This is an optimization exercise on Yosys and OpenROAD, whose aim is small area, not a production implementation.
RTL that was checked went through simulation tests only; none was proved equivalent to the original.
The series may have gaps, and a smaller design here may also do less where the tests do not look.
The RTL of runs 7 to 11 was laid out without a check of its function.
Power is estimated from default activity; no workload was simulated. The clock port is modelled as an ideal driver; clocking choices that lean on that would not hold on a real chip.

<file path="flow/config.mk">
export PLATFORM = sky130hd
export DESIGN_NAME = edge_detect
export DESIGN_NICKNAME = edge_detect
export VERILOG_FILES = /design/flow/design.v
export SDC_FILE = /design/flow/constraint.sdc
export NUM_CORES = 8
export LEC_CHECK = 0
export CAP_MARGIN = 20
export CORE_MARGIN = 2
export CORE_UTILIZATION = 50
export CTS_CLUSTER_DIAMETER = 70
export CTS_CLUSTER_SIZE = 30
export PLACE_DENSITY = 0.6
export SLEW_MARGIN = 20
</file>
<file path="flow/constraint.sdc">
create_clock -name core_clock -period 6.0 [get_ports {aclk}]
set_input_delay 1.2000 -clock core_clock [delete_from_list [all_inputs] [get_ports {aclk}]]
set_output_delay 1.2000 -clock core_clock [all_outputs]
set_load 0.01 [all_outputs]
</file>
<file path="flow/design.v">
`timescale 1ns / 1ps
module ring_bank #(parameter L = 16, parameter RH = 120, parameter IB = 7) (
    input           clk,
    input  [7:0]    wdata,
    input  [IB-1:0] wr_idx,
    input           wr_hi,
    input  [IB-1:0] rd_idx,
    output [7:0]    mux_a,
    output [7:0]    mux_b
);
    wire [7:0] port_a [0:RH-1];
    wire [7:0] port_b [0:RH-1];
    genvar i;
    generate
        for (i = 0; i < RH; i = i + 1) begin : g_ring
            reg [8*L-1:0] ra, rb;
            wire we_a = !wr_hi && wr_idx == i;
            wire we_b =  wr_hi && wr_idx == i;
            always @(posedge clk) begin
                ra <= {we_a ? wdata : ra[7:0], ra[8*L-1:8]};
                rb <= {we_b ? wdata : rb[7:0], rb[8*L-1:8]};
            end
            assign port_a[i] = ra[7:0];
            assign port_b[i] = rb[7:0];
        end
    endgenerate
    assign mux_a = port_a[rd_idx];
    assign mux_b = port_b[rd_idx];
endmodule
`timescale 1ns / 1ps
module rgb2grey (
    input  [9:0] sum,
    output [7:0] grey
);
    assign grey = sum / 2'd3;
endmodule
`timescale 1ns / 1ps
module sobel (
    input         aclk,
    input         aresetn,
    input         v,
    input  [7:0]  p0,
    input  [7:0]  l1,
    input  [7:0]  l2,
    input         tuser,
    input         tlast,
    input  [31:0] threshold,
    output reg    m_axis_tvalid,
    output [23:0] m_axis_tdata,
    output reg    m_axis_tuser,
    output reg    m_axis_tlast
);
    reg       v1, u1, l1r, e_r;
    reg [7:0] a0, a1, a2;    
    reg [7:0] b0, b1, b2;    
    reg [7:0] c0, c1, c2;    
    always @(posedge aclk) begin
        if (!aresetn) begin
            a0 <= 0; a1 <= 0;
            b0 <= 0; b1 <= 0;
            c0 <= 0; c1 <= 0;
        end else if (v) begin
            a0 <= p0; a1 <= a0;
            b0 <= l1; b1 <= b0;
            c0 <= l2; c1 <= c0;
        end
        if (v) begin
            a2 <= a1; b2 <= b1; c2 <= c1;
        end
    end
    wire [9:0] hv0 = a0 + {a1, 1'b0} + a2;
    wire [9:0] hv1 = c0 + {c1, 1'b0} + c2;
    wire [9:0] hh0 = a0 + {b0, 1'b0} + c0;
    wire [9:0] hh1 = a2 + {b2, 1'b0} + c2;
    wire [9:0] t10 = threshold[9:0];
    wire big = |threshold[30:10];
    wire signed [10:0] dv = $signed({1'b0, hv0}) - $signed({1'b0, hv1});
    wire signed [10:0] dh = $signed({1'b0, hh0}) - $signed({1'b0, hh1});
    wire [9:0] xv = dv[9:0] ^ {10{dv[10]}};
    wire [9:0] xh = dh[9:0] ^ {10{dh[10]}};
    wire [10:0] cv = {1'b0, xv} + {1'b0, ~t10} + dv[10];
    wire [10:0] ch = {1'b0, xh} + {1'b0, ~t10} + dh[10];
    wire edge_v = cv[10];
    wire edge_h = ch[10];
    wire is_edge = threshold[31] | (~big & (edge_v | edge_h));
    always @(posedge aclk) begin
        v1 <= v; u1 <= tuser; l1r <= tlast;
        m_axis_tvalid <= v1;
        m_axis_tuser  <= u1;
        m_axis_tlast  <= l1r;
        e_r <= is_edge;
    end
    assign m_axis_tdata = {24{e_r}};
endmodule
`timescale 1ns / 1ps
module edge_detect (
    input         aclk,
    input         aresetn,
    input  [23:0] s_axis_tdata,
    input         s_axis_tvalid,
    output        s_axis_tready,
    input         s_axis_tuser,
    input         s_axis_tlast,
    output        m_axis_tvalid,
    output [23:0] m_axis_tdata,
    input         m_axis_tready,
    output        m_axis_tuser,
    output        m_axis_tlast,
    input  [31:0] threshold
);
    localparam LB = 5;                  
    localparam L  = 1 << LB;            
    localparam R  = 3840 / L;           
    localparam RH = R / 2;              
    localparam IB = 6;                  
    assign s_axis_tready = m_axis_tready;
    reg       v, u1, l1;
    reg [9:0] sum;
    always @(posedge aclk) begin
        v   <= s_axis_tvalid;
        u1  <= s_axis_tuser;
        l1  <= s_axis_tlast;
        sum <= s_axis_tdata[23:16] + s_axis_tdata[15:8] + s_axis_tdata[7:0];
    end
    wire [7:0] grey;
    rgb2grey u_grey (.sum(sum), .grey(grey));
    reg [LB-1:0] n_lo, ph;
    reg [IB-1:0] n_idx, rb_idx;
    reg          n_hi, rb_hi;
    reg          f1, f2;                
    wire          n_wrap  = v && (&n_lo);
    wire          n_top   = n_idx == RH - 1;
    wire [LB-1:0] n_lo_nx = n_lo + v;
    wire [IB-1:0] n_idx_nx = n_wrap ? (n_top ? {IB{1'b0}} : n_idx + 1'b1) : n_idx;
    wire          n_hi_nx = n_hi ^ (n_wrap && n_top);
    wire [LB-1:0] ph_nx   = ph + 1'b1;
    wire          cb_nx   = ph_nx < n_lo_nx;
    wire          b_top   = cb_nx && n_idx_nx == RH - 1;
    wire [IB-1:0] rb_idx_nx = b_top ? {IB{1'b0}} : n_idx_nx + cb_nx;
    wire          rb_hi_nx  = n_hi_nx ^ b_top;
    always @(posedge aclk) begin
        if (!aresetn) begin
            n_lo <= 0; n_idx <= 0; n_hi <= 1'b0;
            ph <= 0; rb_idx <= 0; rb_hi <= 1'b0;
            f1 <= 1'b0; f2 <= 1'b0;
        end else begin
            n_lo <= n_lo_nx; n_idx <= n_idx_nx; n_hi <= n_hi_nx;
            ph <= ph_nx; rb_idx <= rb_idx_nx; rb_hi <= rb_hi_nx;
            if (n_wrap && n_top) begin
                if (n_hi) f2 <= 1'b1; else f1 <= 1'b1;
            end
        end
    end
    wire [LB-1:0] dlt = ph - n_lo;      
    wire [IB-1:0] wr_idx = (rb_idx == 0) ? RH - 1 : rb_idx - 1'b1;
    wire          wr_hi  = (rb_idx == 0) ? ~rb_hi : rb_hi;
    reg [7:0] wbuf [0:L-1];
    genvar k;
    generate
        for (k = 0; k < L; k = k + 1) begin : g_wb
            always @(posedge aclk)
                if (v && n_lo == k) wbuf[k] <= grey;
        end
    endgenerate
    wire [7:0] wdata = wbuf[ph];
    wire [7:0] mux_a, mux_b;
    ring_bank #(.L(L), .RH(RH), .IB(IB)) u_bank (
        .clk(aclk), .wdata(wdata), .wr_idx(wr_idx), .wr_hi(wr_hi),
        .rd_idx(rb_idx), .mux_a(mux_a), .mux_b(mux_b));
    wire [7:0] port1 = rb_hi ? mux_a : mux_b;    
    wire [7:0] port2 = rb_hi ? mux_b : mux_a;    
    reg [7:0] pf1 [0:L-2];
    reg [7:0] pf2 [0:L-2];
    integer j;
    always @(posedge aclk) begin
        pf1[0] <= port1;
        pf2[0] <= port2;
        for (j = 1; j < L - 1; j = j + 1) begin
            pf1[j] <= pf1[j-1];
            pf2[j] <= pf2[j-1];
        end
    end
    wire [LB-1:0] dm1 = dlt - 1'b1;
    wire [7:0] line1 = (dlt == 0) ? port1 : pf1[dm1];
    wire [7:0] line2 = (dlt == 0) ? port2 : pf2[dm1];
    sobel u_sobel (
        .aclk(aclk), .aresetn(aresetn), .v(v),
        .p0(grey), .l1(f1 ? line1 : 8'd0), .l2(f2 ? line2 : 8'd0),
        .tuser(u1), .tlast(l1), .threshold(threshold),
        .m_axis_tvalid(m_axis_tvalid), .m_axis_tdata(m_axis_tdata),
        .m_axis_tuser(m_axis_tuser), .m_axis_tlast(m_axis_tlast));
endmodule
</file>
<file path="flow/run.sh">
#!/bin/bash
# synth_recipe.tcl (not shown) runs the flow's synth.tcl, then flattens the netlist and writes it again
# the make line also repeats each setting of config.mk as NAME=value (left out here)
make -C /OpenROAD-flow-scripts/flow DESIGN_CONFIG=/design/flow/config.mk WORK_HOME=/design/flow/orfs CLKGATE_MAP_FILE= SYNTH_SCRIPT=/design/flow/synth_recipe.tcl finish
</file>
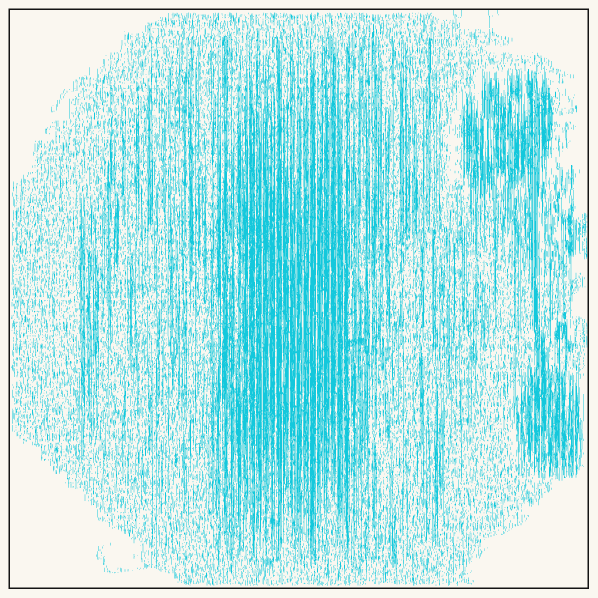
Run 1: M2 wires
Scale: 0.5 px per µm.
The wires run mostly vertical. The longest straight run is 428 µm. The layer holds 42% of the routed length. 32882 nets have wire on it.

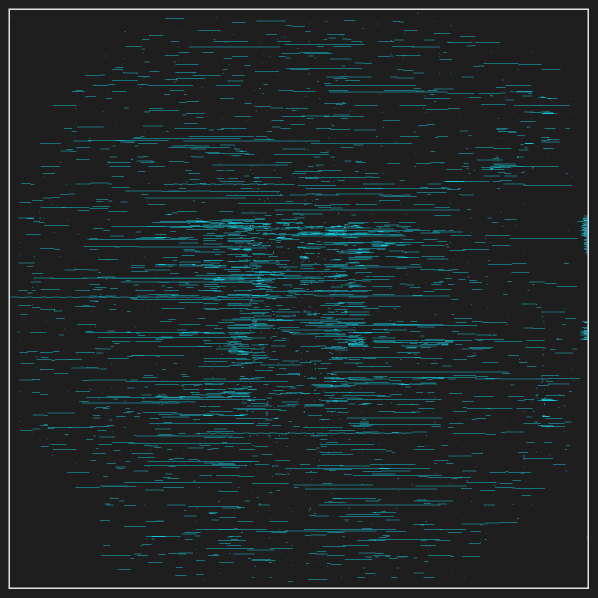
Run 1: the metal 3 layer
Scale: 0.5 px per µm.
1262 nets have wire on it. The layer holds 5.2% of the routed length. The longest straight run is 376 µm. The wires run mostly horizontal.

==> impl_metrics.env, run 1 <==
export IMPL_syn_avg_cell_area_um2=18.2
export IMPL_fp_dieArea_um2=1330000
export IMPL_async_flop_share=0
export IMPL_crit_path_frequent_cell="buf_4"
export IMPL_relSlewSlack=0.170
export IMPL_grt_max_degree=43
export IMPL_synth_seq_area_share=0.959
export IMPL_slew_violations=0
export IMPL_power_share_sequential=0.659
export IMPL_syn_num_nets=36600
export IMPL_maxCapViolCount=0
export IMPL_fmax_mhz=178
export IMPL_hold_buffers=0
export IMPL_finalWeightedCongestion=0.889
export IMPL_synth_area_um2=662000
export IMPL_synth_cells=36400
export IMPL_place_ws_ns=-0.357
export IMPL_firstDrtPassIters=6
export IMPL_worstMarginPinSlew_ns=1.24
export IMPL_clockPowerShare=0.309
export IMPL_critPathKind="register to register"
export IMPL_ys_top_cells_by_area="dfxtp_1 (95%), edfxtp_1 (1.3%), o21ai_0 (0.74%)"
export IMPL_via_count=239000
export IMPL_synth_top_area_frac=0.946
export IMPL_vdd_drop_max_uv=473
export IMPL_synth_cell_types=84
export IMPL_rsz0062_at_grt="no"
export IMPL_synth_ff_type="dfxtp_1"
export IMPL_cts_sinks=31600
export IMPL_yosys_area_top_type="dfxtp_1"
export IMPL_drt_initial_drc_count=17300
export IMPL_grt_pass1_vias=230000
export IMPL_cpLargestDelayFamily="adder cells"
export IMPL_routed_wl_mm=1290
export IMPL_synth_seq_cells=31600
export IMPL_syn2layout_area_growth_pct=9.52
export IMPL_slowest_delay_ns=0.60
export IMPL_min_path_type="register to register"
export IMPL_antenna_found_initial=274
export IMPL_start_util=0.502
export IMPL_slowest_stage="fa_1"
export IMPL_cts_tree="yes"
export IMPL_clock_path_buffers=6
export IMPL_synth_common_cells="dfxtp_1 (31300), nand2_1 (1260), o21ai_0 (985)"
export IMPL_grt_usage=0.188
export IMPL_leakage_uw=0.284
export IMPL_postRouteAntennaNets=0
export IMPL_layout_drive_gt1_share=0.0597
export IMPL_synth_warnings=6
export IMPL_p_sw_uw=67500
export IMPL_core_area_um2=1320000
export IMPL_num_io_pins=90
export IMPL_wire_per_inst_um=23.0
export IMPL_die_x_mm=1.16
export IMPL_via_per_inst=4.29
export IMPL_finalSetupViolCount=0
export IMPL_htree_num_levels=7
export IMPL_clkSlewWorstSetupHoldPaths_ns=0.10
export IMPL_finalHoldViolCount=0
export IMPL_startpoint_type="register"
export IMPL_timing_final_crit_share=0.938
export IMPL_fin_nets=38100
export IMPL_fin_crit_ns=5.63
export IMPL_switching_share=0.208
export IMPL_grt_pass1_wl_mm=1740
export IMPL_drc=0
export IMPL_p_int_uw=258000
export IMPL_dp_hpwl_mm=892
export IMPL_die_y_mm=1.16
export IMPL_rows=422
export IMPL_power_density_nw_per_um2=448
export IMPL_critPathMaxFanout=2
export IMPL_io_buffers=87
export IMPL_crit_buf_inv=7
export IMPL_worst_ep_arrival_time_ns=6.82
export IMPL_cts_made_buffers=1312
export IMPL_synth_edff_count=280
export IMPL_finClkSkew_ns=0.0985
export IMPL_share_comb_of_total_power=0.032
export IMPL_crit_required_ns=7.19
export IMPL_setup_slack_ns=0.371
export IMPL_clk_latency_ns=1.32
export IMPL_synth_most_common_cell="dfxtp_1"
export IMPL_endpoint_kind="register"
export IMPL_status="timing/DRC/antenna clean"
export IMPL_root_buffer="clkbuf_16"
export IMPL_grt_overflow_total=0
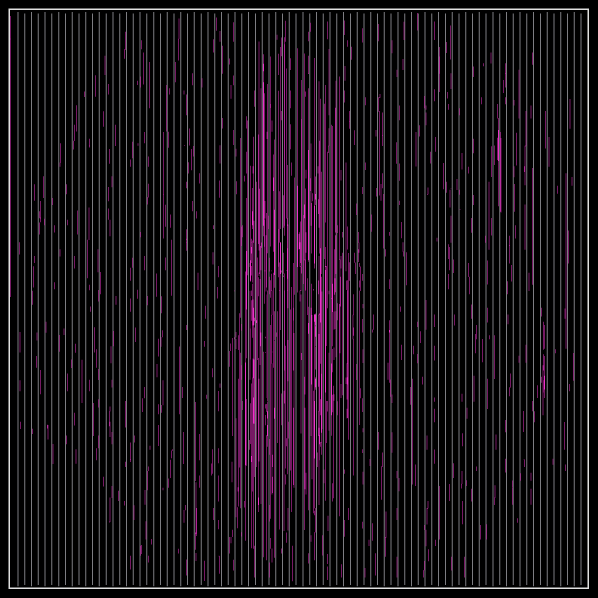
Run 1: the metal 4 layer
Scale: 0.5 px per µm. Supply wires on this layer in grey.
The longest straight run is 516 µm. The layer holds 4.6% of the routed length. 411 nets have wire on it. The layer carries 58.4 mm of wire.

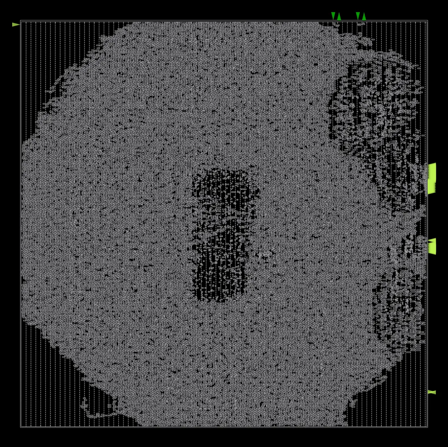
Run 1: cell outlines without signal wires
Non-Filler Instances: 55800
FFs & Latches: 31600
Post-Route Utilization: 0.549

[run 1: worst paths after layout]
path	cells after the start	from	to	slack, ns
max	27	u_sobel.a2[2]	u_sobel.e_r	0.37
min reg2reg	0	u_bank.g_ring[20].ra[138]	u_bank.g_ring[20].ra[130]	0.26
max reg2reg	27	u_sobel.a2[2]	u_sobel.e_r	0.37
min	0	u_bank.g_ring[20].ra[138]	u_bank.g_ring[20].ra[130]	0.26
[run 1: state kept, by name, indices dropped and copies added (netlist names), 10 cells and up]
signal,cells
pf2,248
wbuf,256
sum,10
pf1,248
u_bank.g_ring.rb,15360
u_bank.g_ring.ra,15360
[run 1: placed cells by master, fill, tap and decap left out, types with 22 or more instances in the layout]
cell type	n
dfxtp_1	31300
clkbuf_16	1341
nand2_1	1236
o21ai_0	982
a22oi_1	571
buf_4	533
edfxtp_1	280
diode_2	156
nor2_1	121
inv_1	109
nand4_1	109
a21oi_1	88
mux2i_1	87
clkdlybuf4s50_1	86
nand3_1	80
ha_1	71
and3_1	69
fa_1	69
a22o_1	58
a221oi_1	57
nor2b_1	45
buf_12	45
nor3_1	40
and2_1	40
nor2_2	37
xnor2_1	31
xor2_1	24
nand2_2	24
inv_6	23
nor4_1	22
clkinv_8	22
[run 1: stage by stage]
stage	power (µW)	instances	TNS, ns	hold WS [ns]	instance area, µm²
floorplan	222000	36400	0	0.310	662000
global placement	230000	54200	-2.60	0.309	689000
detailed placement	229000	54200	-0.357	0.312	689000
CTS	328000	55700	0	0.206	725000
global route	336000	55700	0	0.265	725000
finish	325000	55800	0	0.263	725000
[run 1: power groups by stage]
stage	combinational [µW]	clock [µW]	sequential (µW)
after global placement	10700	0	219000
final	10500	101000	214000
after floorplan	3830	0	218000
after global routing	11100	111000	214000
after detailed placement	10400	0	219000
after CTS	10700	103000	214000
[run 1: routing by layer]
metal | vias to the layer above | global-route usage | wire length [µm]
met5 | - | 0 | 127
met3 | 1806 | 0.0334 | 66500
met2 | 4472 | 0.281 | 541000
met4 | 20 | 0.0753 | 58400
met1 | 116000 | 0.274 | 619000
li1 | 117000 | - | -
[run 1: cell families (layout without fill, tap and decap cells)]
logic type / count (synthesis) / in the layout / share of synthesized area
DFF: 31600 / 31600 / 0.959
buffers and inverters: 588 / 2282 / 0.00360
and+or+nand+nor: 1968 / 1968 / 0.0132
adders and majority gates: 143 / 143 / 0.00352
AOI/OAI and AO/OA: 1943 / 1943 / 0.0185
other: 0 / 156 / 0
xor gates and xnor gates: 63 / 63 / 0.000844
muxes: 96 / 96 / 0.00146
[run 1: final cells by class]
type	instances	area (µm²)
flip-flops and latches	31600	635000
repair buffers	675	5940
well taps	17600	22000
diodes	156	390
clock inverters	130	2120
fillers	102000	595000
multi-input cells	4213	25600
clock buffers	1363	33700
inverters	114	428
[run 1: repair_timing]
| item | 4_1_cts | 5_1_grt |
|---|---|---|
| pin swaps | 21 | 14 |
| resized for setup | 15 | 16 |
| endpoints found under the setup margin | 1 | 1 |
| buffers inserted | 18 | 2 |
Run 1, metal 1:
Scale: 0.5 px per µm. Supply wires on this layer in grey.
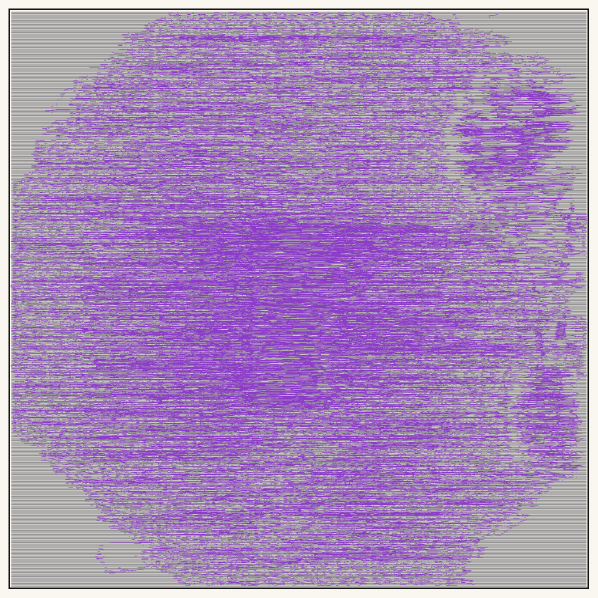

--- run 2 (diff from run 1) ---
==> flow/flow/run.sh (new file) <==
#!/bin/bash
# The standard layout (standard.sh: ORFS synth .. finish), with one
# change: clock tree synthesis runs without dummy loads. Sink clusters of at
# most 32 flip-flops within 80 um, as in config.mk.
set -euo pipefail
export CTS_ARGS="-sink_clustering_enable -repair_clock_nets -sink_clustering_size 32 -sink_clustering_max_diameter 80 -dont_use_dummy_load"
bash standard.sh finish > standard_finish.log 2>&1
==> flow/standard.sh (new file) <==
#!/bin/bash
# synth_recipe.tcl (not shown) runs the flow's synth.tcl, then flattens the netlist and writes it again
# the make line also repeats each setting of config.mk as NAME=value (left out here)
make -C /OpenROAD-flow-scripts/flow DESIGN_CONFIG=/design/flow/config.mk WORK_HOME=/design/flow/orfs CLKGATE_MAP_FILE= SYNTH_SCRIPT=/design/flow/synth_recipe.tcl "${@:-finish}"
--- a/flow/config.mk
+++ b/flow/config.mk
@@ -8,7 +8,7 @@
 export CAP_MARGIN = 20
 export CORE_MARGIN = 2
 export CORE_UTILIZATION = 50
-export CTS_CLUSTER_DIAMETER = 70
-export CTS_CLUSTER_SIZE = 30
+export CTS_CLUSTER_DIAMETER = 80
+export CTS_CLUSTER_SIZE = 32
 export PLACE_DENSITY = 0.6
 export SLEW_MARGIN = 20
removed: flow/run.sh
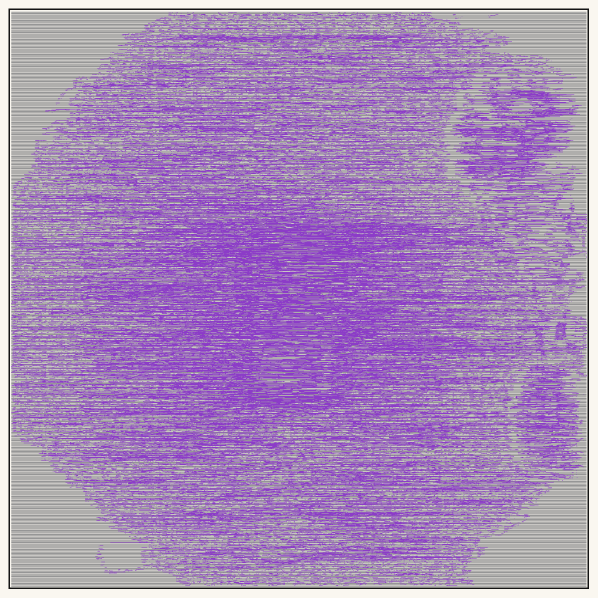
Run 2: metal 1
Scale: 0.5 px per µm. Supply wires on this layer in grey.
The layer holds 48% of the routed length. The wires run mostly horizontal. The longest straight run is 332 µm. 37631 nets have wire on it.

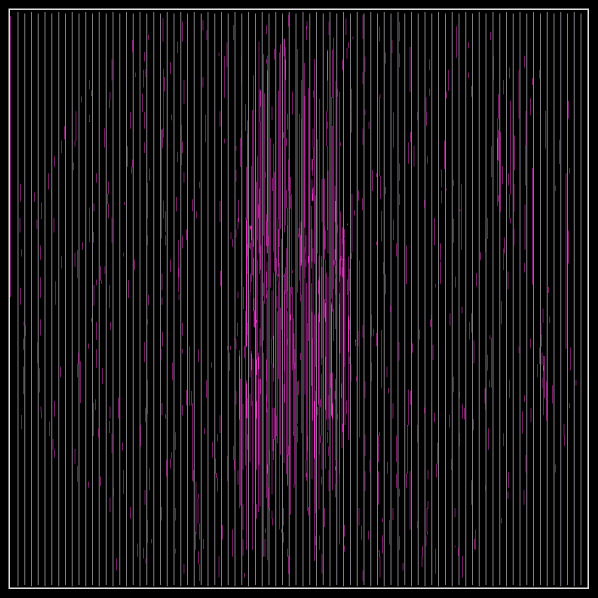
Run 2: the metal 4 layer
Scale: 0.5 px per µm. Supply wires on this layer in grey.
DR vias: 238000
Post-Route WL: 1280 mm

==> run 2 against run 1 <==
Effect of this change: area after synthesis unchanged; cell area decreased by 0.68%; highest routed layer unchanged; first-iteration DRC count increased by 0.78%; sequential share of layout area increased by 0.60 points; critical path depth decreased by 4; cell count decreased by 0.46%; maximum frequency decreased by 0.21%; core utilization decreased by 0.38 points; setup slack got worse by 0.012 ns; clock skew increased by 0.025 ns.
==> impl_metrics.env, run 2 <==
export IMPL_r2r_cells=23
export IMPL_rows=422
export IMPL_fin_crit_ns=5.64
export IMPL_dr_wl_met3_mm=64.3
export IMPL_wire_per_inst_um=23.1
export IMPL_io_buffers=87
export IMPL_design_area_um2=720000
export IMPL_synth_seq_cells=31600
export IMPL_startpoint_type="register"
export IMPL_core_area_um2=1320000
export IMPL_route_met2_wl_mm=542
export IMPL_wl_met1_mm=620
export IMPL_num_io_pins=90
export IMPL_layout_drive_gt1_share=0.0537
export IMPL_root_buffer="clkbuf_16"
export IMPL_r2r_end="u_sobel.e_r"
export IMPL_syn_avg_cell_area_um2=18.2
export IMPL_firstDrtPassIters=8
export IMPL_p_sw_uw=65200
export IMPL_switching_share=0.205
export IMPL_grt_max_degree=43
export IMPL_r2r_slack_ns=0.36
export IMPL_cpLargestDelayFamily="adder cells"
export IMPL_synth_ff_type="dfxtp_1"
export IMPL_share_comb_of_total_power=0.033
export IMPL_leakage_uw=0.282
export IMPL_fmax_mhz=177
export IMPL_slowest_stage="fa_1"
export IMPL_synth_warnings=6
export IMPL_htree_num_levels=7
export IMPL_synth_cells=36400
export IMPL_finClkSkew_ns=0.124
export IMPL_hold_buffers=0
export IMPL_vdd_drop_max_uv=465
export IMPL_maxCapViolCount=0
export IMPL_worst_ep_arrival_time_ns=6.76
export IMPL_finalSetupViolCount=0
export IMPL_rsz0062_at_grt="no"
export IMPL_whs_path_depth=0
export IMPL_grt_pass1_vias=228000
export IMPL_timing_final_crit_share=0.940
export IMPL_power_density_nw_per_um2=442
export IMPL_finalWeightedCongestion=0.889
export IMPL_synth_cell_types=84
export IMPL_endpoint_kind="register"
export IMPL_critPathMaxFanout=4
export IMPL_synth_common_cells="dfxtp_1 (31300), nand2_1 (1260), o21ai_0 (985)"
export IMPL_slowest_delay_ns=0.58
export IMPL_synth_area_um2=662000
export IMPL_power_share_sequential=0.672
export IMPL_grt_usage=0.188
export IMPL_reg_top3="u_bank.g_ring.ra x15360, u_bank.g_ring.rb x15360, wbuf x256"
export IMPL_crit_required_ns=7.12
export IMPL_fp_dieArea_um2=1330000
export IMPL_synth_most_common_cell="dfxtp_1"
export IMPL_syn2layout_area_growth_pct=8.77
export IMPL_clockPowerShare=0.295
export IMPL_r2r_start="u_sobel.a2[2]"
export IMPL_async_flop_share=0
export IMPL_worstMarginPinSlew_ns=1.25
export IMPL_clock_path_buffers=6
export IMPL_synth_top_area_frac=0.946
export IMPL_grt_pass1_wl_mm=1730
export IMPL_syn_num_nets=36600
export IMPL_die_y_mm=1.16
export IMPL_drc=0
export IMPL_via_per_inst=4.29
export IMPL_dp_hpwl_mm=892
export IMPL_final_common_cell="dfxtp_1"
export IMPL_clkSlewWorstSetupHoldPaths_ns=0.11
export IMPL_crit_chain="fa_1, fa_1, fa_1, ha_1, a21o_1, a21oi_2, nor2b_2, o21a_1, o41a_1, a21o_1, a21oi_4, buf_6, xor2_2, ha_1, nand4_1, nor4_2, nor4_2, buf_4, nand3_4, nor2_4, o21ai_1, a21oi_1, a21oi_1"
export IMPL_clk_latency_ns=1.32
export IMPL_antenna_found_initial=275
export IMPL_synth_edff_count=280
export IMPL_place_area_um2=689000
export IMPL_p_int_uw=253000
export IMPL_start_util=0.502
export IMPL_synth_seq_area_share=0.959
export IMPL_min_from="u_bank.g_ring[20].ra[138]"
export IMPL_status="timing/DRC/antenna clean"
export IMPL_grt_overflow_total=0
export IMPL_cts_tree="yes"
export IMPL_cts_sinks=31600
export IMPL_drt_initial_drc_count=17500
export IMPL_holdPathEnd="u_bank.g_ring[20].ra[130]"
export IMPL_ys_top_cells_by_area="dfxtp_1 (95%), edfxtp_1 (1.3%), o21ai_0 (0.74%)"
export IMPL_die_x_mm=1.16
export IMPL_crit_path_frequent_cell="fa_1"
export IMPL_finalHoldViolCount=0
export IMPL_slew_violations=0
export IMPL_total_power_uw=319000
export IMPL_postRouteAntennaNets=0
export IMPL_crit_buf_inv=2
export IMPL_min_path_type="register to register"
export IMPL_fin_nets=38000
export IMPL_yosys_area_top_type="dfxtp_1"
export IMPL_cts_made_buffers=1232
export IMPL_top_layer="met5"
export IMPL_critPathKind="register to register"
export IMPL_relSlewSlack=0.168
export IMPL_layout_common_cells="dfxtp_1 (31300), nand2_1 (1235), clkbuf_16 (1232), o21ai_0 (981), a22oi_1 (571)"
-- run 2: cell types whose count changed in the layout (fill, tap and decap cells not counted), moves of 15 or more --
cell | before | now
clkbuf_1 | 15 | 0
clkbuf_16 | 1341 | 1232
clkinv_16 | 18 | 0
clkinv_8 | 22 | 0
inv_12 | 19 | 0
inv_16 | 19 | 0
inv_6 | 23 | 0
-- run 2: kinds of logic after synthesis --
| kind of cell | Yosys count | synth area share |
|---|---|---|
| DFF | 31600 | 0.959 |
| and+or+nand+nor | 1968 | 0.0132 |
| buffers and inverters | 588 | 0.00360 |
| xor gates and xnor gates | 63 | 0.000844 |
| AOI/OAI and AO/OA | 1943 | 0.0185 |
| adders and majority gates | 143 | 0.00352 |
| muxes | 96 | 0.00146 |
-- run 2: repair_timing --
item	4_1_cts	5_1_grt
endpoints found under the setup margin	1	1
buffers inserted	18	3
pin swaps	24	17
gates resized for setup	19	17
-- run 2: worst max path at each step --
stage / depth (start not counted) / endpoint / from
2_1_floorplan: 22 / u_sobel.e_r / u_sobel.c0[2]
3_3_place_gp: 27 / u_sobel.e_r / u_sobel.c2[2]
3_5_place_dp: 27 / u_sobel.e_r / u_sobel.c1[1]
4_1_cts: 24 / u_sobel.e_r / u_sobel.a2[2]
5_1_grt: 25 / u_sobel.e_r / u_sobel.a2[2]
6_report: 23 / u_sobel.e_r / u_sobel.a2[2]
-- run 2: power by group through the flow --
| stage | sequential (µW) | clock (µW) | combinational, µW |
|---|---|---|---|
| global route | 214000 | 104000 | 11200 |
| floorplan | 218000 | 0 | 3830 |
| global placement | 219000 | 0 | 10700 |
| finish | 214000 | 94100 | 10500 |
| detailed placement | 219000 | 0 | 10400 |
| CTS | 214000 | 96600 | 10700 |
-- run 2: layer usage --
layer / vias to the layer above / global-route usage
met3: 1712 / 0.0315
met1: 116000 / 0.274
met5: - / 0
li1: 116000 / -
met4: 12 / 0.0714
met2: 4464 / 0.282
-- run 2: stage by stage --
step	setup WS, ns	setup TNS (ns)	std cells	util	hold WS, ns
finish	0.359	0	55600	0.546	0.254
CTS	0.0111	0	55400	0.545	0.240
global placement	-0.922	-2.60	54200	0.521	0.309
floorplan	0.925	0	36400	-	0.310
global route	0.000963	0	55400	0.545	0.250
detailed placement	-0.357	-0.357	54200	0.522	0.312
-- run 2: worst reg2reg max path: stages (launching register included) --
cell	delay, ns
edfxtp_1	0.43
fa_1	0.57
fa_1	0.47
fa_1	0.58
ha_1	0.23
a21o_1	0.17
a21oi_2	0.18
nor2b_2	0.07
o21a_1	0.21
o41a_1	0.41
a21o_1	0.23
a21oi_4	0.22
buf_6	0.16
xor2_2	0.15
ha_1	0.26
nand4_1	0.17
nor4_2	0.08
nor4_2	0.16
buf_4	0.18
nand3_4	0.09
nor2_4	0.13
o21ai_1	0.07
a21oi_1	0.14
a21oi_1	0.09
-- run 2: cell type report --
cell class	instances	area (µm²)
antenna	157	393
fill	102000	600000
timing repair buffer	676	5940
tap	17600	22000
clock buffer	1232	30800
sequential	31600	635000
multi-input combinational	4213	25600
inverter	114	428
Run 2, the metal 3 layer:
Scale: 0.5 px per µm.
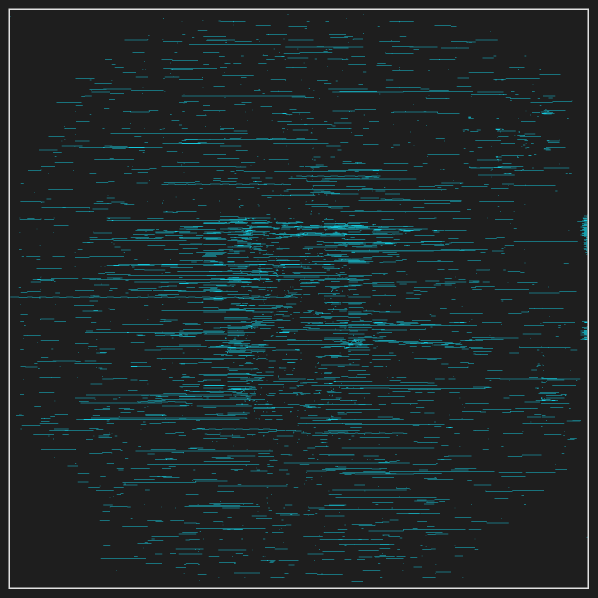

--- run 3 (diff from run 2) ---
--- a/flow/config.mk
+++ b/flow/config.mk
@@ -10,5 +10,6 @@
 export CORE_UTILIZATION = 50
 export CTS_CLUSTER_DIAMETER = 80
 export CTS_CLUSTER_SIZE = 32
+export GPL_TIMING_DRIVEN = 0
 export PLACE_DENSITY = 0.6
 export SLEW_MARGIN = 20
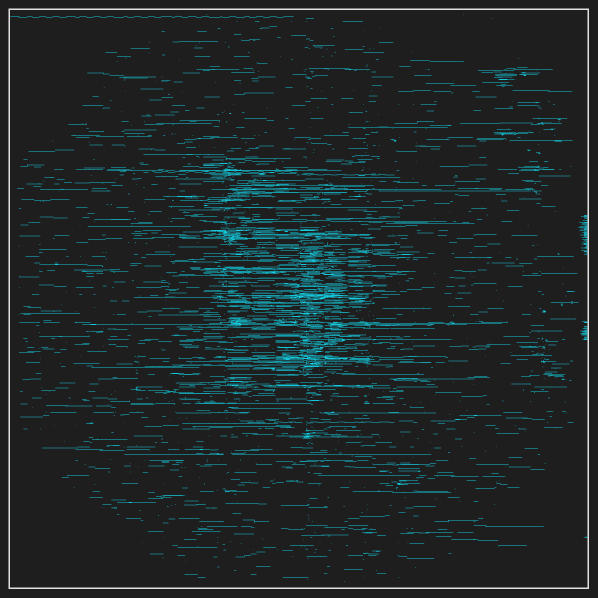
Run 3: the metal 3 layer
Scale: 0.5 px per µm.
1617 nets have wire on it. The longest straight run is 459 µm. The layer holds 5.7% of the routed length. The layer carries 74.2 mm of wire. The wires run mostly horizontal.

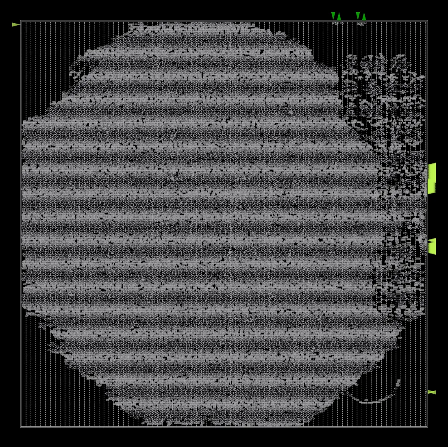
Run 3: cell outlines without signal wires
Non-Filler Instances: 55700
register share of the cell area: 0.879
tap cells: 17600
FP Rows: 422

==> run 3 against run 2 <==
Effect of this change: the layout now fails its checks (negative setup slack); global-route usage grew 0.44 points; highest routed layer unchanged; largest power group unchanged; sequential cell count is the same; maximum frequency shrank 11%; sequential power is essentially flat; largest cell class unchanged; clock-buffer cell count shrank 4; first-iteration DRC count grew 10%.
==> impl_metrics.env, run 3 <==
export IMPL_wire_per_inst_um=23.6
export IMPL_firstDrtPassIters=5
export IMPL_relSlewSlack=0.110
export IMPL_fp_dieArea_um2=1330000
export IMPL_crit_chain="clkbuf_2, nor2b_1, clkbuf_1, and2_0, clkbuf_2, clkbuf_2, buf_16, a22oi_1, nand4_1, nor3_1, nand4_1, o21ai_0, mux2i_4, a221o_1"
export IMPL_layout_drive_gt1_share=0.0537
export IMPL_post_route_util=0.547
export IMPL_layout_common_cells="dfxtp_1 (31300), nand2_1 (1249), clkbuf_16 (1228), o21ai_0 (929), a22oi_1 (547)"
export IMPL_synth_ff_type="dfxtp_1"
export IMPL_ys_top_cells_by_area="dfxtp_1 (95%), edfxtp_1 (1.3%), o21ai_0 (0.74%)"
export IMPL_synth_most_common_cell="dfxtp_1"
export IMPL_finalSetupViolCount=19
export IMPL_synth_common_cells="dfxtp_1 (31300), nand2_1 (1260), o21ai_0 (985)"
export IMPL_fmax_mhz=157
export IMPL_syn_num_nets=36600
export IMPL_fin_crit_ns=6.37
export IMPL_start_util=0.502
export IMPL_min_path_type="register to register"
export IMPL_check_faults="negative setup slack"
export IMPL_finalHoldViolCount=0
export IMPL_root_buffer="clkbuf_16"
export IMPL_postRouteAntennaNets=0
export IMPL_finClkSkew_ns=0.117
export IMPL_cts_tree="yes"
export IMPL_grt_usage=0.192
export IMPL_startpoint_type="register"
export IMPL_cts_made_buffers=1228
export IMPL_r2r_start="rb_idx[0]"
export IMPL_setup_slack_ns=-0.370
export IMPL_r2r_slack_ns=-0.37
export IMPL_maxCapViolCount=0
export IMPL_synth_top_area_frac=0.946
export IMPL_synth_cell_types=84
export IMPL_timing_final_crit_share=1.06
export IMPL_slowest_stage="nand4_1"
export IMPL_cpLargestDelayFamily="buffers and inverters"
export IMPL_critPathMaxFanout=10
export IMPL_syn2layout_area_growth_pct=9.07
export IMPL_cts_sinks=31600
export IMPL_clock_path_buffers=6
export IMPL_clk_latency_ns=1.33
export IMPL_grt_pass1_wl_mm=1770
export IMPL_holdPathEnd="u_bank.g_ring[53].ra[45]"
export IMPL_routed_wl_mm=1310
export IMPL_synth_edff_count=280
export IMPL_async_flop_share=0
export IMPL_via_count=243000
export IMPL_r2r_cells=14
export IMPL_grt_max_degree=34
export IMPL_antenna_found_initial=283
export IMPL_synth_seq_area_share=0.959
export IMPL_syn_avg_cell_area_um2=18.2
export IMPL_finalWeightedCongestion=0.913
export IMPL_die_x_mm=1.16
export IMPL_synth_warnings=6
export IMPL_worst_ep_arrival_time_ns=7.53
export IMPL_leakage_uw=0.282
export IMPL_slew_violations=0
export IMPL_crit_buf_inv=5
export IMPL_min_from="u_bank.g_ring[53].ra[53]"
export IMPL_io_buffers=88
export IMPL_r2r_end="u_sobel.b0[3]"
export IMPL_rsz0062_at_grt="yes"
export IMPL_endpoint_kind="register"
export IMPL_yosys_area_top_type="dfxtp_1"
export IMPL_status="complete, but fails checks"
export IMPL_core_area_um2=1320000
export IMPL_slowest_delay_ns=0.71
export IMPL_reg_top3="u_bank.g_ring.ra x15360, u_bank.g_ring.rb x15360, wbuf x256"
export IMPL_num_io_pins=90
export IMPL_synth_area_um2=662000
export IMPL_hold_buffers=0
export IMPL_place_ws_ns=-1.15
export IMPL_critPathKind="register to register"
export IMPL_synth_cells=36400
export IMPL_total_power_uw=318000
export IMPL_drc=0
export IMPL_htree_num_levels=7
export IMPL_final_common_cell="dfxtp_1"
export IMPL_die_y_mm=1.16
export IMPL_grt_pass1_vias=230000
export IMPL_synth_seq_cells=31600
export IMPL_crit_path_frequent_cell="clkbuf_2"
export IMPL_clkSlewWorstSetupHoldPaths_ns=0.11
export IMPL_vdd_drop_max_uv=335
export IMPL_fin_nets=38200
export IMPL_via_per_inst=4.37
export IMPL_worstMarginPinSlew_ns=1.34
export IMPL_grt_overflow_total=0
export IMPL_whs_path_depth=0
export IMPL_dp_hpwl_mm=930
export IMPL_power_density_nw_per_um2=441
[run 3: worst max path at each step]
| stage | to | from | depth (start not counted) |
|---|---|---|---|
| final | u_sobel.b0[3] | rb_idx[0] | 14 |
| after global routing | u_sobel.b0[1] | rb_idx[2] | 14 |
| after CTS | u_bank.g_ring[14].ra[253] | ph[0] | 15 |
| after detailed placement | u_sobel.c0[4] | rb_idx[1] | 13 |
| after global placement | u_sobel.b0[4] | rb_idx[1] | 12 |
| after floorplan | u_sobel.e_r | u_sobel.c0[2] | 22 |
[run 3: where the power goes]
part           internal, µW  switching [µW]  leakage (µW)
Clock                 37100           57100        0.0151
Sequential           213000            1030         0.255
Combinational          2970            7350        0.0125
Total                253000           65500         0.282
[run 3: repair_timing]
action / in CTS / in global routing
pin swaps: 5 / 3
gates resized for setup: 83 / 35
buffers inserted: 1 / 0
setup endpoints to repair: 241 / 46
[run 3: logic make-up (layout without fill, tap and decap cells)]
group           count (synthesis)  in the layout  synth area share
simple gates                 1968           1968            0.0132
other cells                     0            184                 0
buf+inv                       588           2156           0.00360
flops                       31600          31600             0.959
xor+xnor                       63             63          0.000844
fa+ha+maj                     143            143           0.00352
mux                            96             96           0.00146
compound gates               1943           1943            0.0185
[run 3: per-layer routing]
metal  part of all wire  track usage
met1               0.47        0.277
met2               0.42        0.284
met3              0.056       0.0316
met4              0.055       0.0912
met5            0.00010            0
[run 3: cell type report]
class | instances | area (µm²)
Tap cell | 17600 | 22000
Multi-Input combinational cell | 4213 | 25800
Buffer | 468 | 2360
Timing Repair Buffer | 346 | 5420
Antenna cell | 184 | 460
Clock buffer | 1228 | 30700
Sequential cell | 31600 | 635000
Inverter | 114 | 428
Fill cell | 102000 | 598000
[run 3: per-stage QoR]
step | cell area, µm² | cells | hold WS (ns) | setup TNS, ns
2_1_floorplan | 662000 | 36400 | 0.310 | 0
3_3_place_gp | 685000 | 54100 | 0.310 | -2796.71
3_5_place_dp | 691000 | 54300 | 0.312 | -55.69
4_1_cts | 722000 | 55600 | 0.217 | -0.115
5_1_grt | 722000 | 55600 | 0.213 | -0.298
6_report | 722000 | 55700 | 0.217 | -2.48
Run 3, M2 wires:
Scale: 0.5 px per µm.
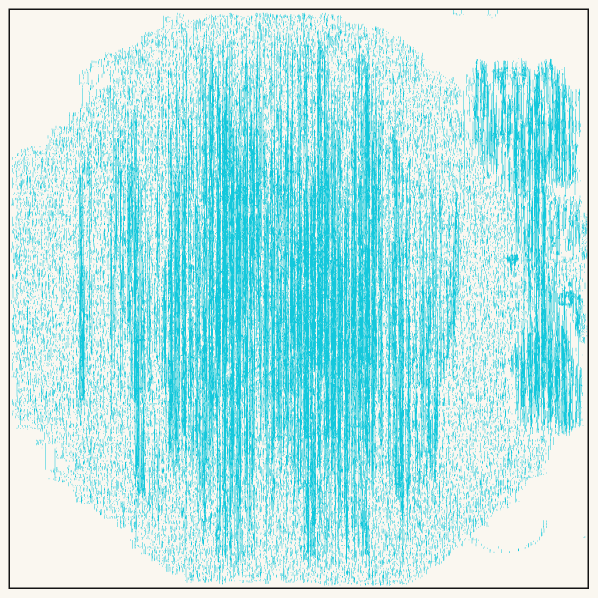

--- run 4 (diff from run 3) ---
--- a/flow/config.mk
+++ b/flow/config.mk
@@ -10,6 +10,5 @@
 export CORE_UTILIZATION = 50
 export CTS_CLUSTER_DIAMETER = 80
 export CTS_CLUSTER_SIZE = 32
-export GPL_TIMING_DRIVEN = 0
-export PLACE_DENSITY = 0.6
+export PLACE_DENSITY = 0.72
 export SLEW_MARGIN = 20
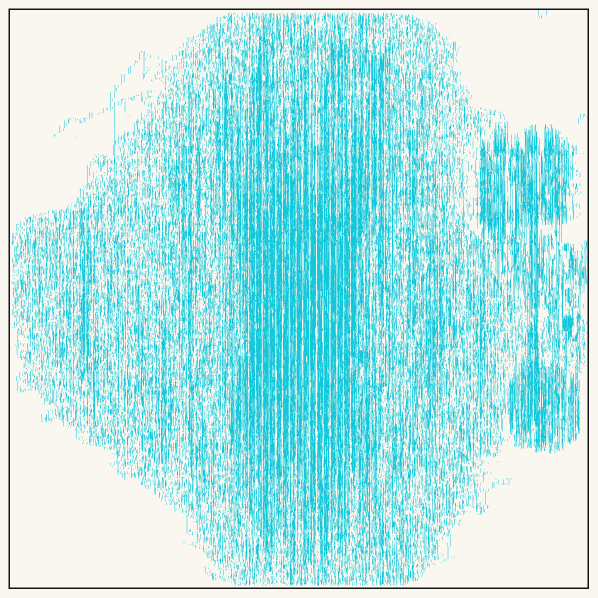
Run 4: M2 wires
Scale: 0.5 px per µm.
Post-Route WL: 1310 mm
Global Route met2 Usage: 0.293

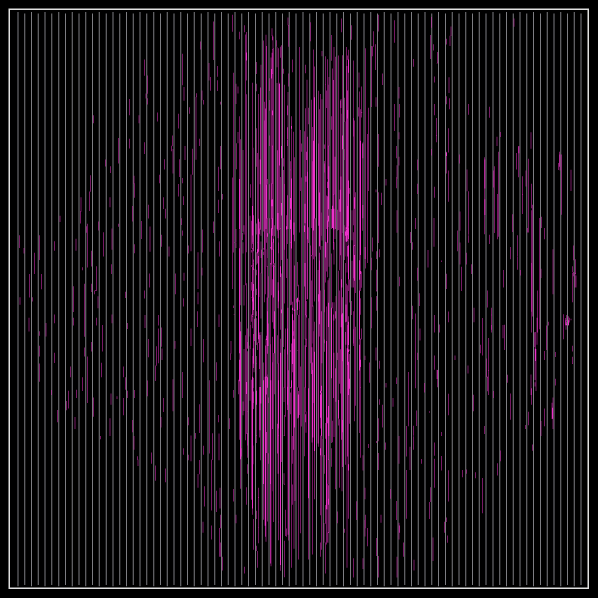
Run 4: the metal 4 layer
Scale: 0.5 px per µm. Supply wires on this layer in grey.
The longest straight run is 506 µm. 548 nets have wire on it. The layer carries 81.5 mm of wire. The layer holds 6.2% of the routed length. The wires run mostly vertical.

==> run 4 against run 3 <==
Effect of this change: the layout still fails its checks (negative setup slack); highest routed layer unchanged; clock power rose by 0.6%; maximum frequency rose by 5.7%; synthesized cell count stayed put; die area stayed put; combinational power fell by 4%.
==> impl_metrics.env, run 4 <==
export IMPL_status="complete, but fails checks"
export IMPL_check_faults="negative setup slack"
export IMPL_timing_final_crit_share=1.00
export IMPL_die_x_mm=1.16
export IMPL_via_per_inst=4.38
export IMPL_fmax_mhz=166
export IMPL_clkSlewWorstSetupHoldPaths_ns=0.11
export IMPL_postRouteAntennaNets=0
export IMPL_grt_overflow_total=0
export IMPL_grt_usage=0.191
export IMPL_synth_cell_types=84
export IMPL_vdd_drop_max_uv=313
export IMPL_cts_tree="yes"
export IMPL_root_buffer="clkbuf_16"
export IMPL_clk_latency_ns=1.32
export IMPL_relSlewSlack=0.144
export IMPL_slowest_stage="o41ai_2"
export IMPL_num_io_pins=90
export IMPL_rows=422
export IMPL_via_count=243000
export IMPL_finalHoldViolCount=0
export IMPL_syn2layout_area_growth_pct=8.59
export IMPL_core_area_um2=1320000
export IMPL_instances_no_fill=55400
export IMPL_min_path_type="register to register"
export IMPL_finClkSkew_ns=0.153
export IMPL_synth_edff_count=280
export IMPL_layout_drive_gt1_share=0.0503
export IMPL_finalWeightedCongestion=0.914
export IMPL_synth_ff_type="dfxtp_1"
export IMPL_htree_num_levels=7
export IMPL_worstMarginPinSlew_ns=1.28
export IMPL_critPathMaxFanout=23
export IMPL_cpLargestDelayFamily="compound AO/OA/AOI/OAI gates"
export IMPL_rsz0062_at_grt="no"
export IMPL_antenna_found_initial=251
export IMPL_synth_top_area_frac=0.946
export IMPL_endpoint_kind="register"
export IMPL_fin_crit_ns=6.03
export IMPL_grt_pass1_vias=243000
export IMPL_synth_area_um2=662000
export IMPL_layout_common_cells="dfxtp_1 (31300), clkbuf_16 (1231), nand2_1 (1226), o21ai_0 (980), a22oi_1 (571)"
export IMPL_grt_pass1_wl_mm=1800
export IMPL_leakage_uw=0.281
export IMPL_place_inst=54100
export IMPL_reg_top3="u_bank.g_ring.ra x15360, u_bank.g_ring.rb x15360, wbuf x256"
export IMPL_cts_made_buffers=1231
export IMPL_yosys_area_top_type="dfxtp_1"
export IMPL_power_density_nw_per_um2=443
export IMPL_crit_buf_inv=1
export IMPL_syn_num_nets=36600
export IMPL_finalSetupViolCount=1
export IMPL_start_util=0.502
export IMPL_setup_slack_ns=-0.0287
export IMPL_drc=0
export IMPL_slowest_delay_ns=1.14
export IMPL_cts_sinks=31600
export IMPL_critPathKind="register to register"
export IMPL_synth_seq_area_share=0.959
export IMPL_synth_common_cells="dfxtp_1 (31300), nand2_1 (1260), o21ai_0 (985)"
export IMPL_synth_warnings=6
export IMPL_synth_cells=36400
export IMPL_io_buffers=87
export IMPL_worst_ep_arrival_time_ns=7.17
export IMPL_crit_chain="nor4bb_1, and2_1, a22oi_1, nand4_1, or4_1, o41ai_2, buf_4, mux2i_1, o21ai_0, o21ai_1"
export IMPL_fin_nets=37900
export IMPL_dp_hpwl_mm=860
export IMPL_wire_per_inst_um=23.7
export IMPL_grt_max_degree=57
export IMPL_slew_violations=0
export IMPL_fp_dieArea_um2=1330000
export IMPL_final_common_cell="dfxtp_1"
export IMPL_syn_avg_cell_area_um2=18.2
export IMPL_maxCapViolCount=0
export IMPL_holdWs_ns=0.210
export IMPL_synth_most_common_cell="dfxtp_1"
export IMPL_ys_top_cells_by_area="dfxtp_1 (95%), edfxtp_1 (1.3%), o21ai_0 (0.74%)"
## run 4: what timing repair did
item                                   in CTS  in global routing
setup buffers                               7                  1
gates cloned                                0                  0
setup endpoints to repair                   1                  1
pin swaps                                   9                 18
endpoints found under the hold margin       0                  0
resized for setup                          12                  8
hold buffers                                0                  0
## run 4: path summary, 6_finish.rpt
check / start / slack [ns] / cells after the start / to
worst max-delay path: rb_idx[2] / -0.03 / 10 / u_sobel.b0[6]
worst min-delay path: u_bank.g_ring[17].ra[238] / 0.21 / 0 / u_bank.g_ring[17].ra[230]
worst max register to register: rb_idx[2] / -0.03 / 10 / u_sobel.b0[6]
worst min register to register: u_bank.g_ring[17].ra[238] / 0.21 / 0 / u_bank.g_ring[17].ra[230]
## run 4: area by class of cell
type	count	area (µm²)
flip-flops and latches	31600	635000
fillers	96800	601000
clock buffers	1231	30800
multi-input cells	4213	25500
well taps	17600	22000
repair buffers	563	5040
inverters	114	428
diodes	113	283
## run 4: routing by layer
metal  part of all wire  GRT usage
met5           0.000075          0
met4              0.062      0.101
met3              0.055     0.0335
met2               0.43      0.293
met1               0.45      0.263
## run 4: through the flow
| step | power (µW) | util | worst slack, ns | instance area (µm²) | TNS (ns) |
|---|---|---|---|---|---|
| floorplan | 222000 | - | 0.925 | 662000 | 0 |
| global placement | 229000 | 0.521 | -0.627 | 688000 | -0.627 |
| detailed placement | 229000 | 0.521 | -0.187 | 688000 | -0.187 |
| CTS | 321000 | 0.544 | 0.00907 | 719000 | 0 |
| global route | 328000 | 0.545 | 0.00619 | 719000 | 0 |
| finish | 319000 | 0.545 | -0.0287 | 719000 | -0.0287 |
## run 4: worst register-to-register path, stage by stage (launching register included)
cell      delay, ns
dfxtp_1        0.99
nor4bb_1       0.30
and2_1         0.51
a22oi_1        0.96
nand4_1        0.19
or4_1          0.75
o41ai_2        1.14
buf_4          0.27
mux2i_1        0.25
o21ai_0        0.43
o21ai_1        0.09
## run 4: power breakdown
part           internal [µW]  leakage, µW  switching [µW]
logic                   3250       0.0113            6620
clock network          37200       0.0152           57600
registers             213000        0.255            1310
## run 4: cell families after synthesis
group / after synthesis / share of synthesized area
AOI/OAI and AO/OA: 1943 / 0.0185
muxes: 96 / 0.00146
adders and majority gates: 143 / 0.00352
DFF: 31600 / 0.959
and+or+nand+nor: 1968 / 0.0132
xor gates and xnor gates: 63 / 0.000844
buffers and inverters: 588 / 0.00360
Run 4, metal 1:
Scale: 0.5 px per µm. Supply wires on this layer in grey.
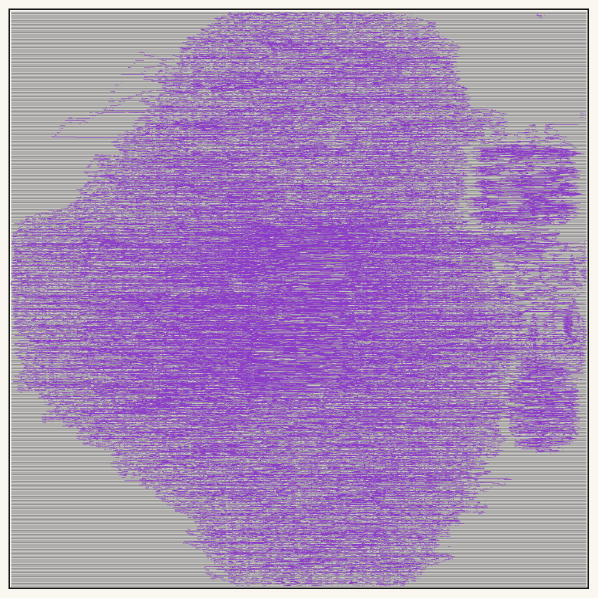

--- run 5 (diff from run 4) ---
--- a/flow/config.mk
+++ b/flow/config.mk
@@ -7,8 +7,8 @@
 export LEC_CHECK = 0
 export CAP_MARGIN = 20
 export CORE_MARGIN = 2
-export CORE_UTILIZATION = 50
+export CORE_UTILIZATION = 60
 export CTS_CLUSTER_DIAMETER = 80
 export CTS_CLUSTER_SIZE = 32
-export PLACE_DENSITY = 0.72
+export PLACE_DENSITY = 0.68
 export SLEW_MARGIN = 20
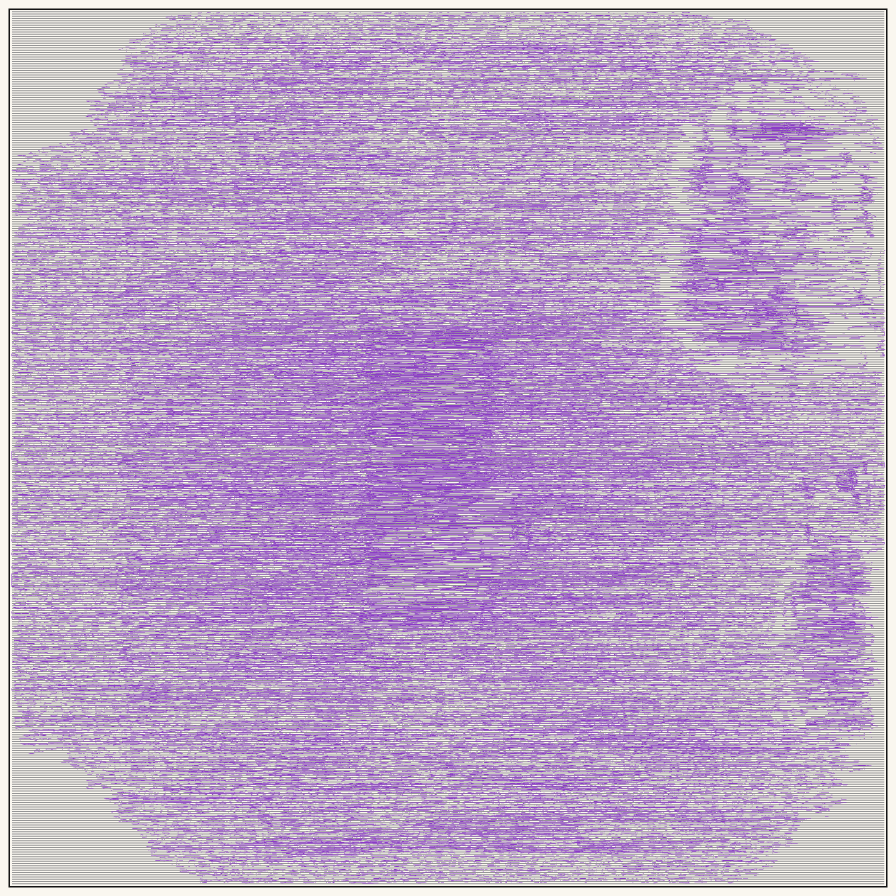
Run 5: metal 1
Supply wires on this layer in grey.
The longest straight run is 337 µm. The wires run mostly horizontal. 37636 nets have wire on it.

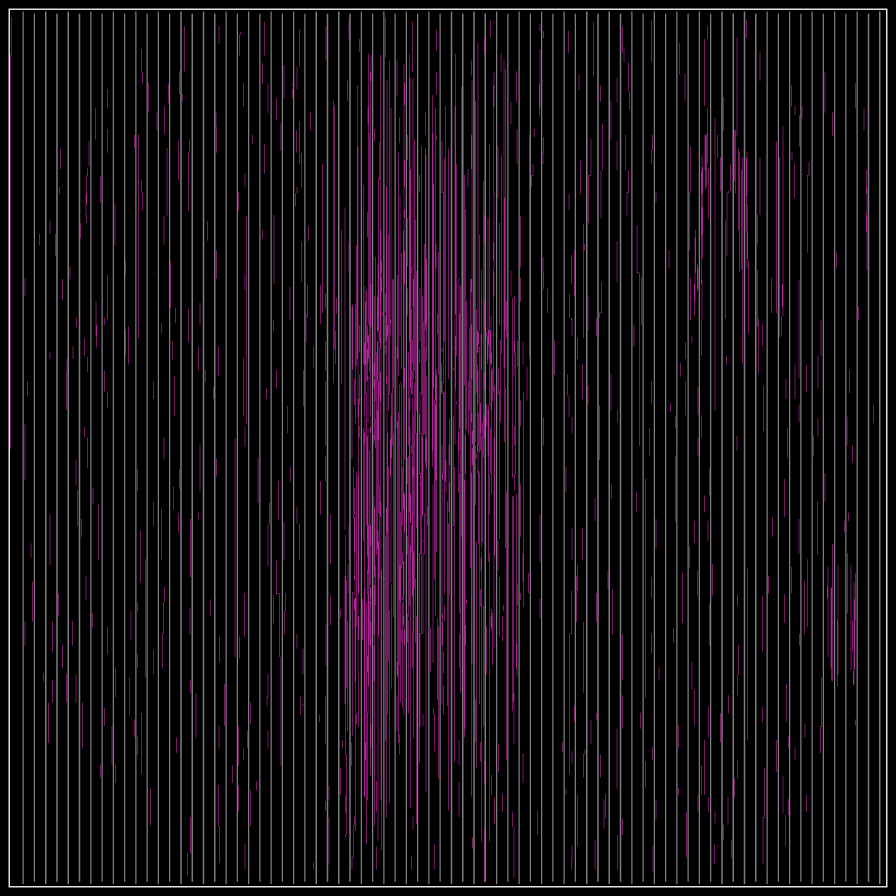
Run 5: the metal 4 layer
Supply wires on this layer in grey.
The layer carries 77.3 mm of wire. The wires run mostly vertical. 545 nets have wire on it. The layer holds 6.0% of the routed length. The longest straight run is 541 µm.

==> run 5 against run 4 <==
Effect of this change: still fails the layout checks on negative setup slack; hold slack better by 0.042 ns; clock power down 2%; clock-buffer cell count down 11; synthesized cell count unchanged; first-iteration DRC count down 5.4%; total power down 0.40%; global-route usage up 3.4 points.
==> impl_metrics.env, run 5 <==
export IMPL_layout_drive_gt1_share=0.0528
export IMPL_fp_dieArea_um2=1110000
export IMPL_finalHoldViolCount=0
export IMPL_fmax_mhz=166
export IMPL_die_y_mm=1.05
export IMPL_synth_area_um2=662000
export IMPL_power_density_nw_per_um2=443
export IMPL_postRouteAntennaNets=0
export IMPL_clk_latency_ns=1.32
export IMPL_via_count=240000
export IMPL_root_buffer="clkbuf_16"
export IMPL_crit_required_ns=7.06
export IMPL_drt_initial_drc_count=18400
export IMPL_holdWs_ns=0.253
export IMPL_status="complete, but fails checks"
export IMPL_io_buffers=87
export IMPL_syn2layout_area_growth_pct=8.16
export IMPL_die_x_mm=1.05
export IMPL_endpoint_kind="register"
export IMPL_synth_seq_cells=31600
export IMPL_async_flop_share=0
export IMPL_finClkSkew_ns=0.176
export IMPL_place_area_um2=685000
export IMPL_design_area_um2=716000
export IMPL_grt_pass1_wl_mm=1730
export IMPL_worst_ep_arrival_time_ns=7.07
export IMPL_maxCapViolCount=0
export IMPL_cts_tree="yes"
export IMPL_synth_common_cells="dfxtp_1 (31300), nand2_1 (1260), o21ai_0 (985)"
export IMPL_layout_common_cells="dfxtp_1 (31300), nand2_1 (1245), clkbuf_16 (1220), o21ai_0 (980), a22oi_1 (571)"
export IMPL_timing_final_crit_share=1.00
export IMPL_grt_usage=0.225
export IMPL_dp_hpwl_mm=893
export IMPL_core_area_um2=1100000
export IMPL_cts_sinks=31600
export IMPL_startpoint_type="register"
export IMPL_rows=386
export IMPL_reg_top3="u_bank.g_ring.ra x15360, u_bank.g_ring.rb x15360, wbuf x256"
export IMPL_grt_overflow_total=0
export IMPL_start_util=0.601
export IMPL_synth_edff_count=280
export IMPL_synth_seq_area_share=0.959
export IMPL_synth_warnings=6
export IMPL_finalSetupViolCount=1
export IMPL_fin_crit_ns=6.01
export IMPL_htree_num_levels=7
export IMPL_place_ws_ns=-0.463
export IMPL_worstMarginPinSlew_ns=1.31
export IMPL_ys_top_cells_by_area="dfxtp_1 (95%), edfxtp_1 (1.3%), o21ai_0 (0.74%)"
export IMPL_hold_buffers=0
export IMPL_relSlewSlack=0.118
export IMPL_syn_num_nets=36600
export IMPL_synth_cells=36400
export IMPL_critPathMaxFanout=19
export IMPL_synth_ff_type="dfxtp_1"
export IMPL_grt_max_degree=51
export IMPL_num_io_pins=90
export IMPL_synth_top_area_frac=0.946
export IMPL_finalWeightedCongestion=0.957
export IMPL_place_inst=51300
export IMPL_cts_made_buffers=1220
export IMPL_clock_path_buffers=6
export IMPL_instances_no_fill=52700
export IMPL_min_path_type="register to register"
export IMPL_via_per_inst=4.56
export IMPL_routed_wl_mm=1280
export IMPL_check_faults="negative setup slack"
export IMPL_drc=0
export IMPL_synth_cell_types=84
export IMPL_clkSlewWorstSetupHoldPaths_ns=0.11
export IMPL_yosys_area_top_type="dfxtp_1"
export IMPL_antenna_found_initial=244
export IMPL_vdd_drop_max_uv=366
export IMPL_synth_most_common_cell="dfxtp_1"
export IMPL_firstDrtPassIters=8
export IMPL_n_fill_cell=73600
export IMPL_slew_violations=0
export IMPL_syn_avg_cell_area_um2=18.2
export IMPL_rsz0062_at_grt="no"
export IMPL_final_common_cell="dfxtp_1"
export IMPL_leakage_uw=0.282
export IMPL_fin_nets=38000
export IMPL_wire_per_inst_um=24.3
export IMPL_grt_pass1_vias=231000
export IMPL_setup_slack_ns=-0.0124
export IMPL_critPathKind="register to register"
## run 5: cell counts after synthesis
No cell type changed its count.
## run 5: report_power, final
part | switching, µW | internal (µW) | total [µW] | leakage (µW)
logic | 6760 | 3250 | 10000 | 0.0118
clock network | 56500 | 36900 | 93300 | 0.0150
registers | 1340 | 213000 | 214000 | 0.255
## run 5: worst paths after layout
kind / cells after the start / end / slack, ns / startpoint
worst max-delay path: 12 / u_sobel.b0[3] / -0.01 / rb_idx[3]
worst min-delay path: 0 / u_bank.g_ring[52].rb[215] / 0.25 / u_bank.g_ring[52].rb[223]
worst max register to register: 12 / u_sobel.b0[3] / -0.01 / rb_idx[3]
worst min register to register: 0 / u_bank.g_ring[52].rb[215] / 0.25 / u_bank.g_ring[52].rb[223]
## run 5: kinds of logic after synthesis
| group | count (synthesis) | synth area share |
|---|---|---|
| DFF | 31600 | 0.959 |
| muxes | 96 | 0.00146 |
| and+or+nand+nor | 1968 | 0.0132 |
| adders and majority gates | 143 | 0.00352 |
| buffers and inverters | 588 | 0.00360 |
| xor gates and xnor gates | 63 | 0.000844 |
| AOI/OAI and AO/OA | 1943 | 0.0185 |
## run 5: per-stage QoR
stage	TNS (ns)	total power, µW	utilization
final	-0.0124	318000	0.650
after global routing	0	327000	0.649
after global placement	-1.07	229000	0.621
after floorplan	0	222000	-
after CTS	0	320000	0.649
after detailed placement	-0.463	229000	0.622
## run 5: worst max-delay path, stage by stage, from the launching register on
cell	delay [ns]
dfxtp_1	0.83
and4bb_1	0.39
and2_1	0.61
a22oi_1	0.35
nand2_1	0.20
nor4_1	1.05
nand4_1	0.86
buf_4	0.41
o21ai_0	0.17
buf_4	0.19
mux2i_1	0.25
buf_4	0.26
a221o_1	0.30
## run 5: layer usage
| layer | GRT usage | routed length [µm] | vias up |
|---|---|---|---|
| met3 | 0.0421 | 71500 | 2187 |
| met1 | 0.324 | 599000 | 117000 |
| met2 | 0.331 | 532000 | 5011 |
| met4 | 0.117 | 77300 | 20 |
| li1 | - | - | 116000 |
| met5 | 0 | 121 | - |
## run 5: area by class of cell
| cell class | count | area (µm²) | share of cell area |
|---|---|---|---|
| flip-flops and latches | 31600 | 635000 | 0.887 |
| clock buffers | 1220 | 30500 | 0.0426 |
| multi-input cells | 4213 | 25500 | 0.0355 |
| well taps | 14700 | 18400 | 0.0257 |
| repair buffers | 677 | 5960 | 0.00832 |
| inverters | 114 | 428 | 0.000597 |
| diodes | 171 | 428 | 0.000597 |
## run 5: what timing repair did
action	4_1_cts	5_1_grt
cloned	0	0
resized for setup	21	6
setup buffers	8	3
endpoints found under the setup margin	1	1
endpoints found under the hold margin	0	0
pin swaps	25	13
Run 5, M2 wires:
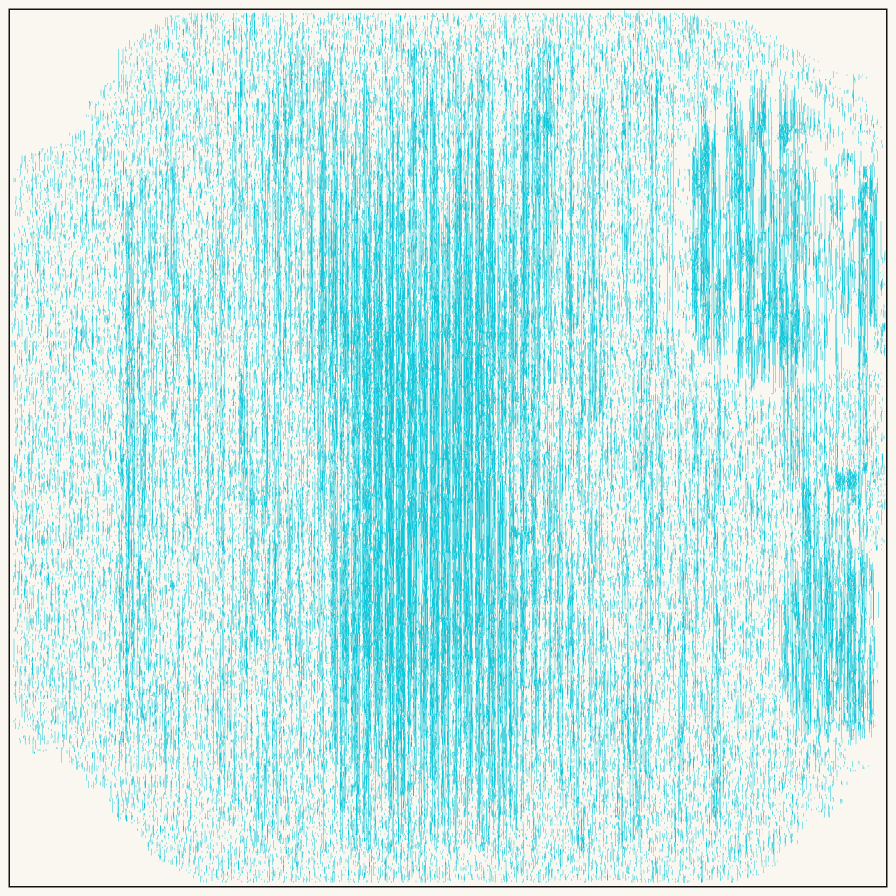

--- run 6 (diff from run 5) ---
==> flow/flow/run.sh (replaced) <==
#!/bin/bash
# The standard layout (standard.sh: ORFS synth .. finish), with one
# change: clock tree synthesis runs without dummy loads. Sink clusters of at
# most 32 flip-flops within 80 um, as in config.mk; clock nets get
# non-default (wider-spaced) routing rules.
set -euo pipefail
export CTS_ARGS="-sink_clustering_enable -repair_clock_nets -sink_clustering_size 32 -sink_clustering_max_diameter 80 -dont_use_dummy_load -apply_ndr half"
bash standard.sh finish > standard_finish.log 2>&1
--- a/flow/config.mk
+++ b/flow/config.mk
@@ -7,8 +7,8 @@
 export LEC_CHECK = 0
 export CAP_MARGIN = 20
 export CORE_MARGIN = 2
-export CORE_UTILIZATION = 60
+export CORE_UTILIZATION = 50
 export CTS_CLUSTER_DIAMETER = 80
 export CTS_CLUSTER_SIZE = 32
-export PLACE_DENSITY = 0.68
+export PLACE_DENSITY = 0.6
 export SLEW_MARGIN = 20
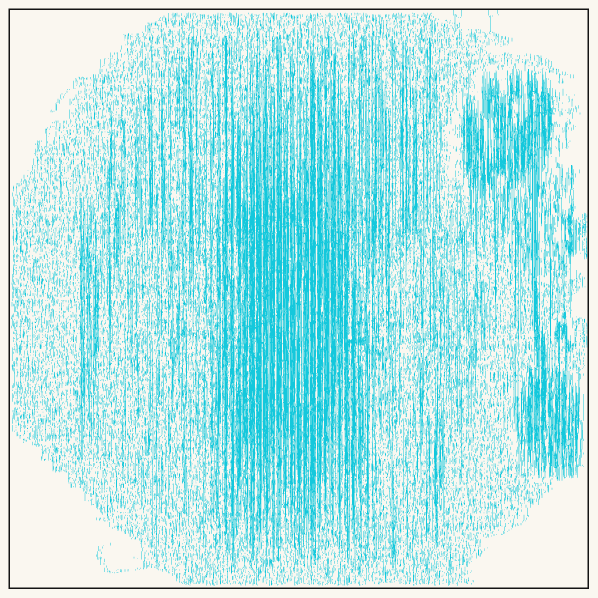
Run 6: M2 wires
Scale: 0.5 px per µm.
The layer holds 42% of the routed length. 32762 nets have wire on it. The layer carries 542 mm of wire. The wires run mostly vertical. The longest straight run is 373 µm.

==> run 6 against run 5 <==
Effect of this change: the run now finishes clean; highest routed layer unchanged; via count fell by 0.83%; sequential cell count unchanged; area after synthesis unchanged; global-route usage shrank 3.8 points; critical endpoint is now u_sobel.e_r.
==> impl_metrics.env, run 6 <==
export IMPL_clkSlewWorstSetupHoldPaths_ns=0.11
export IMPL_rows=422
export IMPL_grt_pass1_wl_mm=1730
export IMPL_vdd_drop_max_uv=465
export IMPL_synth_area_um2=662000
export IMPL_io_buffers=87
export IMPL_worst_ep_arrival_time_ns=6.76
export IMPL_leakage_uw=0.282
export IMPL_via_count=238000
export IMPL_finalSetupViolCount=0
export IMPL_fin_nets=38000
export IMPL_start_util=0.502
export IMPL_reg_top3="u_bank.g_ring.ra x15360, u_bank.g_ring.rb x15360, wbuf x256"
export IMPL_htree_num_levels=7
export IMPL_n_fill_cell=102000
export IMPL_cts_sinks=31600
export IMPL_synth_seq_area_share=0.959
export IMPL_grt_overflow_total=0
export IMPL_grt_pass1_vias=228000
export IMPL_layout_drive_gt1_share=0.0537
export IMPL_yosys_area_top_type="dfxtp_1"
export IMPL_postRouteAntennaNets=0
export IMPL_synth_common_cells="dfxtp_1 (31300), nand2_1 (1260), o21ai_0 (985)"
export IMPL_maxCapViolCount=0
export IMPL_fmax_mhz=177
export IMPL_wire_per_inst_um=23.1
export IMPL_min_path_type="register to register"
export IMPL_finalWeightedCongestion=0.889
export IMPL_die_y_mm=1.16
export IMPL_worstMarginPinSlew_ns=1.25
export IMPL_syn2layout_area_growth_pct=8.77
export IMPL_ys_top_cells_by_area="dfxtp_1 (95%), edfxtp_1 (1.3%), o21ai_0 (0.74%)"
export IMPL_synth_edff_count=280
export IMPL_r2r_slack_ns=0.36
export IMPL_synth_most_common_cell="dfxtp_1"
export IMPL_num_io_pins=90
export IMPL_grt_max_degree=43
export IMPL_endpoint_kind="register"
export IMPL_crit_required_ns=7.12
export IMPL_finClkSkew_ns=0.124
export IMPL_holdPathEnd="u_bank.g_ring[20].ra[130]"
export IMPL_clock_path_buffers=6
export IMPL_antenna_found_initial=275
export IMPL_status="timing/DRC/antenna clean"
export IMPL_synth_top_area_frac=0.946
export IMPL_routed_wl_mm=1280
export IMPL_r2r_end="u_sobel.e_r"
export IMPL_via_per_inst=4.29
export IMPL_hold_buffers=0
export IMPL_synth_ff_type="dfxtp_1"
export IMPL_grt_usage=0.188
export IMPL_clk_latency_ns=1.32
export IMPL_firstDrtPassIters=8
export IMPL_r2r_start="u_sobel.a2[2]"
export IMPL_cts_made_buffers=1232
export IMPL_fp_dieArea_um2=1330000
export IMPL_synth_warnings=6
export IMPL_syn_avg_cell_area_um2=18.2
export IMPL_drt_initial_drc_count=17500
export IMPL_dp_hpwl_mm=892
export IMPL_drc=0
export IMPL_final_common_cell="dfxtp_1"
export IMPL_critPathKind="register to register"
export IMPL_power_density_nw_per_um2=442
export IMPL_finalHoldViolCount=0
export IMPL_setup_slack_ns=0.359
export IMPL_die_x_mm=1.16
export IMPL_layout_common_cells="dfxtp_1 (31300), nand2_1 (1235), clkbuf_16 (1232), o21ai_0 (981), a22oi_1 (571)"
export IMPL_critPathMaxFanout=4
export IMPL_syn_num_nets=36600
export IMPL_synth_cells=36400
export IMPL_slew_violations=0
export IMPL_whs_path_depth=0
export IMPL_synth_seq_cells=31600
export IMPL_min_from="u_bank.g_ring[20].ra[138]"
export IMPL_root_buffer="clkbuf_16"
export IMPL_synth_cell_types=84
export IMPL_async_flop_share=0
export IMPL_total_power_uw=319000
export IMPL_place_ws_ns=-0.357
export IMPL_relSlewSlack=0.168
export IMPL_fin_crit_ns=5.64
export IMPL_core_area_um2=1320000
export IMPL_timing_final_crit_share=0.940
export IMPL_cts_tree="yes"
export IMPL_rsz0062_at_grt="no"
export IMPL_r2r_cells=23
export IMPL_startpoint_type="register"
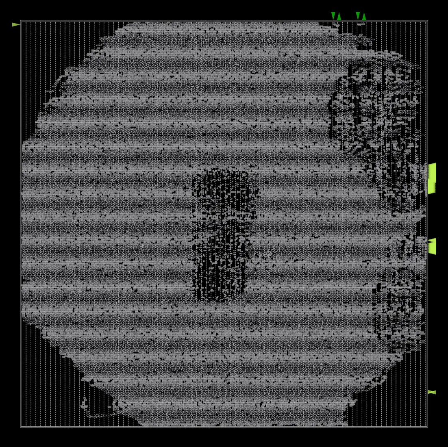
Run 6: cell outlines without signal wires
Post-Route Utilization: 0.546
register share of the cell area: 0.882

## run 6: cell counts after synthesis
No cell type changed its count.
## run 6: worst max-delay path, cell delays in order (launching register included)
cell and delay (ns):
edfxtp_1 0.43, fa_1 0.57, fa_1 0.47, fa_1 0.58, ha_1 0.23, a21o_1 0.17, a21oi_2 0.18, nor2b_2 0.07
o21a_1 0.21, o41a_1 0.41, a21o_1 0.22, a21oi_4 0.22, buf_6 0.16, xor2_2 0.15, ha_1 0.26, nand4_1 0.17
nor4_2 0.08, nor4_2 0.16, buf_4 0.18, nand3_4 0.09, nor2_4 0.13, o21ai_1 0.07, a21oi_1 0.14, a21oi_1 0.09
## run 6: layout make-up
cell class	count	area, µm²	share of cell area
Antenna cell	157	393	0.000545
Inverter	114	428	0.000594
Sequential cell	31600	635000	0.882
Timing Repair Buffer	676	5940	0.00825
Clock buffer	1232	30800	0.0428
Multi-Input combinational cell	4213	25600	0.0356
Tap cell	17600	22000	0.0306
## run 6: layer usage
| layer | vias up | global-route usage | part of all wire |
|---|---|---|---|
| met4 | 12 | 0.0714 | 0.044 |
| met3 | 1712 | 0.0315 | 0.050 |
| met1 | 116000 | 0.274 | 0.48 |
| li1 | 116000 | - | - |
| met5 | - | 0 | 0.000070 |
| met2 | 4464 | 0.282 | 0.42 |
## run 6: kinds of logic after synthesis
family	Yosys count	share of synthesized area
adder cells (fa/ha/maj)	143	0.00352
AO/OA/AOI/OAI	1943	0.0185
buffers and inverters	588	0.00360
flip-flops	31600	0.959
XOR/XNOR	63	0.000844
multiplexers	96	0.00146
AND/OR/NAND/NOR	1968	0.0132
## run 6: how the worst max path moves through the flow
stage / cells past startpoint / endpoint / from
4_1_cts: 24 / u_sobel.e_r / u_sobel.a2[2]
2_1_floorplan: 22 / u_sobel.e_r / u_sobel.c0[2]
3_3_place_gp: 27 / u_sobel.e_r / u_sobel.c2[2]
6_report: 23 / u_sobel.e_r / u_sobel.a2[2]
5_1_grt: 25 / u_sobel.e_r / u_sobel.a2[2]
3_5_place_dp: 27 / u_sobel.e_r / u_sobel.c1[1]
## run 6: repair_timing
action | CTS | global route
endpoints found under the setup margin | 1 | 1
resized for setup | 19 | 17
gates cloned | 0 | 0
setup buffers | 18 | 3
pin swaps | 24 | 17
## run 6: report_power, final
part | leakage [µW] | internal, µW | switching, µW | total (µW)
Clock | 0.0152 | 37200 | 56900 | 94100
Combinational | 0.0119 | 3450 | 7030 | 10500
Sequential | 0.255 | 213000 | 1310 | 214000
Total | 0.282 | 253000 | 65200 | 319000
## run 6: metrics by stage
stage	setup TNS [ns]	instances	hold WS [ns]	cell area [µm²]
after global routing	0	55400	0.250	720000
after detailed placement	-0.357	54200	0.312	689000
final	0	55600	0.254	720000
after global placement	-2.60	54200	0.309	689000
after CTS	0	55400	0.240	720000
after floorplan	0	36400	0.310	662000
==> run 7: a larger rewrite; changed files in full <==
removed: flow/flow/run.sh
removed: flow/standard.sh
==> flow/design.v <==
`timescale 1ns / 1ps
module ring_bank #(parameter L = 16, parameter RH = 120, parameter IB = 7) (
    input           clk,
    input  [7:0]    wdata,
    input  [IB-1:0] wr_idx,
    input           wr_hi,
    input  [IB-1:0] rd_idx,
    output [7:0]    mux_a,
    output [7:0]    mux_b
);
    wire [7:0] port_a [0:RH-1];
    wire [7:0] port_b [0:RH-1];
    genvar i;
    generate
        for (i = 0; i < RH; i = i + 1) begin : g_ring
            reg [8*L-1:0] ra, rb;
            wire we_a = !wr_hi && wr_idx == i;
            wire we_b =  wr_hi && wr_idx == i;
            always @(posedge clk) begin
                ra <= {we_a ? wdata : ra[7:0], ra[8*L-1:8]};
                rb <= {we_b ? wdata : rb[7:0], rb[8*L-1:8]};
            end
            assign port_a[i] = ra[7:0];
            assign port_b[i] = rb[7:0];
        end
    endgenerate
    assign mux_a = port_a[rd_idx];
    assign mux_b = port_b[rd_idx];
endmodule
`timescale 1ns / 1ps
module rgb2grey (
    input  [23:0] rgb,
    output [7:0]  grey
);
    wire [9:0] sum = rgb[23:16] + rgb[15:8] + rgb[7:0];
    assign grey = sum / 2'd3;
endmodule
`timescale 1ns / 1ps
module sobel (
    input         aclk,
    input         aresetn,
    input         v,
    input  [7:0]  p0,
    input  [7:0]  l1,
    input  [7:0]  l2,
    input         tuser,
    input         tlast,
    input  [31:0] threshold,
    output reg    m_axis_tvalid,
    output [23:0] m_axis_tdata,
    output reg    m_axis_tuser,
    output reg    m_axis_tlast
);
    reg [7:0] a0, a1, a2;    
    reg [7:0] b0, b1, b2;    
    reg [7:0] c0, c1, c2;    
    always @(posedge aclk) begin
        if (!aresetn) begin
            a0 <= 0; a1 <= 0; a2 <= 0;
            b0 <= 0; b1 <= 0; b2 <= 0;
            c0 <= 0; c1 <= 0; c2 <= 0;
        end else if (v) begin
            a0 <= p0; a1 <= a0; a2 <= a1;
            b0 <= l1; b1 <= b0; b2 <= b1;
            c0 <= l2; c1 <= c0; c2 <= c1;
        end
    end
    always @(posedge aclk) begin
        m_axis_tvalid <= v;
        m_axis_tuser  <= tuser;
        m_axis_tlast  <= tlast;
    end
    wire [9:0] hv0 = a0 + {a1, 1'b0} + a2;
    wire [9:0] hv1 = c0 + {c1, 1'b0} + c2;
    wire [9:0] hh0 = a0 + {b0, 1'b0} + c0;
    wire [9:0] hh1 = a2 + {b2, 1'b0} + c2;
    wire [9:0] t10 = threshold[9:0];
    wire big = |threshold[30:10];
    wire [10:0] dv = (hv0 > hv1) ? hv0 - hv1 : hv1 - hv0;
    wire [10:0] dh = (hh0 > hh1) ? hh0 - hh1 : hh1 - hh0;
    wire edge_v = dv > t10;
    wire edge_h = dh > t10;
    wire is_edge = threshold[31] | (~big & (edge_v | edge_h));
    assign m_axis_tdata = {24{is_edge}};
endmodule
`timescale 1ns / 1ps
module edge_detect (
    input         aclk,
    input         aresetn,
    input  [23:0] s_axis_tdata,
    input         s_axis_tvalid,
    output        s_axis_tready,
    input         s_axis_tuser,
    input         s_axis_tlast,
    output        m_axis_tvalid,
    output [23:0] m_axis_tdata,
    input         m_axis_tready,
    output        m_axis_tuser,
    output        m_axis_tlast,
    input  [31:0] threshold
);
    localparam LB = 4;                  
    localparam L  = 1 << LB;            
    localparam R  = 3840 / L;           
    localparam RH = R / 2;              
    localparam IB = $clog2(RH);
    assign s_axis_tready = m_axis_tready;
    wire       v = s_axis_tvalid;
    wire [7:0] grey;
    rgb2grey u_grey (.rgb(s_axis_tdata), .grey(grey));
    reg [LB-1:0] n_lo;
    reg [IB-1:0] n_idx;
    reg          n_hi;
    reg [LB-1:0] dlt;
    reg          f1, f2;                
    always @(posedge aclk) begin
        if (!aresetn) begin
            n_lo <= 0; n_idx <= 0; n_hi <= 1'b0; dlt <= 0;
            f1 <= 1'b0; f2 <= 1'b0;
        end else if (v) begin
            n_lo <= n_lo + 1'b1;
            if (&n_lo) begin
                if (n_idx == RH - 1) begin
                    n_idx <= 0;
                    n_hi  <= ~n_hi;
                    if (n_hi) f2 <= 1'b1; else f1 <= 1'b1;
                end else
                    n_idx <= n_idx + 1'b1;
            end
        end else
            dlt <= dlt + 1'b1;
    end
    wire [LB:0]  ph_sum = {1'b0, n_lo} + {1'b0, dlt};
    wire [LB-1:0] ph = ph_sum[LB-1:0];
    wire         cb = ph_sum[LB];
    wire [IB-1:0] rb_idx = (cb && n_idx == RH - 1) ? {IB{1'b0}} : n_idx + cb;
    wire          rb_hi  = (cb && n_idx == RH - 1) ? ~n_hi : n_hi;
    wire [IB-1:0] wr_idx = (rb_idx == 0) ? RH - 1 : rb_idx - 1'b1;
    wire          wr_hi  = (rb_idx == 0) ? ~rb_hi : rb_hi;
    reg [7:0] wbuf [0:L-1];
    genvar k;
    generate
        for (k = 0; k < L; k = k + 1) begin : g_wb
            always @(posedge aclk)
                if (v && n_lo == k) wbuf[k] <= grey;
        end
    endgenerate
    wire [7:0] wdata = wbuf[ph];
    wire [7:0] mux_a, mux_b;
    ring_bank #(.L(L), .RH(RH), .IB(IB)) u_bank (
        .clk(aclk), .wdata(wdata), .wr_idx(wr_idx), .wr_hi(wr_hi),
        .rd_idx(rb_idx), .mux_a(mux_a), .mux_b(mux_b));
    wire [7:0] port1 = rb_hi ? mux_a : mux_b;    
    wire [7:0] port2 = rb_hi ? mux_b : mux_a;    
    reg [7:0] pf1 [0:L-2];
    reg [7:0] pf2 [0:L-2];
    integer j;
    always @(posedge aclk) begin
        pf1[0] <= port1;
        pf2[0] <= port2;
        for (j = 1; j < L - 1; j = j + 1) begin
            pf1[j] <= pf1[j-1];
            pf2[j] <= pf2[j-1];
        end
    end
    wire [LB-1:0] dm1 = dlt - 1'b1;
    wire [7:0] line1 = (dlt == 0) ? port1 : pf1[dm1];
    wire [7:0] line2 = (dlt == 0) ? port2 : pf2[dm1];
    sobel u_sobel (
        .aclk(aclk), .aresetn(aresetn), .v(v),
        .p0(grey), .l1(f1 ? line1 : 8'd0), .l2(f2 ? line2 : 8'd0),
        .tuser(s_axis_tuser), .tlast(s_axis_tlast), .threshold(threshold),
        .m_axis_tvalid(m_axis_tvalid), .m_axis_tdata(m_axis_tdata),
        .m_axis_tuser(m_axis_tuser), .m_axis_tlast(m_axis_tlast));
endmodule
==> flow/run.sh <==
#!/bin/bash
# synth_recipe.tcl (not shown) runs the flow's synth.tcl, then flattens the netlist and writes it again
# the make line also repeats each setting of config.mk as NAME=value (left out here)
make -C /OpenROAD-flow-scripts/flow DESIGN_CONFIG=/design/flow/config.mk WORK_HOME=/design/flow/orfs CLKGATE_MAP_FILE= SYNTH_SCRIPT=/design/flow/synth_recipe.tcl finish
==> flow/config.mk <==
export PLATFORM = sky130hd
export DESIGN_NAME = edge_detect
export DESIGN_NICKNAME = edge_detect
export VERILOG_FILES = /design/flow/design.v
export SDC_FILE = /design/flow/constraint.sdc
export NUM_CORES = 8
export LEC_CHECK = 0
export CAP_MARGIN = 20
export CORE_MARGIN = 2
export CORE_UTILIZATION = 50
export PLACE_DENSITY = 0.6
export SLEW_MARGIN = 20
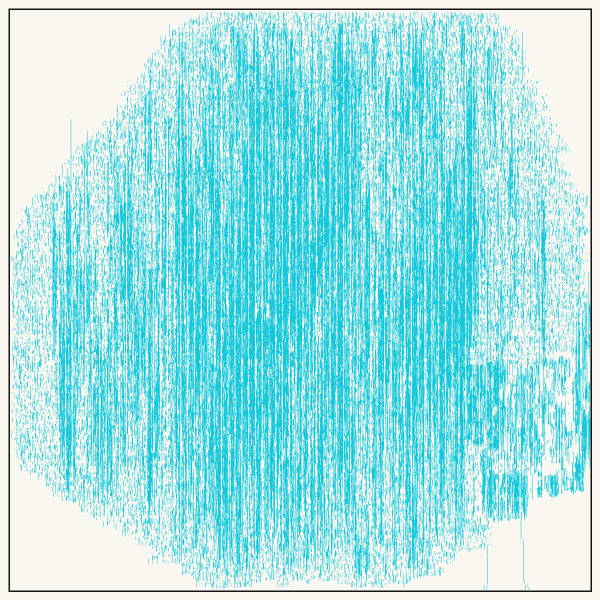
Run 7: M2 wires
Scale: 0.5 px per µm.
The longest straight run is 333 µm. The layer holds 44% of the routed length. The wires run mostly vertical. 39125 nets have wire on it. The layer carries 698 mm of wire.

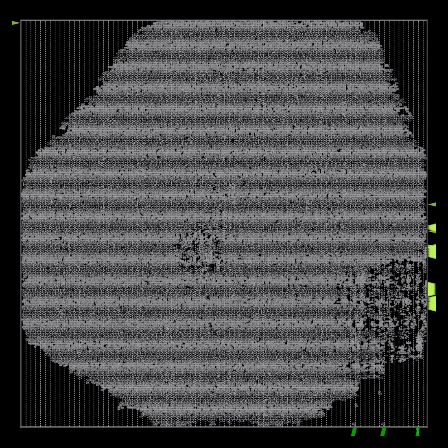
Run 7: cell outlines without signal wires
register share of the cell area: 0.769
Placeable Area: 1340000 µm²
FFs & Latches: 31200
Non-Filler Instances: 63900

==> run 7 against run 6 <==
Effect of this change: clock skew fell by 0.0019 ns; clock-buffer cell count grew 2813; die area up 1.0%; the layout now fails its checks (negative setup slack); total power rose by 24%; combinational power grew 18%; synthesized cell count increased by 7.8%; register-to-register slack got worse by 0.88 ns; global-route usage grew 4.3 points; critical endpoint is now m_axis_tdata[18]; clock power grew 85%; setup slack got worse by 3.1 ns; sequential share of layout area decreased by 11 points.
==> impl_metrics.env, run 7 <==
export IMPL_rsz0062_at_grt="yes"
export IMPL_slowest_delay_ns=0.47
export IMPL_setup_slack_ns=-2.78
export IMPL_clk_latency_ns=1.34
export IMPL_die_x_mm=1.16
export IMPL_clock_path_buffers=6
export IMPL_tns_ns=-75.54
export IMPL_grt_usage=0.231
export IMPL_startpoint_type="register"
export IMPL_final_common_cell="dfxtp_1"
export IMPL_status="complete, but fails checks"
export IMPL_via_per_inst=4.55
export IMPL_vdd_drop_max_uv=376
export IMPL_synth_area_um2=669000
export IMPL_reg_top3="u_bank.g_ring.ra x15360, u_bank.g_ring.rb x15360, wbuf x128"
export IMPL_grt_overflow_total=0
export IMPL_total_power_uw=394000
export IMPL_min_path_type="register to register"
export IMPL_r2r_end="u_sobel.c0[5]"
export IMPL_io_buffers=87
export IMPL_drc=0
export IMPL_post_route_util=0.608
export IMPL_clkSlewWorstSetupHoldPaths_ns=0.07
export IMPL_r2r_slack_ns=-0.52
export IMPL_layout_common_cells="dfxtp_1 (31000), clkbuf_16 (2782), nand2_1 (2365), o21ai_0 (1964), buf_4 (1880)"
export IMPL_finalWeightedCongestion=0.914
export IMPL_cts_tree="yes"
export IMPL_wire_per_inst_um=25.0
export IMPL_async_flop_share=0
export IMPL_relSlewSlack=0.199
export IMPL_syn2layout_area_growth_pct=21.5
export IMPL_synth_seq_area_share=0.935
export IMPL_slew_violations=0
export IMPL_grt_pass1_vias=286000
export IMPL_firstDrtPassIters=9
export IMPL_finalSetupViolCount=57
export IMPL_check_faults="negative setup slack"
export IMPL_timing_critical_path_from="u_sobel.c0[1]"
export IMPL_maxCapViolCount=0
export IMPL_hold_buffers=0
export IMPL_crit_required_ns=4.80
export IMPL_synth_cells=39200
export IMPL_ys_top_cells_by_area="dfxtp_1 (93%), o21ai_0 (1.5%), nand2_1 (1.3%)"
export IMPL_cts_sinks=31200
export IMPL_htree_num_levels=8
export IMPL_routed_wl_mm=1600
export IMPL_finalHoldViolCount=0
export IMPL_dp_hpwl_mm=1090
export IMPL_synth_warnings=6
export IMPL_n_fill_cell=96700
export IMPL_worst_ep_arrival_time_ns=7.58
export IMPL_r2r_start="dlt[0]"
export IMPL_worstMarginPinSlew_ns=1.20
export IMPL_leakage_uw=0.325
export IMPL_fin_nets=44200
export IMPL_critPathKind="register to output port"
export IMPL_critPathMaxFanout=6
export IMPL_via_count=291000
export IMPL_power_density_nw_per_um2=485
export IMPL_yosys_area_top_type="dfxtp_1"
export IMPL_start_util=0.501
export IMPL_timing_final_crit_share=1.46
export IMPL_synth_edff_count=128
export IMPL_fin_crit_ns=8.78
export IMPL_drt_initial_drc_count=23400
export IMPL_slowest_stage="fa_1"
export IMPL_finClkSkew_ns=0.122
export IMPL_layout_drive_gt1_share=0.164
export IMPL_postRouteAntennaNets=0
export IMPL_root_buffer="clkbuf_16"
export IMPL_die_y_mm=1.16
export IMPL_synth_cell_types=97
export IMPL_syn_avg_cell_area_um2=17.1
export IMPL_antenna_found_initial=233
export IMPL_crit_path_frequent_cell="buf_4"
export IMPL_num_io_pins=90
export IMPL_fp_dieArea_um2=1350000
export IMPL_rows=425
export IMPL_crit_end="m_axis_tdata[18]"
export IMPL_synth_common_cells="dfxtp_1 (31100), nand2_1 (2376), o21ai_0 (1991)"
export IMPL_grt_max_degree=65
export IMPL_fmax_mhz=114
export IMPL_synth_most_common_cell="dfxtp_1"
export IMPL_synth_seq_cells=31200
export IMPL_grt_pass1_wl_mm=2170
export IMPL_r2r_cells=32
export IMPL_syn_num_nets=39500
## run 7: changes by cell type in the layout (fill, tap and decap cells not counted), sizes merged, moves of 113 or more
cell | previous run | this run
a21oi | 95 | 215
a22o | 58 | 171
buf | 590 | 2718
bufinv | 0 | 149
clkbuf | 1232 | 4046
clkinv | 1 | 516
dfxtp | 31310 | 31053
edfxtp | 280 | 128
nand2 | 1260 | 2377
o21ai | 996 | 1999
## run 7: worst max-delay path, delay by kind of cell (launching register included)
family / cells / cell delay [ns]
adders and majority gates: 5 / 1.59
muxes: 1 / 0.31
DFF: 1 / 0.36
buffers and inverters: 7 / 1.04
AOI/OAI and AO/OA: 15 / 2.59
and+or+nand+nor: 2 / 0.21
xor gates and xnor gates: 1 / 0.17
## run 7: worst min-delay path by stage
stage                                   start                         to  slack, ns  cells past startpoint
finish              u_bank.g_ring[80].ra[127]  u_bank.g_ring[80].ra[119]       0.21                      0
global route        u_bank.g_ring[80].ra[127]  u_bank.g_ring[80].ra[119]       0.21                      0
CTS                             s_axis_tvalid      u_sobel.m_axis_tvalid       0.17                      1
detailed placement    u_bank.g_ring[0].rb[40]    u_bank.g_ring[0].rb[32]       0.31                      0
global placement     u_bank.g_ring[94].ra[83]   u_bank.g_ring[94].ra[75]       0.31                      0
floorplan              u_bank.g_ring[0].ra[8]     u_bank.g_ring[0].ra[0]       0.31                      0
## run 7: kinds of logic (layout without fill, tap and decap cells)
kind of cell             after synthesis  in the layout  synth area share
multiplexers                         106            106           0.00162
XOR/XNOR                              79             79           0.00106
AO/OA/AOI/OAI                       3570           3573            0.0331
buffers and inverters                907           7730           0.00536
adder cells (fa/ha/maj)              170            170           0.00362
other                                  0            123                 0
flip-flops                         31200          31200             0.935
AND/OR/NAND/NOR                     3230           3230            0.0204
## run 7: repair_timing
item,4_1_cts,5_1_grt
cloned,3,0
buffers inserted,138,84
gates resized for setup,562,217
setup endpoints to repair,122,93
pin swaps,174,167
## run 7: layer usage
metal  wire (µm)  GRT usage  vias to the layer above  share of wire
met3       93100     0.0395                     2768          0.058
met1      726000      0.325                   143000           0.45
met5         144          0                        -       0.000090
met4       79700      0.103                       22          0.050
met2      698000      0.354                     8641           0.44
li1            -          -                   136000              -
## run 7: final cells by class
cell class	instances	area (µm²)	area share
repair buffers	2781	30300	0.0372
multi-input cells	7158	44000	0.0541
clock buffers	4045	81100	0.0997
flip-flops and latches	31200	626000	0.769
inverters	120	455	0.000560
clock inverters	784	9540	0.0117
diodes	123	308	0.000378
well taps	17700	22200	0.0273
## run 7: through the flow
stage | cell area, µm² | hold slack, ns | std cells | setup WS (ns)
after floorplan | 669000 | 0.310 | 39200 | -1.05
after global placement | 717000 | 0.309 | 58800 | -3.00
after detailed placement | 718000 | 0.312 | 58800 | -2.36
after CTS | 811000 | 0.168 | 63700 | -3.00
after global routing | 813000 | 0.206 | 63800 | -3.12
final | 813000 | 0.212 | 63900 | -2.78
## run 7: power by group
part	total, µW	internal (µW)	switching (µW)
combinational	12400	3690	8720
clock	174000	100000	73200
sequential	208000	208000	189
--- run 8 (diff from run 7) ---
--- a/flow/design.v
+++ b/flow/design.v
@@ -51,6 +51,7 @@
     output reg    m_axis_tuser,
     output reg    m_axis_tlast
 );
+    reg       v1, u1, l1r, e_r;
     reg [7:0] a0, a1, a2;    
     reg [7:0] b0, b1, b2;    
     reg [7:0] c0, c1, c2;    
@@ -66,9 +67,11 @@
         end
     end
     always @(posedge aclk) begin
-        m_axis_tvalid <= v;
-        m_axis_tuser  <= tuser;
-        m_axis_tlast  <= tlast;
+        v1 <= v; u1 <= tuser; l1r <= tlast;
+        m_axis_tvalid <= v1;
+        m_axis_tuser  <= u1;
+        m_axis_tlast  <= l1r;
+        e_r <= is_edge;
     end
     wire [9:0] hv0 = a0 + {a1, 1'b0} + a2;
     wire [9:0] hv1 = c0 + {c1, 1'b0} + c2;
@@ -81,7 +84,7 @@
     wire edge_v = dv > t10;
     wire edge_h = dh > t10;
     wire is_edge = threshold[31] | (~big & (edge_v | edge_h));
-    assign m_axis_tdata = {24{is_edge}};
+    assign m_axis_tdata = {24{e_r}};
 endmodule
 `timescale 1ns / 1ps
 module edge_detect (
@@ -99,7 +102,7 @@
     output        m_axis_tlast,
     input  [31:0] threshold
 );
-    localparam LB = 4;                  
+    localparam LB = 5;                  
     localparam L  = 1 << LB;            
     localparam R  = 3840 / L;           
     localparam RH = R / 2;              
--- a/flow/config.mk
+++ b/flow/config.mk
@@ -7,6 +7,8 @@
 export LEC_CHECK = 0
 export CAP_MARGIN = 20
 export CORE_MARGIN = 2
-export CORE_UTILIZATION = 50
-export PLACE_DENSITY = 0.6
+export CORE_UTILIZATION = 70
+export CTS_CLUSTER_DIAMETER = 60
+export CTS_CLUSTER_SIZE = 35
+export PLACE_DENSITY = 0.78
 export SLEW_MARGIN = 20
==> run 8 against run 7 <==
Effect of this change: the run now fails in 3_5_place_dp; synthesized cell count down 8.5%; area after synthesis down 0.27%.
==> impl_metrics.env, run 8 <==
export IMPL_async_flop_share=0
export IMPL_syn_avg_cell_area_um2=18.6
export IMPL_status="aborted with a tool error"
export IMPL_ys_top_cells_by_area="dfxtp_1 (94%), mux2_2 (1.7%), edfxtp_1 (1.2%)"
export IMPL_synth_seq_area_share=0.951
export IMPL_synth_top_area_frac=0.939
export IMPL_num_io_pins=90
export IMPL_synth_area_um2=667000
export IMPL_die_y_um=980
export IMPL_firstError="[ERROR DPL-0033] detailed placement checks failed during check placement."
export IMPL_synth_cell_types=102
export IMPL_die_x_um=980
export IMPL_synth_most_common_cell="dfxtp_1"
export IMPL_syn_num_nets=36100
export IMPL_rows=358
export IMPL_stop_stage="3_5_place_dp"
export IMPL_dp_hpwl_mm=985
export IMPL_synth_seq_cells=31600
export IMPL_finalWeightedCongestion=0.938
export IMPL_synth_cells=35900
export IMPL_yosys_area_top_type="dfxtp_1"
export IMPL_synth_common_cells="dfxtp_1 (31300), mux2_2 (990), a22oi_1 (402)"
export IMPL_synth_warnings=6
export IMPL_io_buffers=87
export IMPL_synth_edff_count=256
export IMPL_synth_ff_type="dfxtp_1"
export IMPL_start_util=0.702
[run 8: cell types whose count changed after synthesis, moves of 120 or more]
cell      change
nand2_1    -2024
o21ai_0    -1908
mux2_2      +973
clkbuf_1    -415
dfxtp_1     +261
nor2_1      +174
edfxtp_1    +128
a22oi_1     -120
[run 8: logic make-up after synthesis]
| family | share of synthesized area |
|---|---|
| AO/OA/AOI/OAI | 0.0149 |
| XOR/XNOR | 0.00112 |
| adder cells (fa/ha/maj) | 0.00370 |
| buffers and inverters | 0.00302 |
| flip-flops | 0.951 |
| multiplexers | 0.0182 |
| AND/OR/NAND/NOR | 0.00816 |
[run 8: worst min path at each step]
stage | startpoint | endpoint | slack (ns) | cells past startpoint
2_1_floorplan | u_bank.g_ring[0].ra[8] | u_bank.g_ring[0].ra[0] | 0.31 | 0
3_3_place_gp | u_bank.g_ring[42].ra[31] | u_bank.g_ring[42].ra[23] | 0.31 | 0
[run 8: power by group through the flow]
stage / combinational (µW) / clock [µW] / sequential (µW)
floorplan: 3980 / 0 / 216000
global placement: 11400 / 0 / 216000
[run 8: through the flow]
step,area [µm²],cells
after global placement,696000,49600
after floorplan,668000,35900
--- run 9 (diff from run 8) ---
--- a/flow/design.v
+++ b/flow/design.v
@@ -29,10 +29,9 @@
 endmodule
 `timescale 1ns / 1ps
 module rgb2grey (
-    input  [23:0] rgb,
-    output [7:0]  grey
+    input  [9:0] sum,
+    output [7:0] grey
 );
-    wire [9:0] sum = rgb[23:16] + rgb[15:8] + rgb[7:0];
     assign grey = sum / 2'd3;
 endmodule
 `timescale 1ns / 1ps
@@ -79,10 +78,8 @@
     wire [9:0] hh1 = a2 + {b2, 1'b0} + c2;
     wire [9:0] t10 = threshold[9:0];
     wire big = |threshold[30:10];
-    wire [10:0] dv = (hv0 > hv1) ? hv0 - hv1 : hv1 - hv0;
-    wire [10:0] dh = (hh0 > hh1) ? hh0 - hh1 : hh1 - hh0;
-    wire edge_v = dv > t10;
-    wire edge_h = dh > t10;
+    wire edge_v = ({1'b0, hv0} > hv1 + t10) | ({1'b0, hv1} > hv0 + t10);
+    wire edge_h = ({1'b0, hh0} > hh1 + t10) | ({1'b0, hh1} > hh0 + t10);
     wire is_edge = threshold[31] | (~big & (edge_v | edge_h));
     assign m_axis_tdata = {24{e_r}};
 endmodule
@@ -108,9 +105,16 @@
     localparam RH = R / 2;              
     localparam IB = $clog2(RH);
     assign s_axis_tready = m_axis_tready;
-    wire       v = s_axis_tvalid;
+    reg       v, u1, l1;
+    reg [9:0] sum;
+    always @(posedge aclk) begin
+        v   <= s_axis_tvalid;
+        u1  <= s_axis_tuser;
+        l1  <= s_axis_tlast;
+        sum <= s_axis_tdata[23:16] + s_axis_tdata[15:8] + s_axis_tdata[7:0];
+    end
     wire [7:0] grey;
-    rgb2grey u_grey (.rgb(s_axis_tdata), .grey(grey));
+    rgb2grey u_grey (.sum(sum), .grey(grey));
     reg [LB-1:0] n_lo;
     reg [IB-1:0] n_idx;
     reg          n_hi;
@@ -172,7 +176,7 @@
     sobel u_sobel (
         .aclk(aclk), .aresetn(aresetn), .v(v),
         .p0(grey), .l1(f1 ? line1 : 8'd0), .l2(f2 ? line2 : 8'd0),
-        .tuser(s_axis_tuser), .tlast(s_axis_tlast), .threshold(threshold),
+        .tuser(u1), .tlast(l1), .threshold(threshold),
         .m_axis_tvalid(m_axis_tvalid), .m_axis_tdata(m_axis_tdata),
         .m_axis_tuser(m_axis_tuser), .m_axis_tlast(m_axis_tlast));
 endmodule
==> run 9 against run 8 <==
Effect of this change: the run again fails in 3_5_place_dp; area after synthesis fell by 0.22%; synthesized cell count rose by 2.8%.
==> impl_metrics.env, run 9 <==
export IMPL_stop_stage="3_5_place_dp"
export IMPL_syn_num_nets=37200
export IMPL_yosys_area_top_type="dfxtp_1"
export IMPL_synth_seq_area_share=0.953
export IMPL_num_io_pins=90
export IMPL_synth_cell_types=105
export IMPL_io_buffers=87
export IMPL_finalWeightedCongestion=0.948
export IMPL_firstError="Error: detail_place.tcl, 38 bad optional access"
export IMPL_synth_area_um2=666000
export IMPL_ys_top_cells_by_area="dfxtp_1 (94%), edfxtp_1 (1.2%), o21ai_0 (0.78%)"
export IMPL_synth_top_area_frac=0.942
export IMPL_synth_common_cells="dfxtp_1 (31300), nand2_1 (1251), o21ai_0 (1037)"
export IMPL_async_flop_share=0
export IMPL_die_y_um=979
export IMPL_synth_most_common_cell="dfxtp_1"
export IMPL_start_util=0.702
export IMPL_synth_cells=36900
export IMPL_synth_seq_cells=31600
export IMPL_synth_ff_type="dfxtp_1"
export IMPL_synth_edff_count=256
export IMPL_status="aborted with a tool error"
export IMPL_die_x_um=979
export IMPL_rows=358
export IMPL_syn_avg_cell_area_um2=18.0
export IMPL_synth_warnings=6
==> run 9: cell types whose count changed after synthesis, moves of 16 or more <==
cell / change
o21a_1: -18
nand3_1: +64
nor2_1: -115
nor2b_1: +22
nand2_1: +899
and2_1: +32
o21ai_0: +954
clkbuf_1: +140
a22oi_1: -62
a22o_1: -16
a211oi_1: -20
mux2_2: -966
a21oi_1: -35
==> run 9: logic make-up after synthesis <==
kind of cell | after synthesis | synth area share
buffers and inverters | 617 | 0.00386
and+or+nand+nor | 2119 | 0.0141
muxes | 141 | 0.00219
DFF | 31600 | 0.953
AOI/OAI and AO/OA | 2166 | 0.0211
xor gates and xnor gates | 86 | 0.00124
adders and majority gates | 190 | 0.00409
==> run 9: per-stage QoR <==
step | area, µm² | total power, µW | instances
after global placement | 693000 | 224000 | 50300
after floorplan | 666000 | 219000 | 36900
==> run 9: worst min path at each step <==
stage | from | endpoint | depth (start not counted)
3_3_place_gp | u_bank.g_ring[21].rb[98] | u_bank.g_ring[21].rb[90] | 0
2_1_floorplan | u_bank.g_ring[0].ra[8] | u_bank.g_ring[0].ra[0] | 0
==> run 9: power by group through the flow <==
stage          Sequential, µW  Combinational (µW)  Clock, µW
2_1_floorplan          216000                2230          0
3_3_place_gp           217000                7210          0
--- run 10 (diff from run 9) ---
--- a/flow/config.mk
+++ b/flow/config.mk
@@ -7,8 +7,8 @@
 export LEC_CHECK = 0
 export CAP_MARGIN = 20
 export CORE_MARGIN = 2
-export CORE_UTILIZATION = 70
+export CORE_UTILIZATION = 60
 export CTS_CLUSTER_DIAMETER = 60
 export CTS_CLUSTER_SIZE = 35
-export PLACE_DENSITY = 0.78
+export PLACE_DENSITY = 0.68
 export SLEW_MARGIN = 20
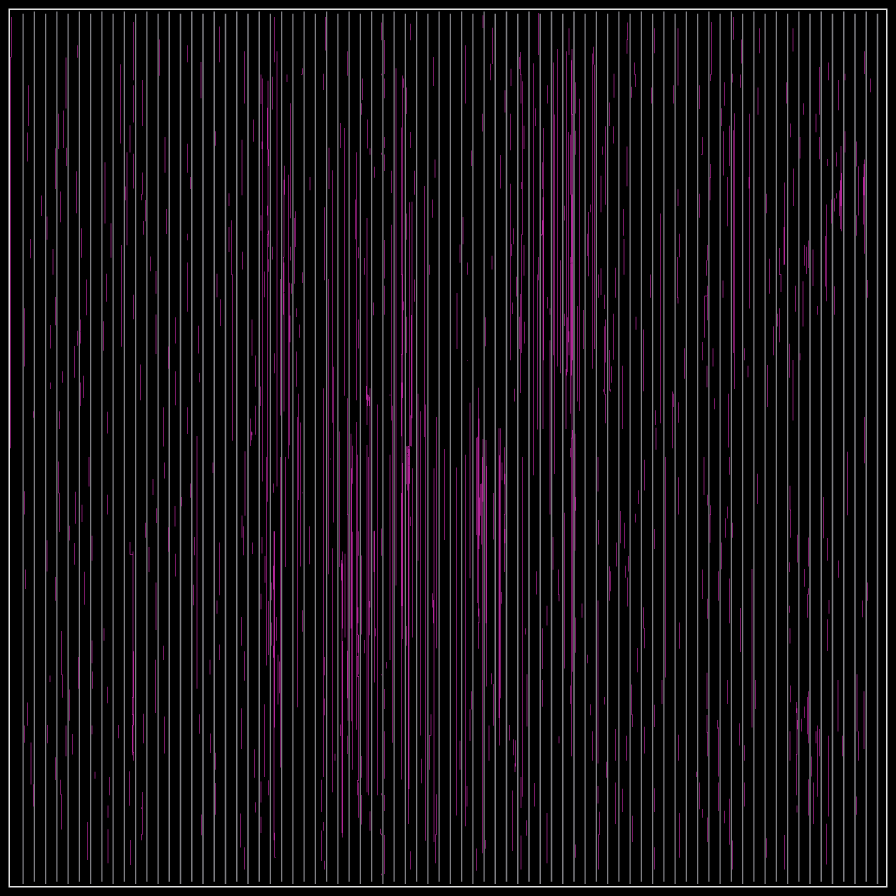
Run 10: the metal 4 layer
Supply wires on this layer in grey.
371 nets have wire on it. The wires run mostly vertical. The layer carries 54.4 mm of wire. The longest straight run is 624 µm. The layer holds 4.0% of the routed length.

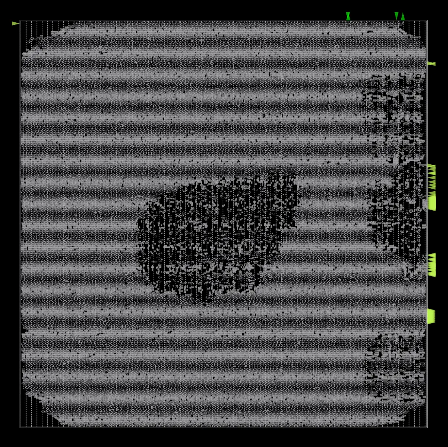
Run 10: cell outlines without signal wires
register share of the cell area: 0.860
Placeable Area: 1110000 µm²
FFs & Latches: 31600

==> run 10 against run 9 <==
Effect of this change: now fails the layout checks on negative setup slack; area after synthesis is the same; synthesized cell count unchanged.
==> impl_metrics.env, run 10 <==
export IMPL_status="complete, but fails checks"
export IMPL_check_faults="negative setup slack"
export IMPL_die_y_mm=1.06
export IMPL_finalHoldViolCount=0
export IMPL_postRouteAntennaNets=0
export IMPL_slowest_delay_ns=0.98
export IMPL_switching_share=0.213
export IMPL_start_util=0.601
export IMPL_setup_slack_ns=-0.107
export IMPL_critPathMaxFanout=5
export IMPL_cts_sinks=31600
export IMPL_crit_required_ns=7.16
export IMPL_layout_common_cells="dfxtp_1 (31300), clkbuf_16 (1294), nand2_1 (1242), o21ai_0 (1025), buf_4 (972)"
export IMPL_clock_path_buffers=6
export IMPL_synth_area_um2=666000
export IMPL_synth_top_area_frac=0.942
export IMPL_fin_nets=39300
export IMPL_drc=0
export IMPL_crit_path_frequent_cell="buf_12"
export IMPL_grt_overflow_total=0
export IMPL_worst_ep_arrival_time_ns=7.27
export IMPL_yosys_area_top_type="dfxtp_1"
export IMPL_root_buffer="clkbuf_16"
export IMPL_post_route_util=0.666
export IMPL_leakage_uw=0.292
export IMPL_dp_hpwl_mm=961
export IMPL_place_area_um2=696000
export IMPL_whs_path_depth=0
export IMPL_rows=387
export IMPL_startpoint_type="register"
export IMPL_total_power_uw=325000
export IMPL_synth_cells=36900
export IMPL_synth_seq_cells=31600
export IMPL_drt_initial_drc_count=17800
export IMPL_io_buffers=87
export IMPL_synth_most_common_cell="dfxtp_1"
export IMPL_grt_max_degree=55
export IMPL_clkSlewWorstSetupHoldPaths_ns=0.12
export IMPL_clk_latency_ns=1.35
export IMPL_synth_seq_area_share=0.953
export IMPL_min_path_type="register to register"
export IMPL_instances_no_fill=54500
export IMPL_clockPowerShare=0.326
export IMPL_maxCapViolCount=0
export IMPL_syn2layout_area_growth_pct=10.8
export IMPL_r2r_cells=26
export IMPL_critPathKind="register to register"
export IMPL_cts_tree="yes"
export IMPL_slew_violations=0
export IMPL_wire_per_inst_um=24.8
export IMPL_share_comb_of_total_power=0.022
export IMPL_place_inst=52500
export IMPL_num_io_pins=90
export IMPL_ys_top_cells_by_area="dfxtp_1 (94%), edfxtp_1 (1.2%), o21ai_0 (0.78%)"
export IMPL_finalSetupViolCount=7
export IMPL_syn_avg_cell_area_um2=18.0
export IMPL_syn_num_nets=37200
export IMPL_reg_top3="u_bank.g_ring.ra x15360, u_bank.g_ring.rb x15360, wbuf x256"
export IMPL_synth_warnings=6
export IMPL_cts_made_buffers=1275
export IMPL_rsz0062_at_grt="yes"
export IMPL_p_sw_uw=69100
export IMPL_finalWeightedCongestion=0.901
export IMPL_grt_pass1_vias=240000
export IMPL_antenna_found_initial=210
export IMPL_grt_pass1_wl_mm=1830
export IMPL_timing_final_crit_share=1.02
export IMPL_async_flop_share=0
export IMPL_hold_buffers=0
export IMPL_grt_usage=0.238
export IMPL_fin_crit_ns=6.11
export IMPL_layout_drive_gt1_share=0.0842
export IMPL_synth_edff_count=256
export IMPL_synth_ff_type="dfxtp_1"
export IMPL_power_density_nw_per_um2=441
export IMPL_relSlewSlack=0.0830
export IMPL_synth_common_cells="dfxtp_1 (31300), nand2_1 (1251), o21ai_0 (1037)"
export IMPL_regArea_um2=635000
export IMPL_vdd_drop_max_uv=370
export IMPL_n_fill_cell=73000
export IMPL_final_common_cell="dfxtp_1"
export IMPL_synth_cell_types=105
export IMPL_design_area_um2=738000
export IMPL_slowest_stage="a2111oi_4"
export IMPL_endpoint_kind="register"
export IMPL_die_x_mm=1.06
export IMPL_finClkSkew_ns=0.177
export IMPL_htree_num_levels=7
run 10: layout make-up:
cell class / count / area share
clock buffer: 1340 / 0.0443
antenna: 145 / 0.000492
inverter: 104 / 0.000529
multi-input combinational: 4702 / 0.0405
clock inverter: 498 / 0.0102
sequential: 31600 / 0.860
tap: 14800 / 0.0251
timing repair buffer: 1345 / 0.0185
run 10: path summary, 6_finish.rpt:
check,start,to,slack (ns)
hold / removal,u_bank.g_ring[1].rb[59],u_bank.g_ring[1].rb[51],0.26
hold reg to reg,u_bank.g_ring[1].rb[59],u_bank.g_ring[1].rb[51],0.26
setup / recovery,n_lo[1],u_sobel.c0[5],-0.11
setup reg to reg,n_lo[1],u_sobel.c0[5],-0.11
run 10: per-layer routing:
metal	wire length (µm)	GRT usage	up-vias
li1	-	-	121000
met1	627000	0.335	120000
met2	624000	0.390	3994
met3	47400	0.0263	1810
met4	54400	0.0794	10
met5	59	0	-
run 10: what timing repair did:
action | 4_1_cts | 5_1_grt
buffers inserted | 15 | 33
setup endpoints to repair | 34 | 25
pin swaps | 23 | 40
resized for setup | 90 | 96
run 10: power by group through the flow:
stage | Clock (µW) | Combinational (µW) | Sequential (µW)
5_1_grt | 115000 | 7550 | 212000
2_1_floorplan | 0 | 2230 | 216000
3_3_place_gp | 0 | 7470 | 217000
4_1_cts | 108000 | 7500 | 212000
6_report | 106000 | 7280 | 212000
3_5_place_dp | 0 | 7470 | 217000
run 10: worst max-delay path, delay by kind of cell (launching register included):
kind / cells / cell delay [ns]
AO/OA/AOI/OAI: 8 / 2.35
XOR/XNOR: 1 / 0.16
adder cells (fa/ha/maj): 2 / 0.44
buffers and inverters: 9 / 1.47
flip-flops: 1 / 0.36
multiplexers: 1 / 0.32
AND/OR/NAND/NOR: 5 / 0.85
run 10: per-stage QoR:
step	hold WS [ns]	worst slack, ns
detailed placement	0.312	-1.04
global placement	0.309	-2.19
floorplan	0.310	1.16
finish	0.256	-0.107
CTS	0.237	0.00669
global route	0.258	-0.225
run 10: cell families after synthesis:
family,Yosys count,synth area share
buffers and inverters,617,0.00386
muxes,141,0.00219
adders and majority gates,190,0.00409
AOI/OAI and AO/OA,2166,0.0211
and+or+nand+nor,2119,0.0141
xor gates and xnor gates,86,0.00124
DFF,31600,0.953
Run 10, M2 wires:
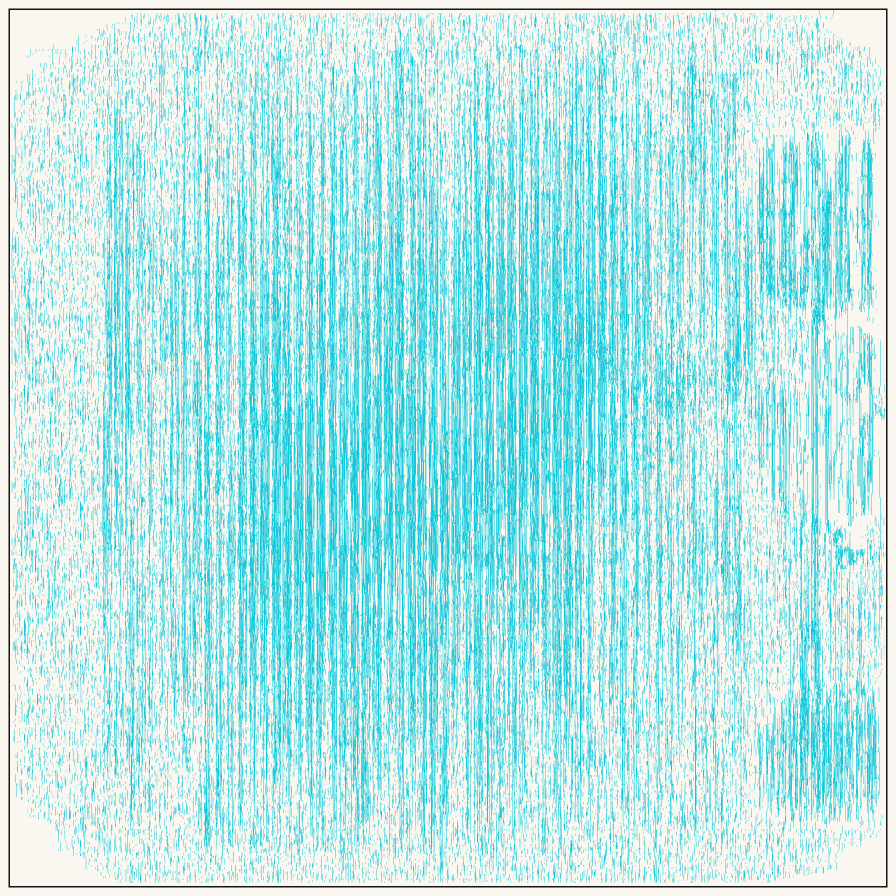

--- run 11 (diff from run 10) ---
--- a/flow/config.mk
+++ b/flow/config.mk
@@ -7,8 +7,8 @@
 export LEC_CHECK = 0
 export CAP_MARGIN = 20
 export CORE_MARGIN = 2
-export CORE_UTILIZATION = 60
-export CTS_CLUSTER_DIAMETER = 60
+export CORE_UTILIZATION = 50
+export CTS_CLUSTER_DIAMETER = 80
 export CTS_CLUSTER_SIZE = 35
-export PLACE_DENSITY = 0.68
+export PLACE_DENSITY = 0.6
 export SLEW_MARGIN = 20
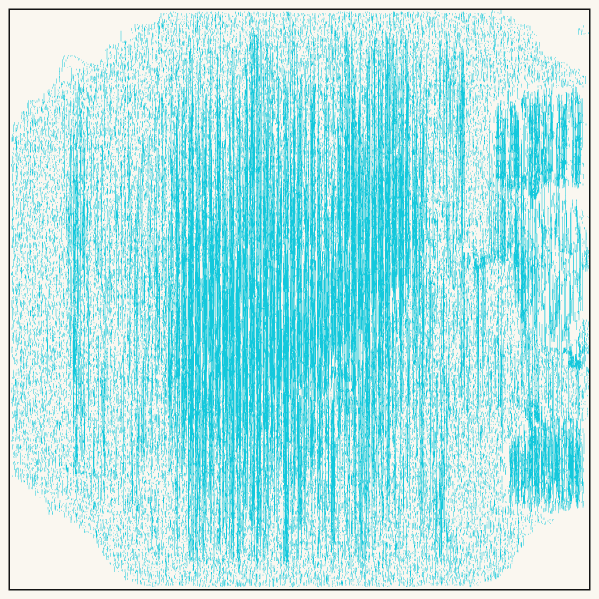
Run 11: M2 wires
Scale: 0.5 px per µm.
The wires run mostly vertical. The layer holds 46% of the routed length. 33971 nets have wire on it. The longest straight run is 446 µm.

==> run 11 against run 10 <==
Effect of this change: the layout still fails its checks (negative setup slack); largest power group unchanged; sequential power about the same; critical endpoint is now u_sobel.c0[4]; clock power decreased by 12%; cell area decreased by 0.73%; critical path depth decreased by 2; non-clock buffer count increased by 99; first-iteration DRC count decreased by 13%; combinational power increased by 1%; sequential share of layout area increased by 0.63 points; clock skew decreased by 0.040 ns; maximum frequency decreased by 3.2%.
==> impl_metrics.env, run 11 <==
export IMPL_status="complete, but fails checks"
export IMPL_check_faults="negative setup slack"
export IMPL_total_power_uw=312000
export IMPL_min_path_type="register to register"
export IMPL_synth_most_common_cell="dfxtp_1"
export IMPL_via_per_inst=4.29
export IMPL_worstMarginPinSlew_ns=1.28
export IMPL_clock_path_buffers=6
export IMPL_grt_pass1_wl_mm=1830
export IMPL_fin_nets=39200
export IMPL_layout_drive_gt1_share=0.0744
export IMPL_async_flop_share=0
export IMPL_slew_violations=0
export IMPL_maxCapViolCount=0
export IMPL_vdd_drop_max_uv=309
export IMPL_grt_max_degree=46
export IMPL_holdWs_ns=0.261
export IMPL_synth_seq_cells=31600
export IMPL_layout_common_cells="dfxtp_1 (31300), nand2_1 (1242), clkbuf_16 (1162), buf_4 (1077), o21ai_0 (1022)"
export IMPL_io_buffers=87
export IMPL_start_util=0.500
export IMPL_synth_cell_types=105
export IMPL_synth_warnings=6
export IMPL_place_area_um2=700000
export IMPL_postRouteAntennaNets=0
export IMPL_htree_num_levels=7
export IMPL_die_y_mm=1.16
export IMPL_multi_input_comb_area_um2=30300
export IMPL_tns_ns=-1.39
export IMPL_cts_tree="yes"
export IMPL_via_count=244000
export IMPL_critPathMaxFanout=7
export IMPL_grt_overflow_total=0
export IMPL_finalSetupViolCount=11
export IMPL_synth_common_cells="dfxtp_1 (31300), nand2_1 (1251), o21ai_0 (1037)"
export IMPL_syn2layout_area_growth_pct=10.0
export IMPL_relSlewSlack=0.144
export IMPL_setup_slack_ns=-0.308
export IMPL_rsz0062_at_grt="yes"
export IMPL_leakage_uw=0.288
export IMPL_final_common_cell="dfxtp_1"
export IMPL_clk_latency_ns=1.35
export IMPL_fin_crit_ns=6.31
export IMPL_drt_initial_drc_count=15500
export IMPL_yosys_area_top_type="dfxtp_1"
export IMPL_wire_per_inst_um=23.8
export IMPL_synth_ff_type="dfxtp_1"
export IMPL_ys_top_cells_by_area="dfxtp_1 (94%), edfxtp_1 (1.2%), o21ai_0 (0.78%)"
export IMPL_syn_num_nets=37200
export IMPL_synth_edff_count=256
export IMPL_clkSlewWorstSetupHoldPaths_ns=0.12
export IMPL_design_area_um2=732000
export IMPL_antenna_found_initial=203
export IMPL_power_density_nw_per_um2=426
export IMPL_routed_wl_mm=1360
export IMPL_reg_top3="u_bank.g_ring.ra x15360, u_bank.g_ring.rb x15360, wbuf x256"
export IMPL_fp_dieArea_um2=1340000
export IMPL_regArea_um2=635000
export IMPL_firstDrtPassIters=6
export IMPL_n_fill_cell=103000
export IMPL_place_ws_ns=-1.70
export IMPL_cts_made_buffers=1135
export IMPL_grt_usage=0.198
export IMPL_drc=0
export IMPL_grt_pass1_vias=235000
export IMPL_die_x_mm=1.16
export IMPL_synth_area_um2=666000
export IMPL_num_io_pins=90
export IMPL_crit_required_ns=7.20
export IMPL_syn_avg_cell_area_um2=18.0
export IMPL_synth_seq_area_share=0.953
export IMPL_endpoint_kind="register"
export IMPL_worst_ep_arrival_time_ns=7.50
export IMPL_timing_final_crit_share=1.05
export IMPL_finalHoldViolCount=0
export IMPL_fmax_mhz=159
export IMPL_startpoint_type="register"
export IMPL_synth_top_area_frac=0.942
export IMPL_root_buffer="clkbuf_16"
export IMPL_cts_sinks=31600
export IMPL_dp_hpwl_mm=972
export IMPL_critPathKind="register to register"
export IMPL_synth_cells=36900
export IMPL_finalWeightedCongestion=0.885
export IMPL_finClkSkew_ns=0.138
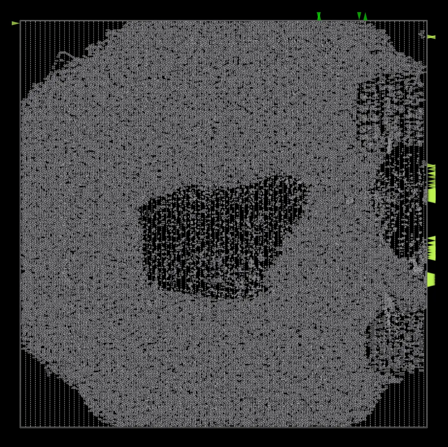
Run 11: cell outlines without signal wires
Placeable Area: 1330000 µm²
tap cells: 17700
FP Rows: 424
register share of the cell area: 0.867
Post-Route Utilization: 0.551

-- run 11: cell types whose count changed in the layout (fill, tap and decap cells not counted), moves of 27 or more --
cell       before   now
buf_4         972  1077
inv_12         95     8
inv_6          75    17
clkbuf_16    1294  1162
inv_16         49    10
clkinv_8       83    10
clkbuf_1       32     5
inv_8          73     2
clkinv_16      40    13
-- run 11: cell families after synthesis --
group | Yosys count | synth area share
multiplexers | 141 | 0.00219
flip-flops | 31600 | 0.953
XOR/XNOR | 86 | 0.00124
AO/OA/AOI/OAI | 2166 | 0.0211
adder cells (fa/ha/maj) | 190 | 0.00409
AND/OR/NAND/NOR | 2119 | 0.0141
buffers and inverters | 617 | 0.00386
-- run 11: path summary, 6_finish.rpt --
check                      startpoint                       end  slack [ns]  cells after the start
max                            dlt[1]             u_sobel.c0[4]       -0.31                     24
max reg2reg                    dlt[1]             u_sobel.c0[4]       -0.31                     24
min          u_bank.g_ring[4].rb[190]  u_bank.g_ring[4].rb[182]        0.26                      0
min reg2reg  u_bank.g_ring[4].rb[190]  u_bank.g_ring[4].rb[182]        0.26                      0
-- run 11: metal layers --
metal / vias up / track usage / share of wire
met3: 1748 / 0.0222 / 0.031
met2: 3398 / 0.323 / 0.46
met5: - / 0 / 0.000020
li1: 120000 / - / -
met4: 4 / 0.0700 / 0.043
met1: 119000 / 0.275 / 0.47
-- run 11: final cells by class --
class                   instances  share of cell area
multi-input cells            4702              0.0413
clock inverters                70             0.00154
diodes                        125            0.000427
well taps                   17700              0.0302
inverters                     104            0.000533
clock buffers                1169              0.0397
repair buffers               1444              0.0195
flip-flops and latches      31600               0.867
-- run 11: where the power goes --
part	switching [µW]	leakage (µW)	internal [µW]
Combinational	5760	0.0184	1590
Sequential	491	0.255	212000
Clock	57300	0.0148	35700
-- run 11: critical path, cell delays in order (launching register included) --
cell       delay [ns]
dfxtp_2          0.36
ha_4             0.24
a211oi_2         0.21
buf_4            0.16
nor2_2           0.04
o21ai_2          0.15
nand2b_4         0.18
ha_4             0.25
ha_4             0.19
buf_12           0.15
and3_4           0.22
xnor2_4          0.27
buf_6            0.15
nor4_4           0.04
buf_4            0.16
and2_4           0.16
buf_12           0.14
a221oi_2         0.25
nand4_1          0.63
clkbuf_16        0.40
and4b_2          0.32
nor4bb_4         0.75
buf_4            0.28
o32ai_2          0.12
a221o_1          0.32
-- run 11: what timing repair did --
action                     4_1_cts  5_1_grt
hold buffers                     0        0
setup endpoints to repair       95       27
pin swaps                       46       61
buffers inserted                45       14
resized for setup              168       94
-- run 11: stage by stage --
stage,std cells,utilization
final,56900,0.551
after detailed placement,55500,0.526
after floorplan,36900,-
after global placement,55500,0.526
after CTS,56700,0.550
after global routing,56800,0.550

==> gallery <==
Metal 1.
picture 1
Scale: 0.5 px per µm. Supply wires on this layer in grey.
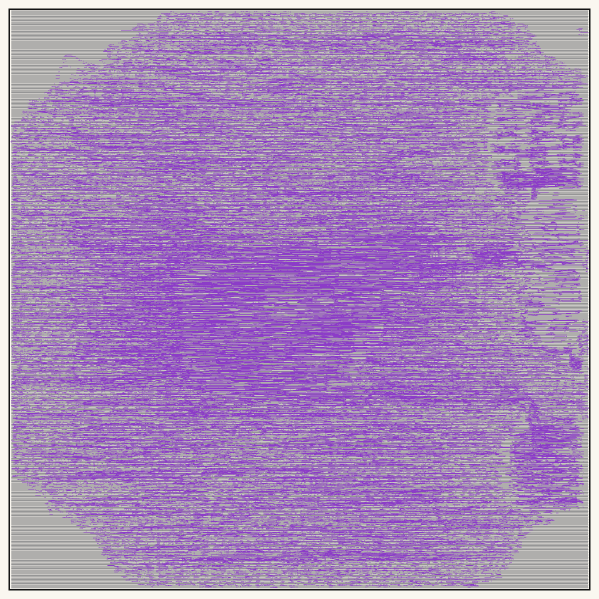
picture 2
Supply wires on this layer in grey.
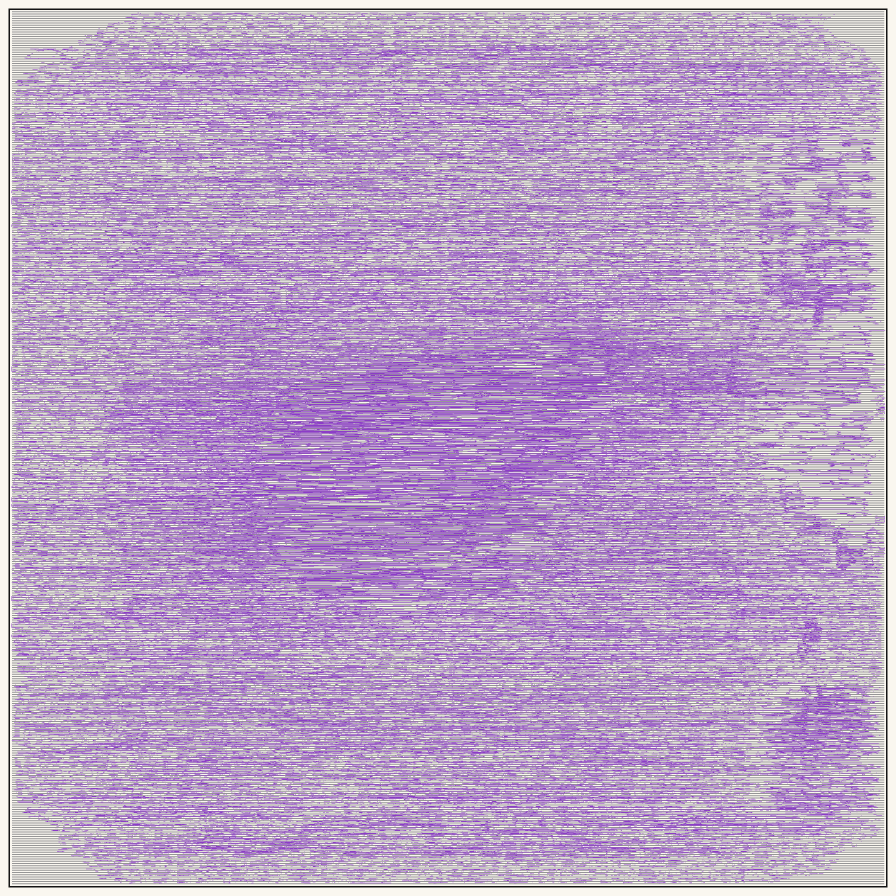
picture 3
Scale: 0.5 px per µm. Supply wires on this layer in grey.
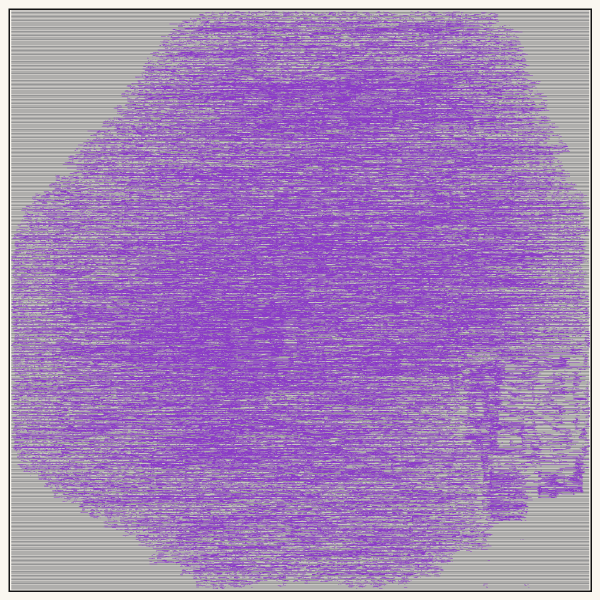
picture 4
Scale: 0.5 px per µm. Supply wires on this layer in grey.
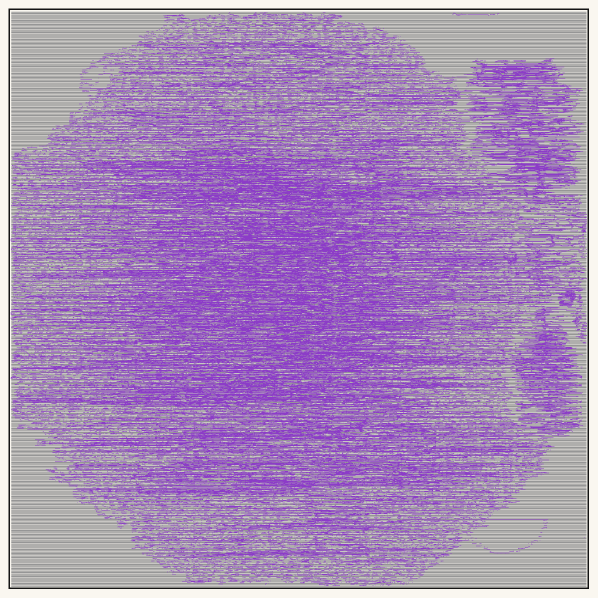
- smallest die: picture 2
- run 7 = picture 3
- run 11 = picture 1
- run 10 = picture 2
- run 3 = picture 4

Key to picture 1:
The wires run mostly horizontal. The longest straight run is 294 µm. The layer holds 47% of the routed length. 38811 nets have wire on it.


==> layout pictures side by side <==
The metal 4 layer.
Scale: 0.5 px per µm. Supply wires on this layer in grey.
panel A
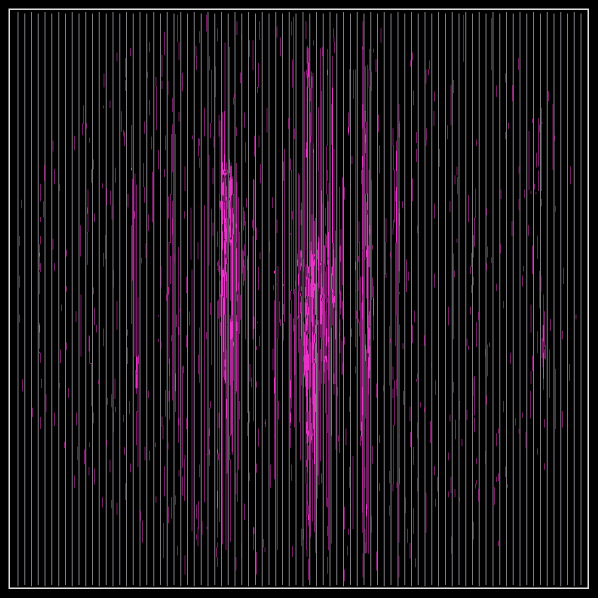
panel B
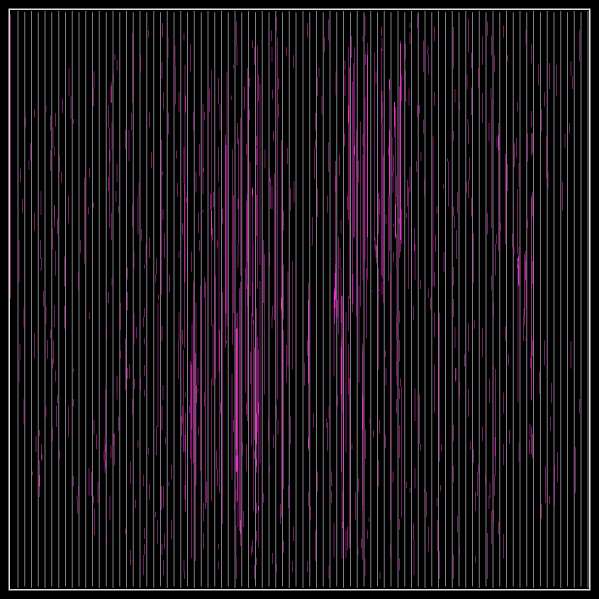
panel C
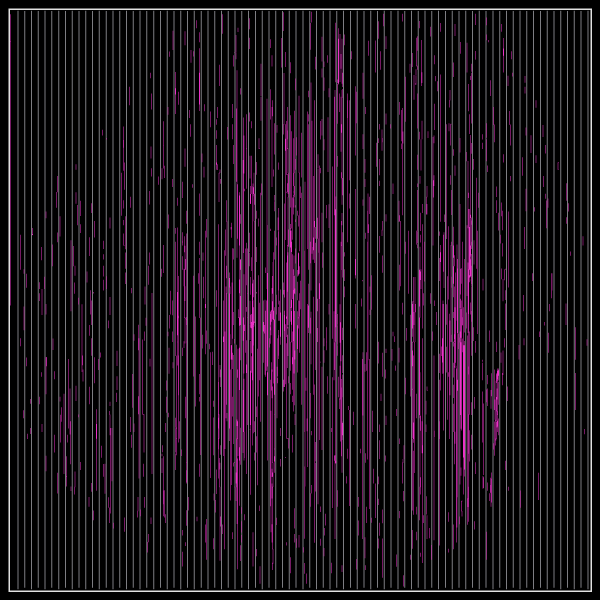
| picture | from |
|---|---|
| panel A | run 3 |
| panel C | run 7 |
| panel B | run 11 |

==> re-timing with driven ports <==
The results above use ideal ports. As a check the final layouts listed here were re-extracted and re-timed, cells and wires unchanged.
Step 1 (the two cells are an assumption about what drives the block):
set clk [get_ports {aclk}]
set_driving_cell -lib_cell sky130_fd_sc_hd__clkbuf_16 $clk
set_driving_cell -lib_cell sky130_fd_sc_hd__buf_2 [delete_from_list [all_inputs] $clk]
Step 2 adds t to the input delays and takes it off the output delays; t is the mean of the earliest and latest rising clock arrival at the registers after step 1. Input paths then give back, and output paths get back, about the clock's delay inside the block.
Three values: ideal ports, drivers, drivers and shift; two values: the first two.
| run | shift t [ns] | setup slack, ns | worst setup path at the end | clock arrival spread, ns | worst register clock-pin slew, ns |
|---|---|---|---|---|---|
| run 1 | 1.430 | 0.371 / 0.371 / 0.371 | register to register | 0.122 / 0.123 | 0.11 / 0.11 |
| run 2 | 1.417 | 0.359 / 0.359 / 0.359 | register to register | 0.156 / 0.156 | 0.12 / 0.12 |
| run 3 | 1.426 | -0.370 / -0.370 / -0.370 | register to register | 0.158 / 0.158 | 0.12 / 0.12 |
| run 4 | 1.421 | -0.029 / -0.029 / -0.029 | register to register | 0.174 / 0.173 | 0.12 / 0.12 |
| run 5 | 1.387 | -0.012 / -0.012 / -0.012 | register to register | 0.181 / 0.181 | 0.12 / 0.12 |
| run 6 | 1.417 | 0.359 / 0.359 / 0.359 | register to register | 0.156 / 0.156 | 0.12 / 0.12 |
| run 7 | 1.475 | -2.785 / -2.952 / -1.477 | register to output | 0.176 / 0.176 | 0.07 / 0.07 |
| run 10 | 1.418 | -0.107 / -0.107 / -0.107 | register to register | 0.182 / 0.182 | 0.12 / 0.12 |
| run 11 | 1.447 | -0.308 / -0.308 / -0.308 | register to register | 0.142 / 0.143 | 0.12 / 0.12 |
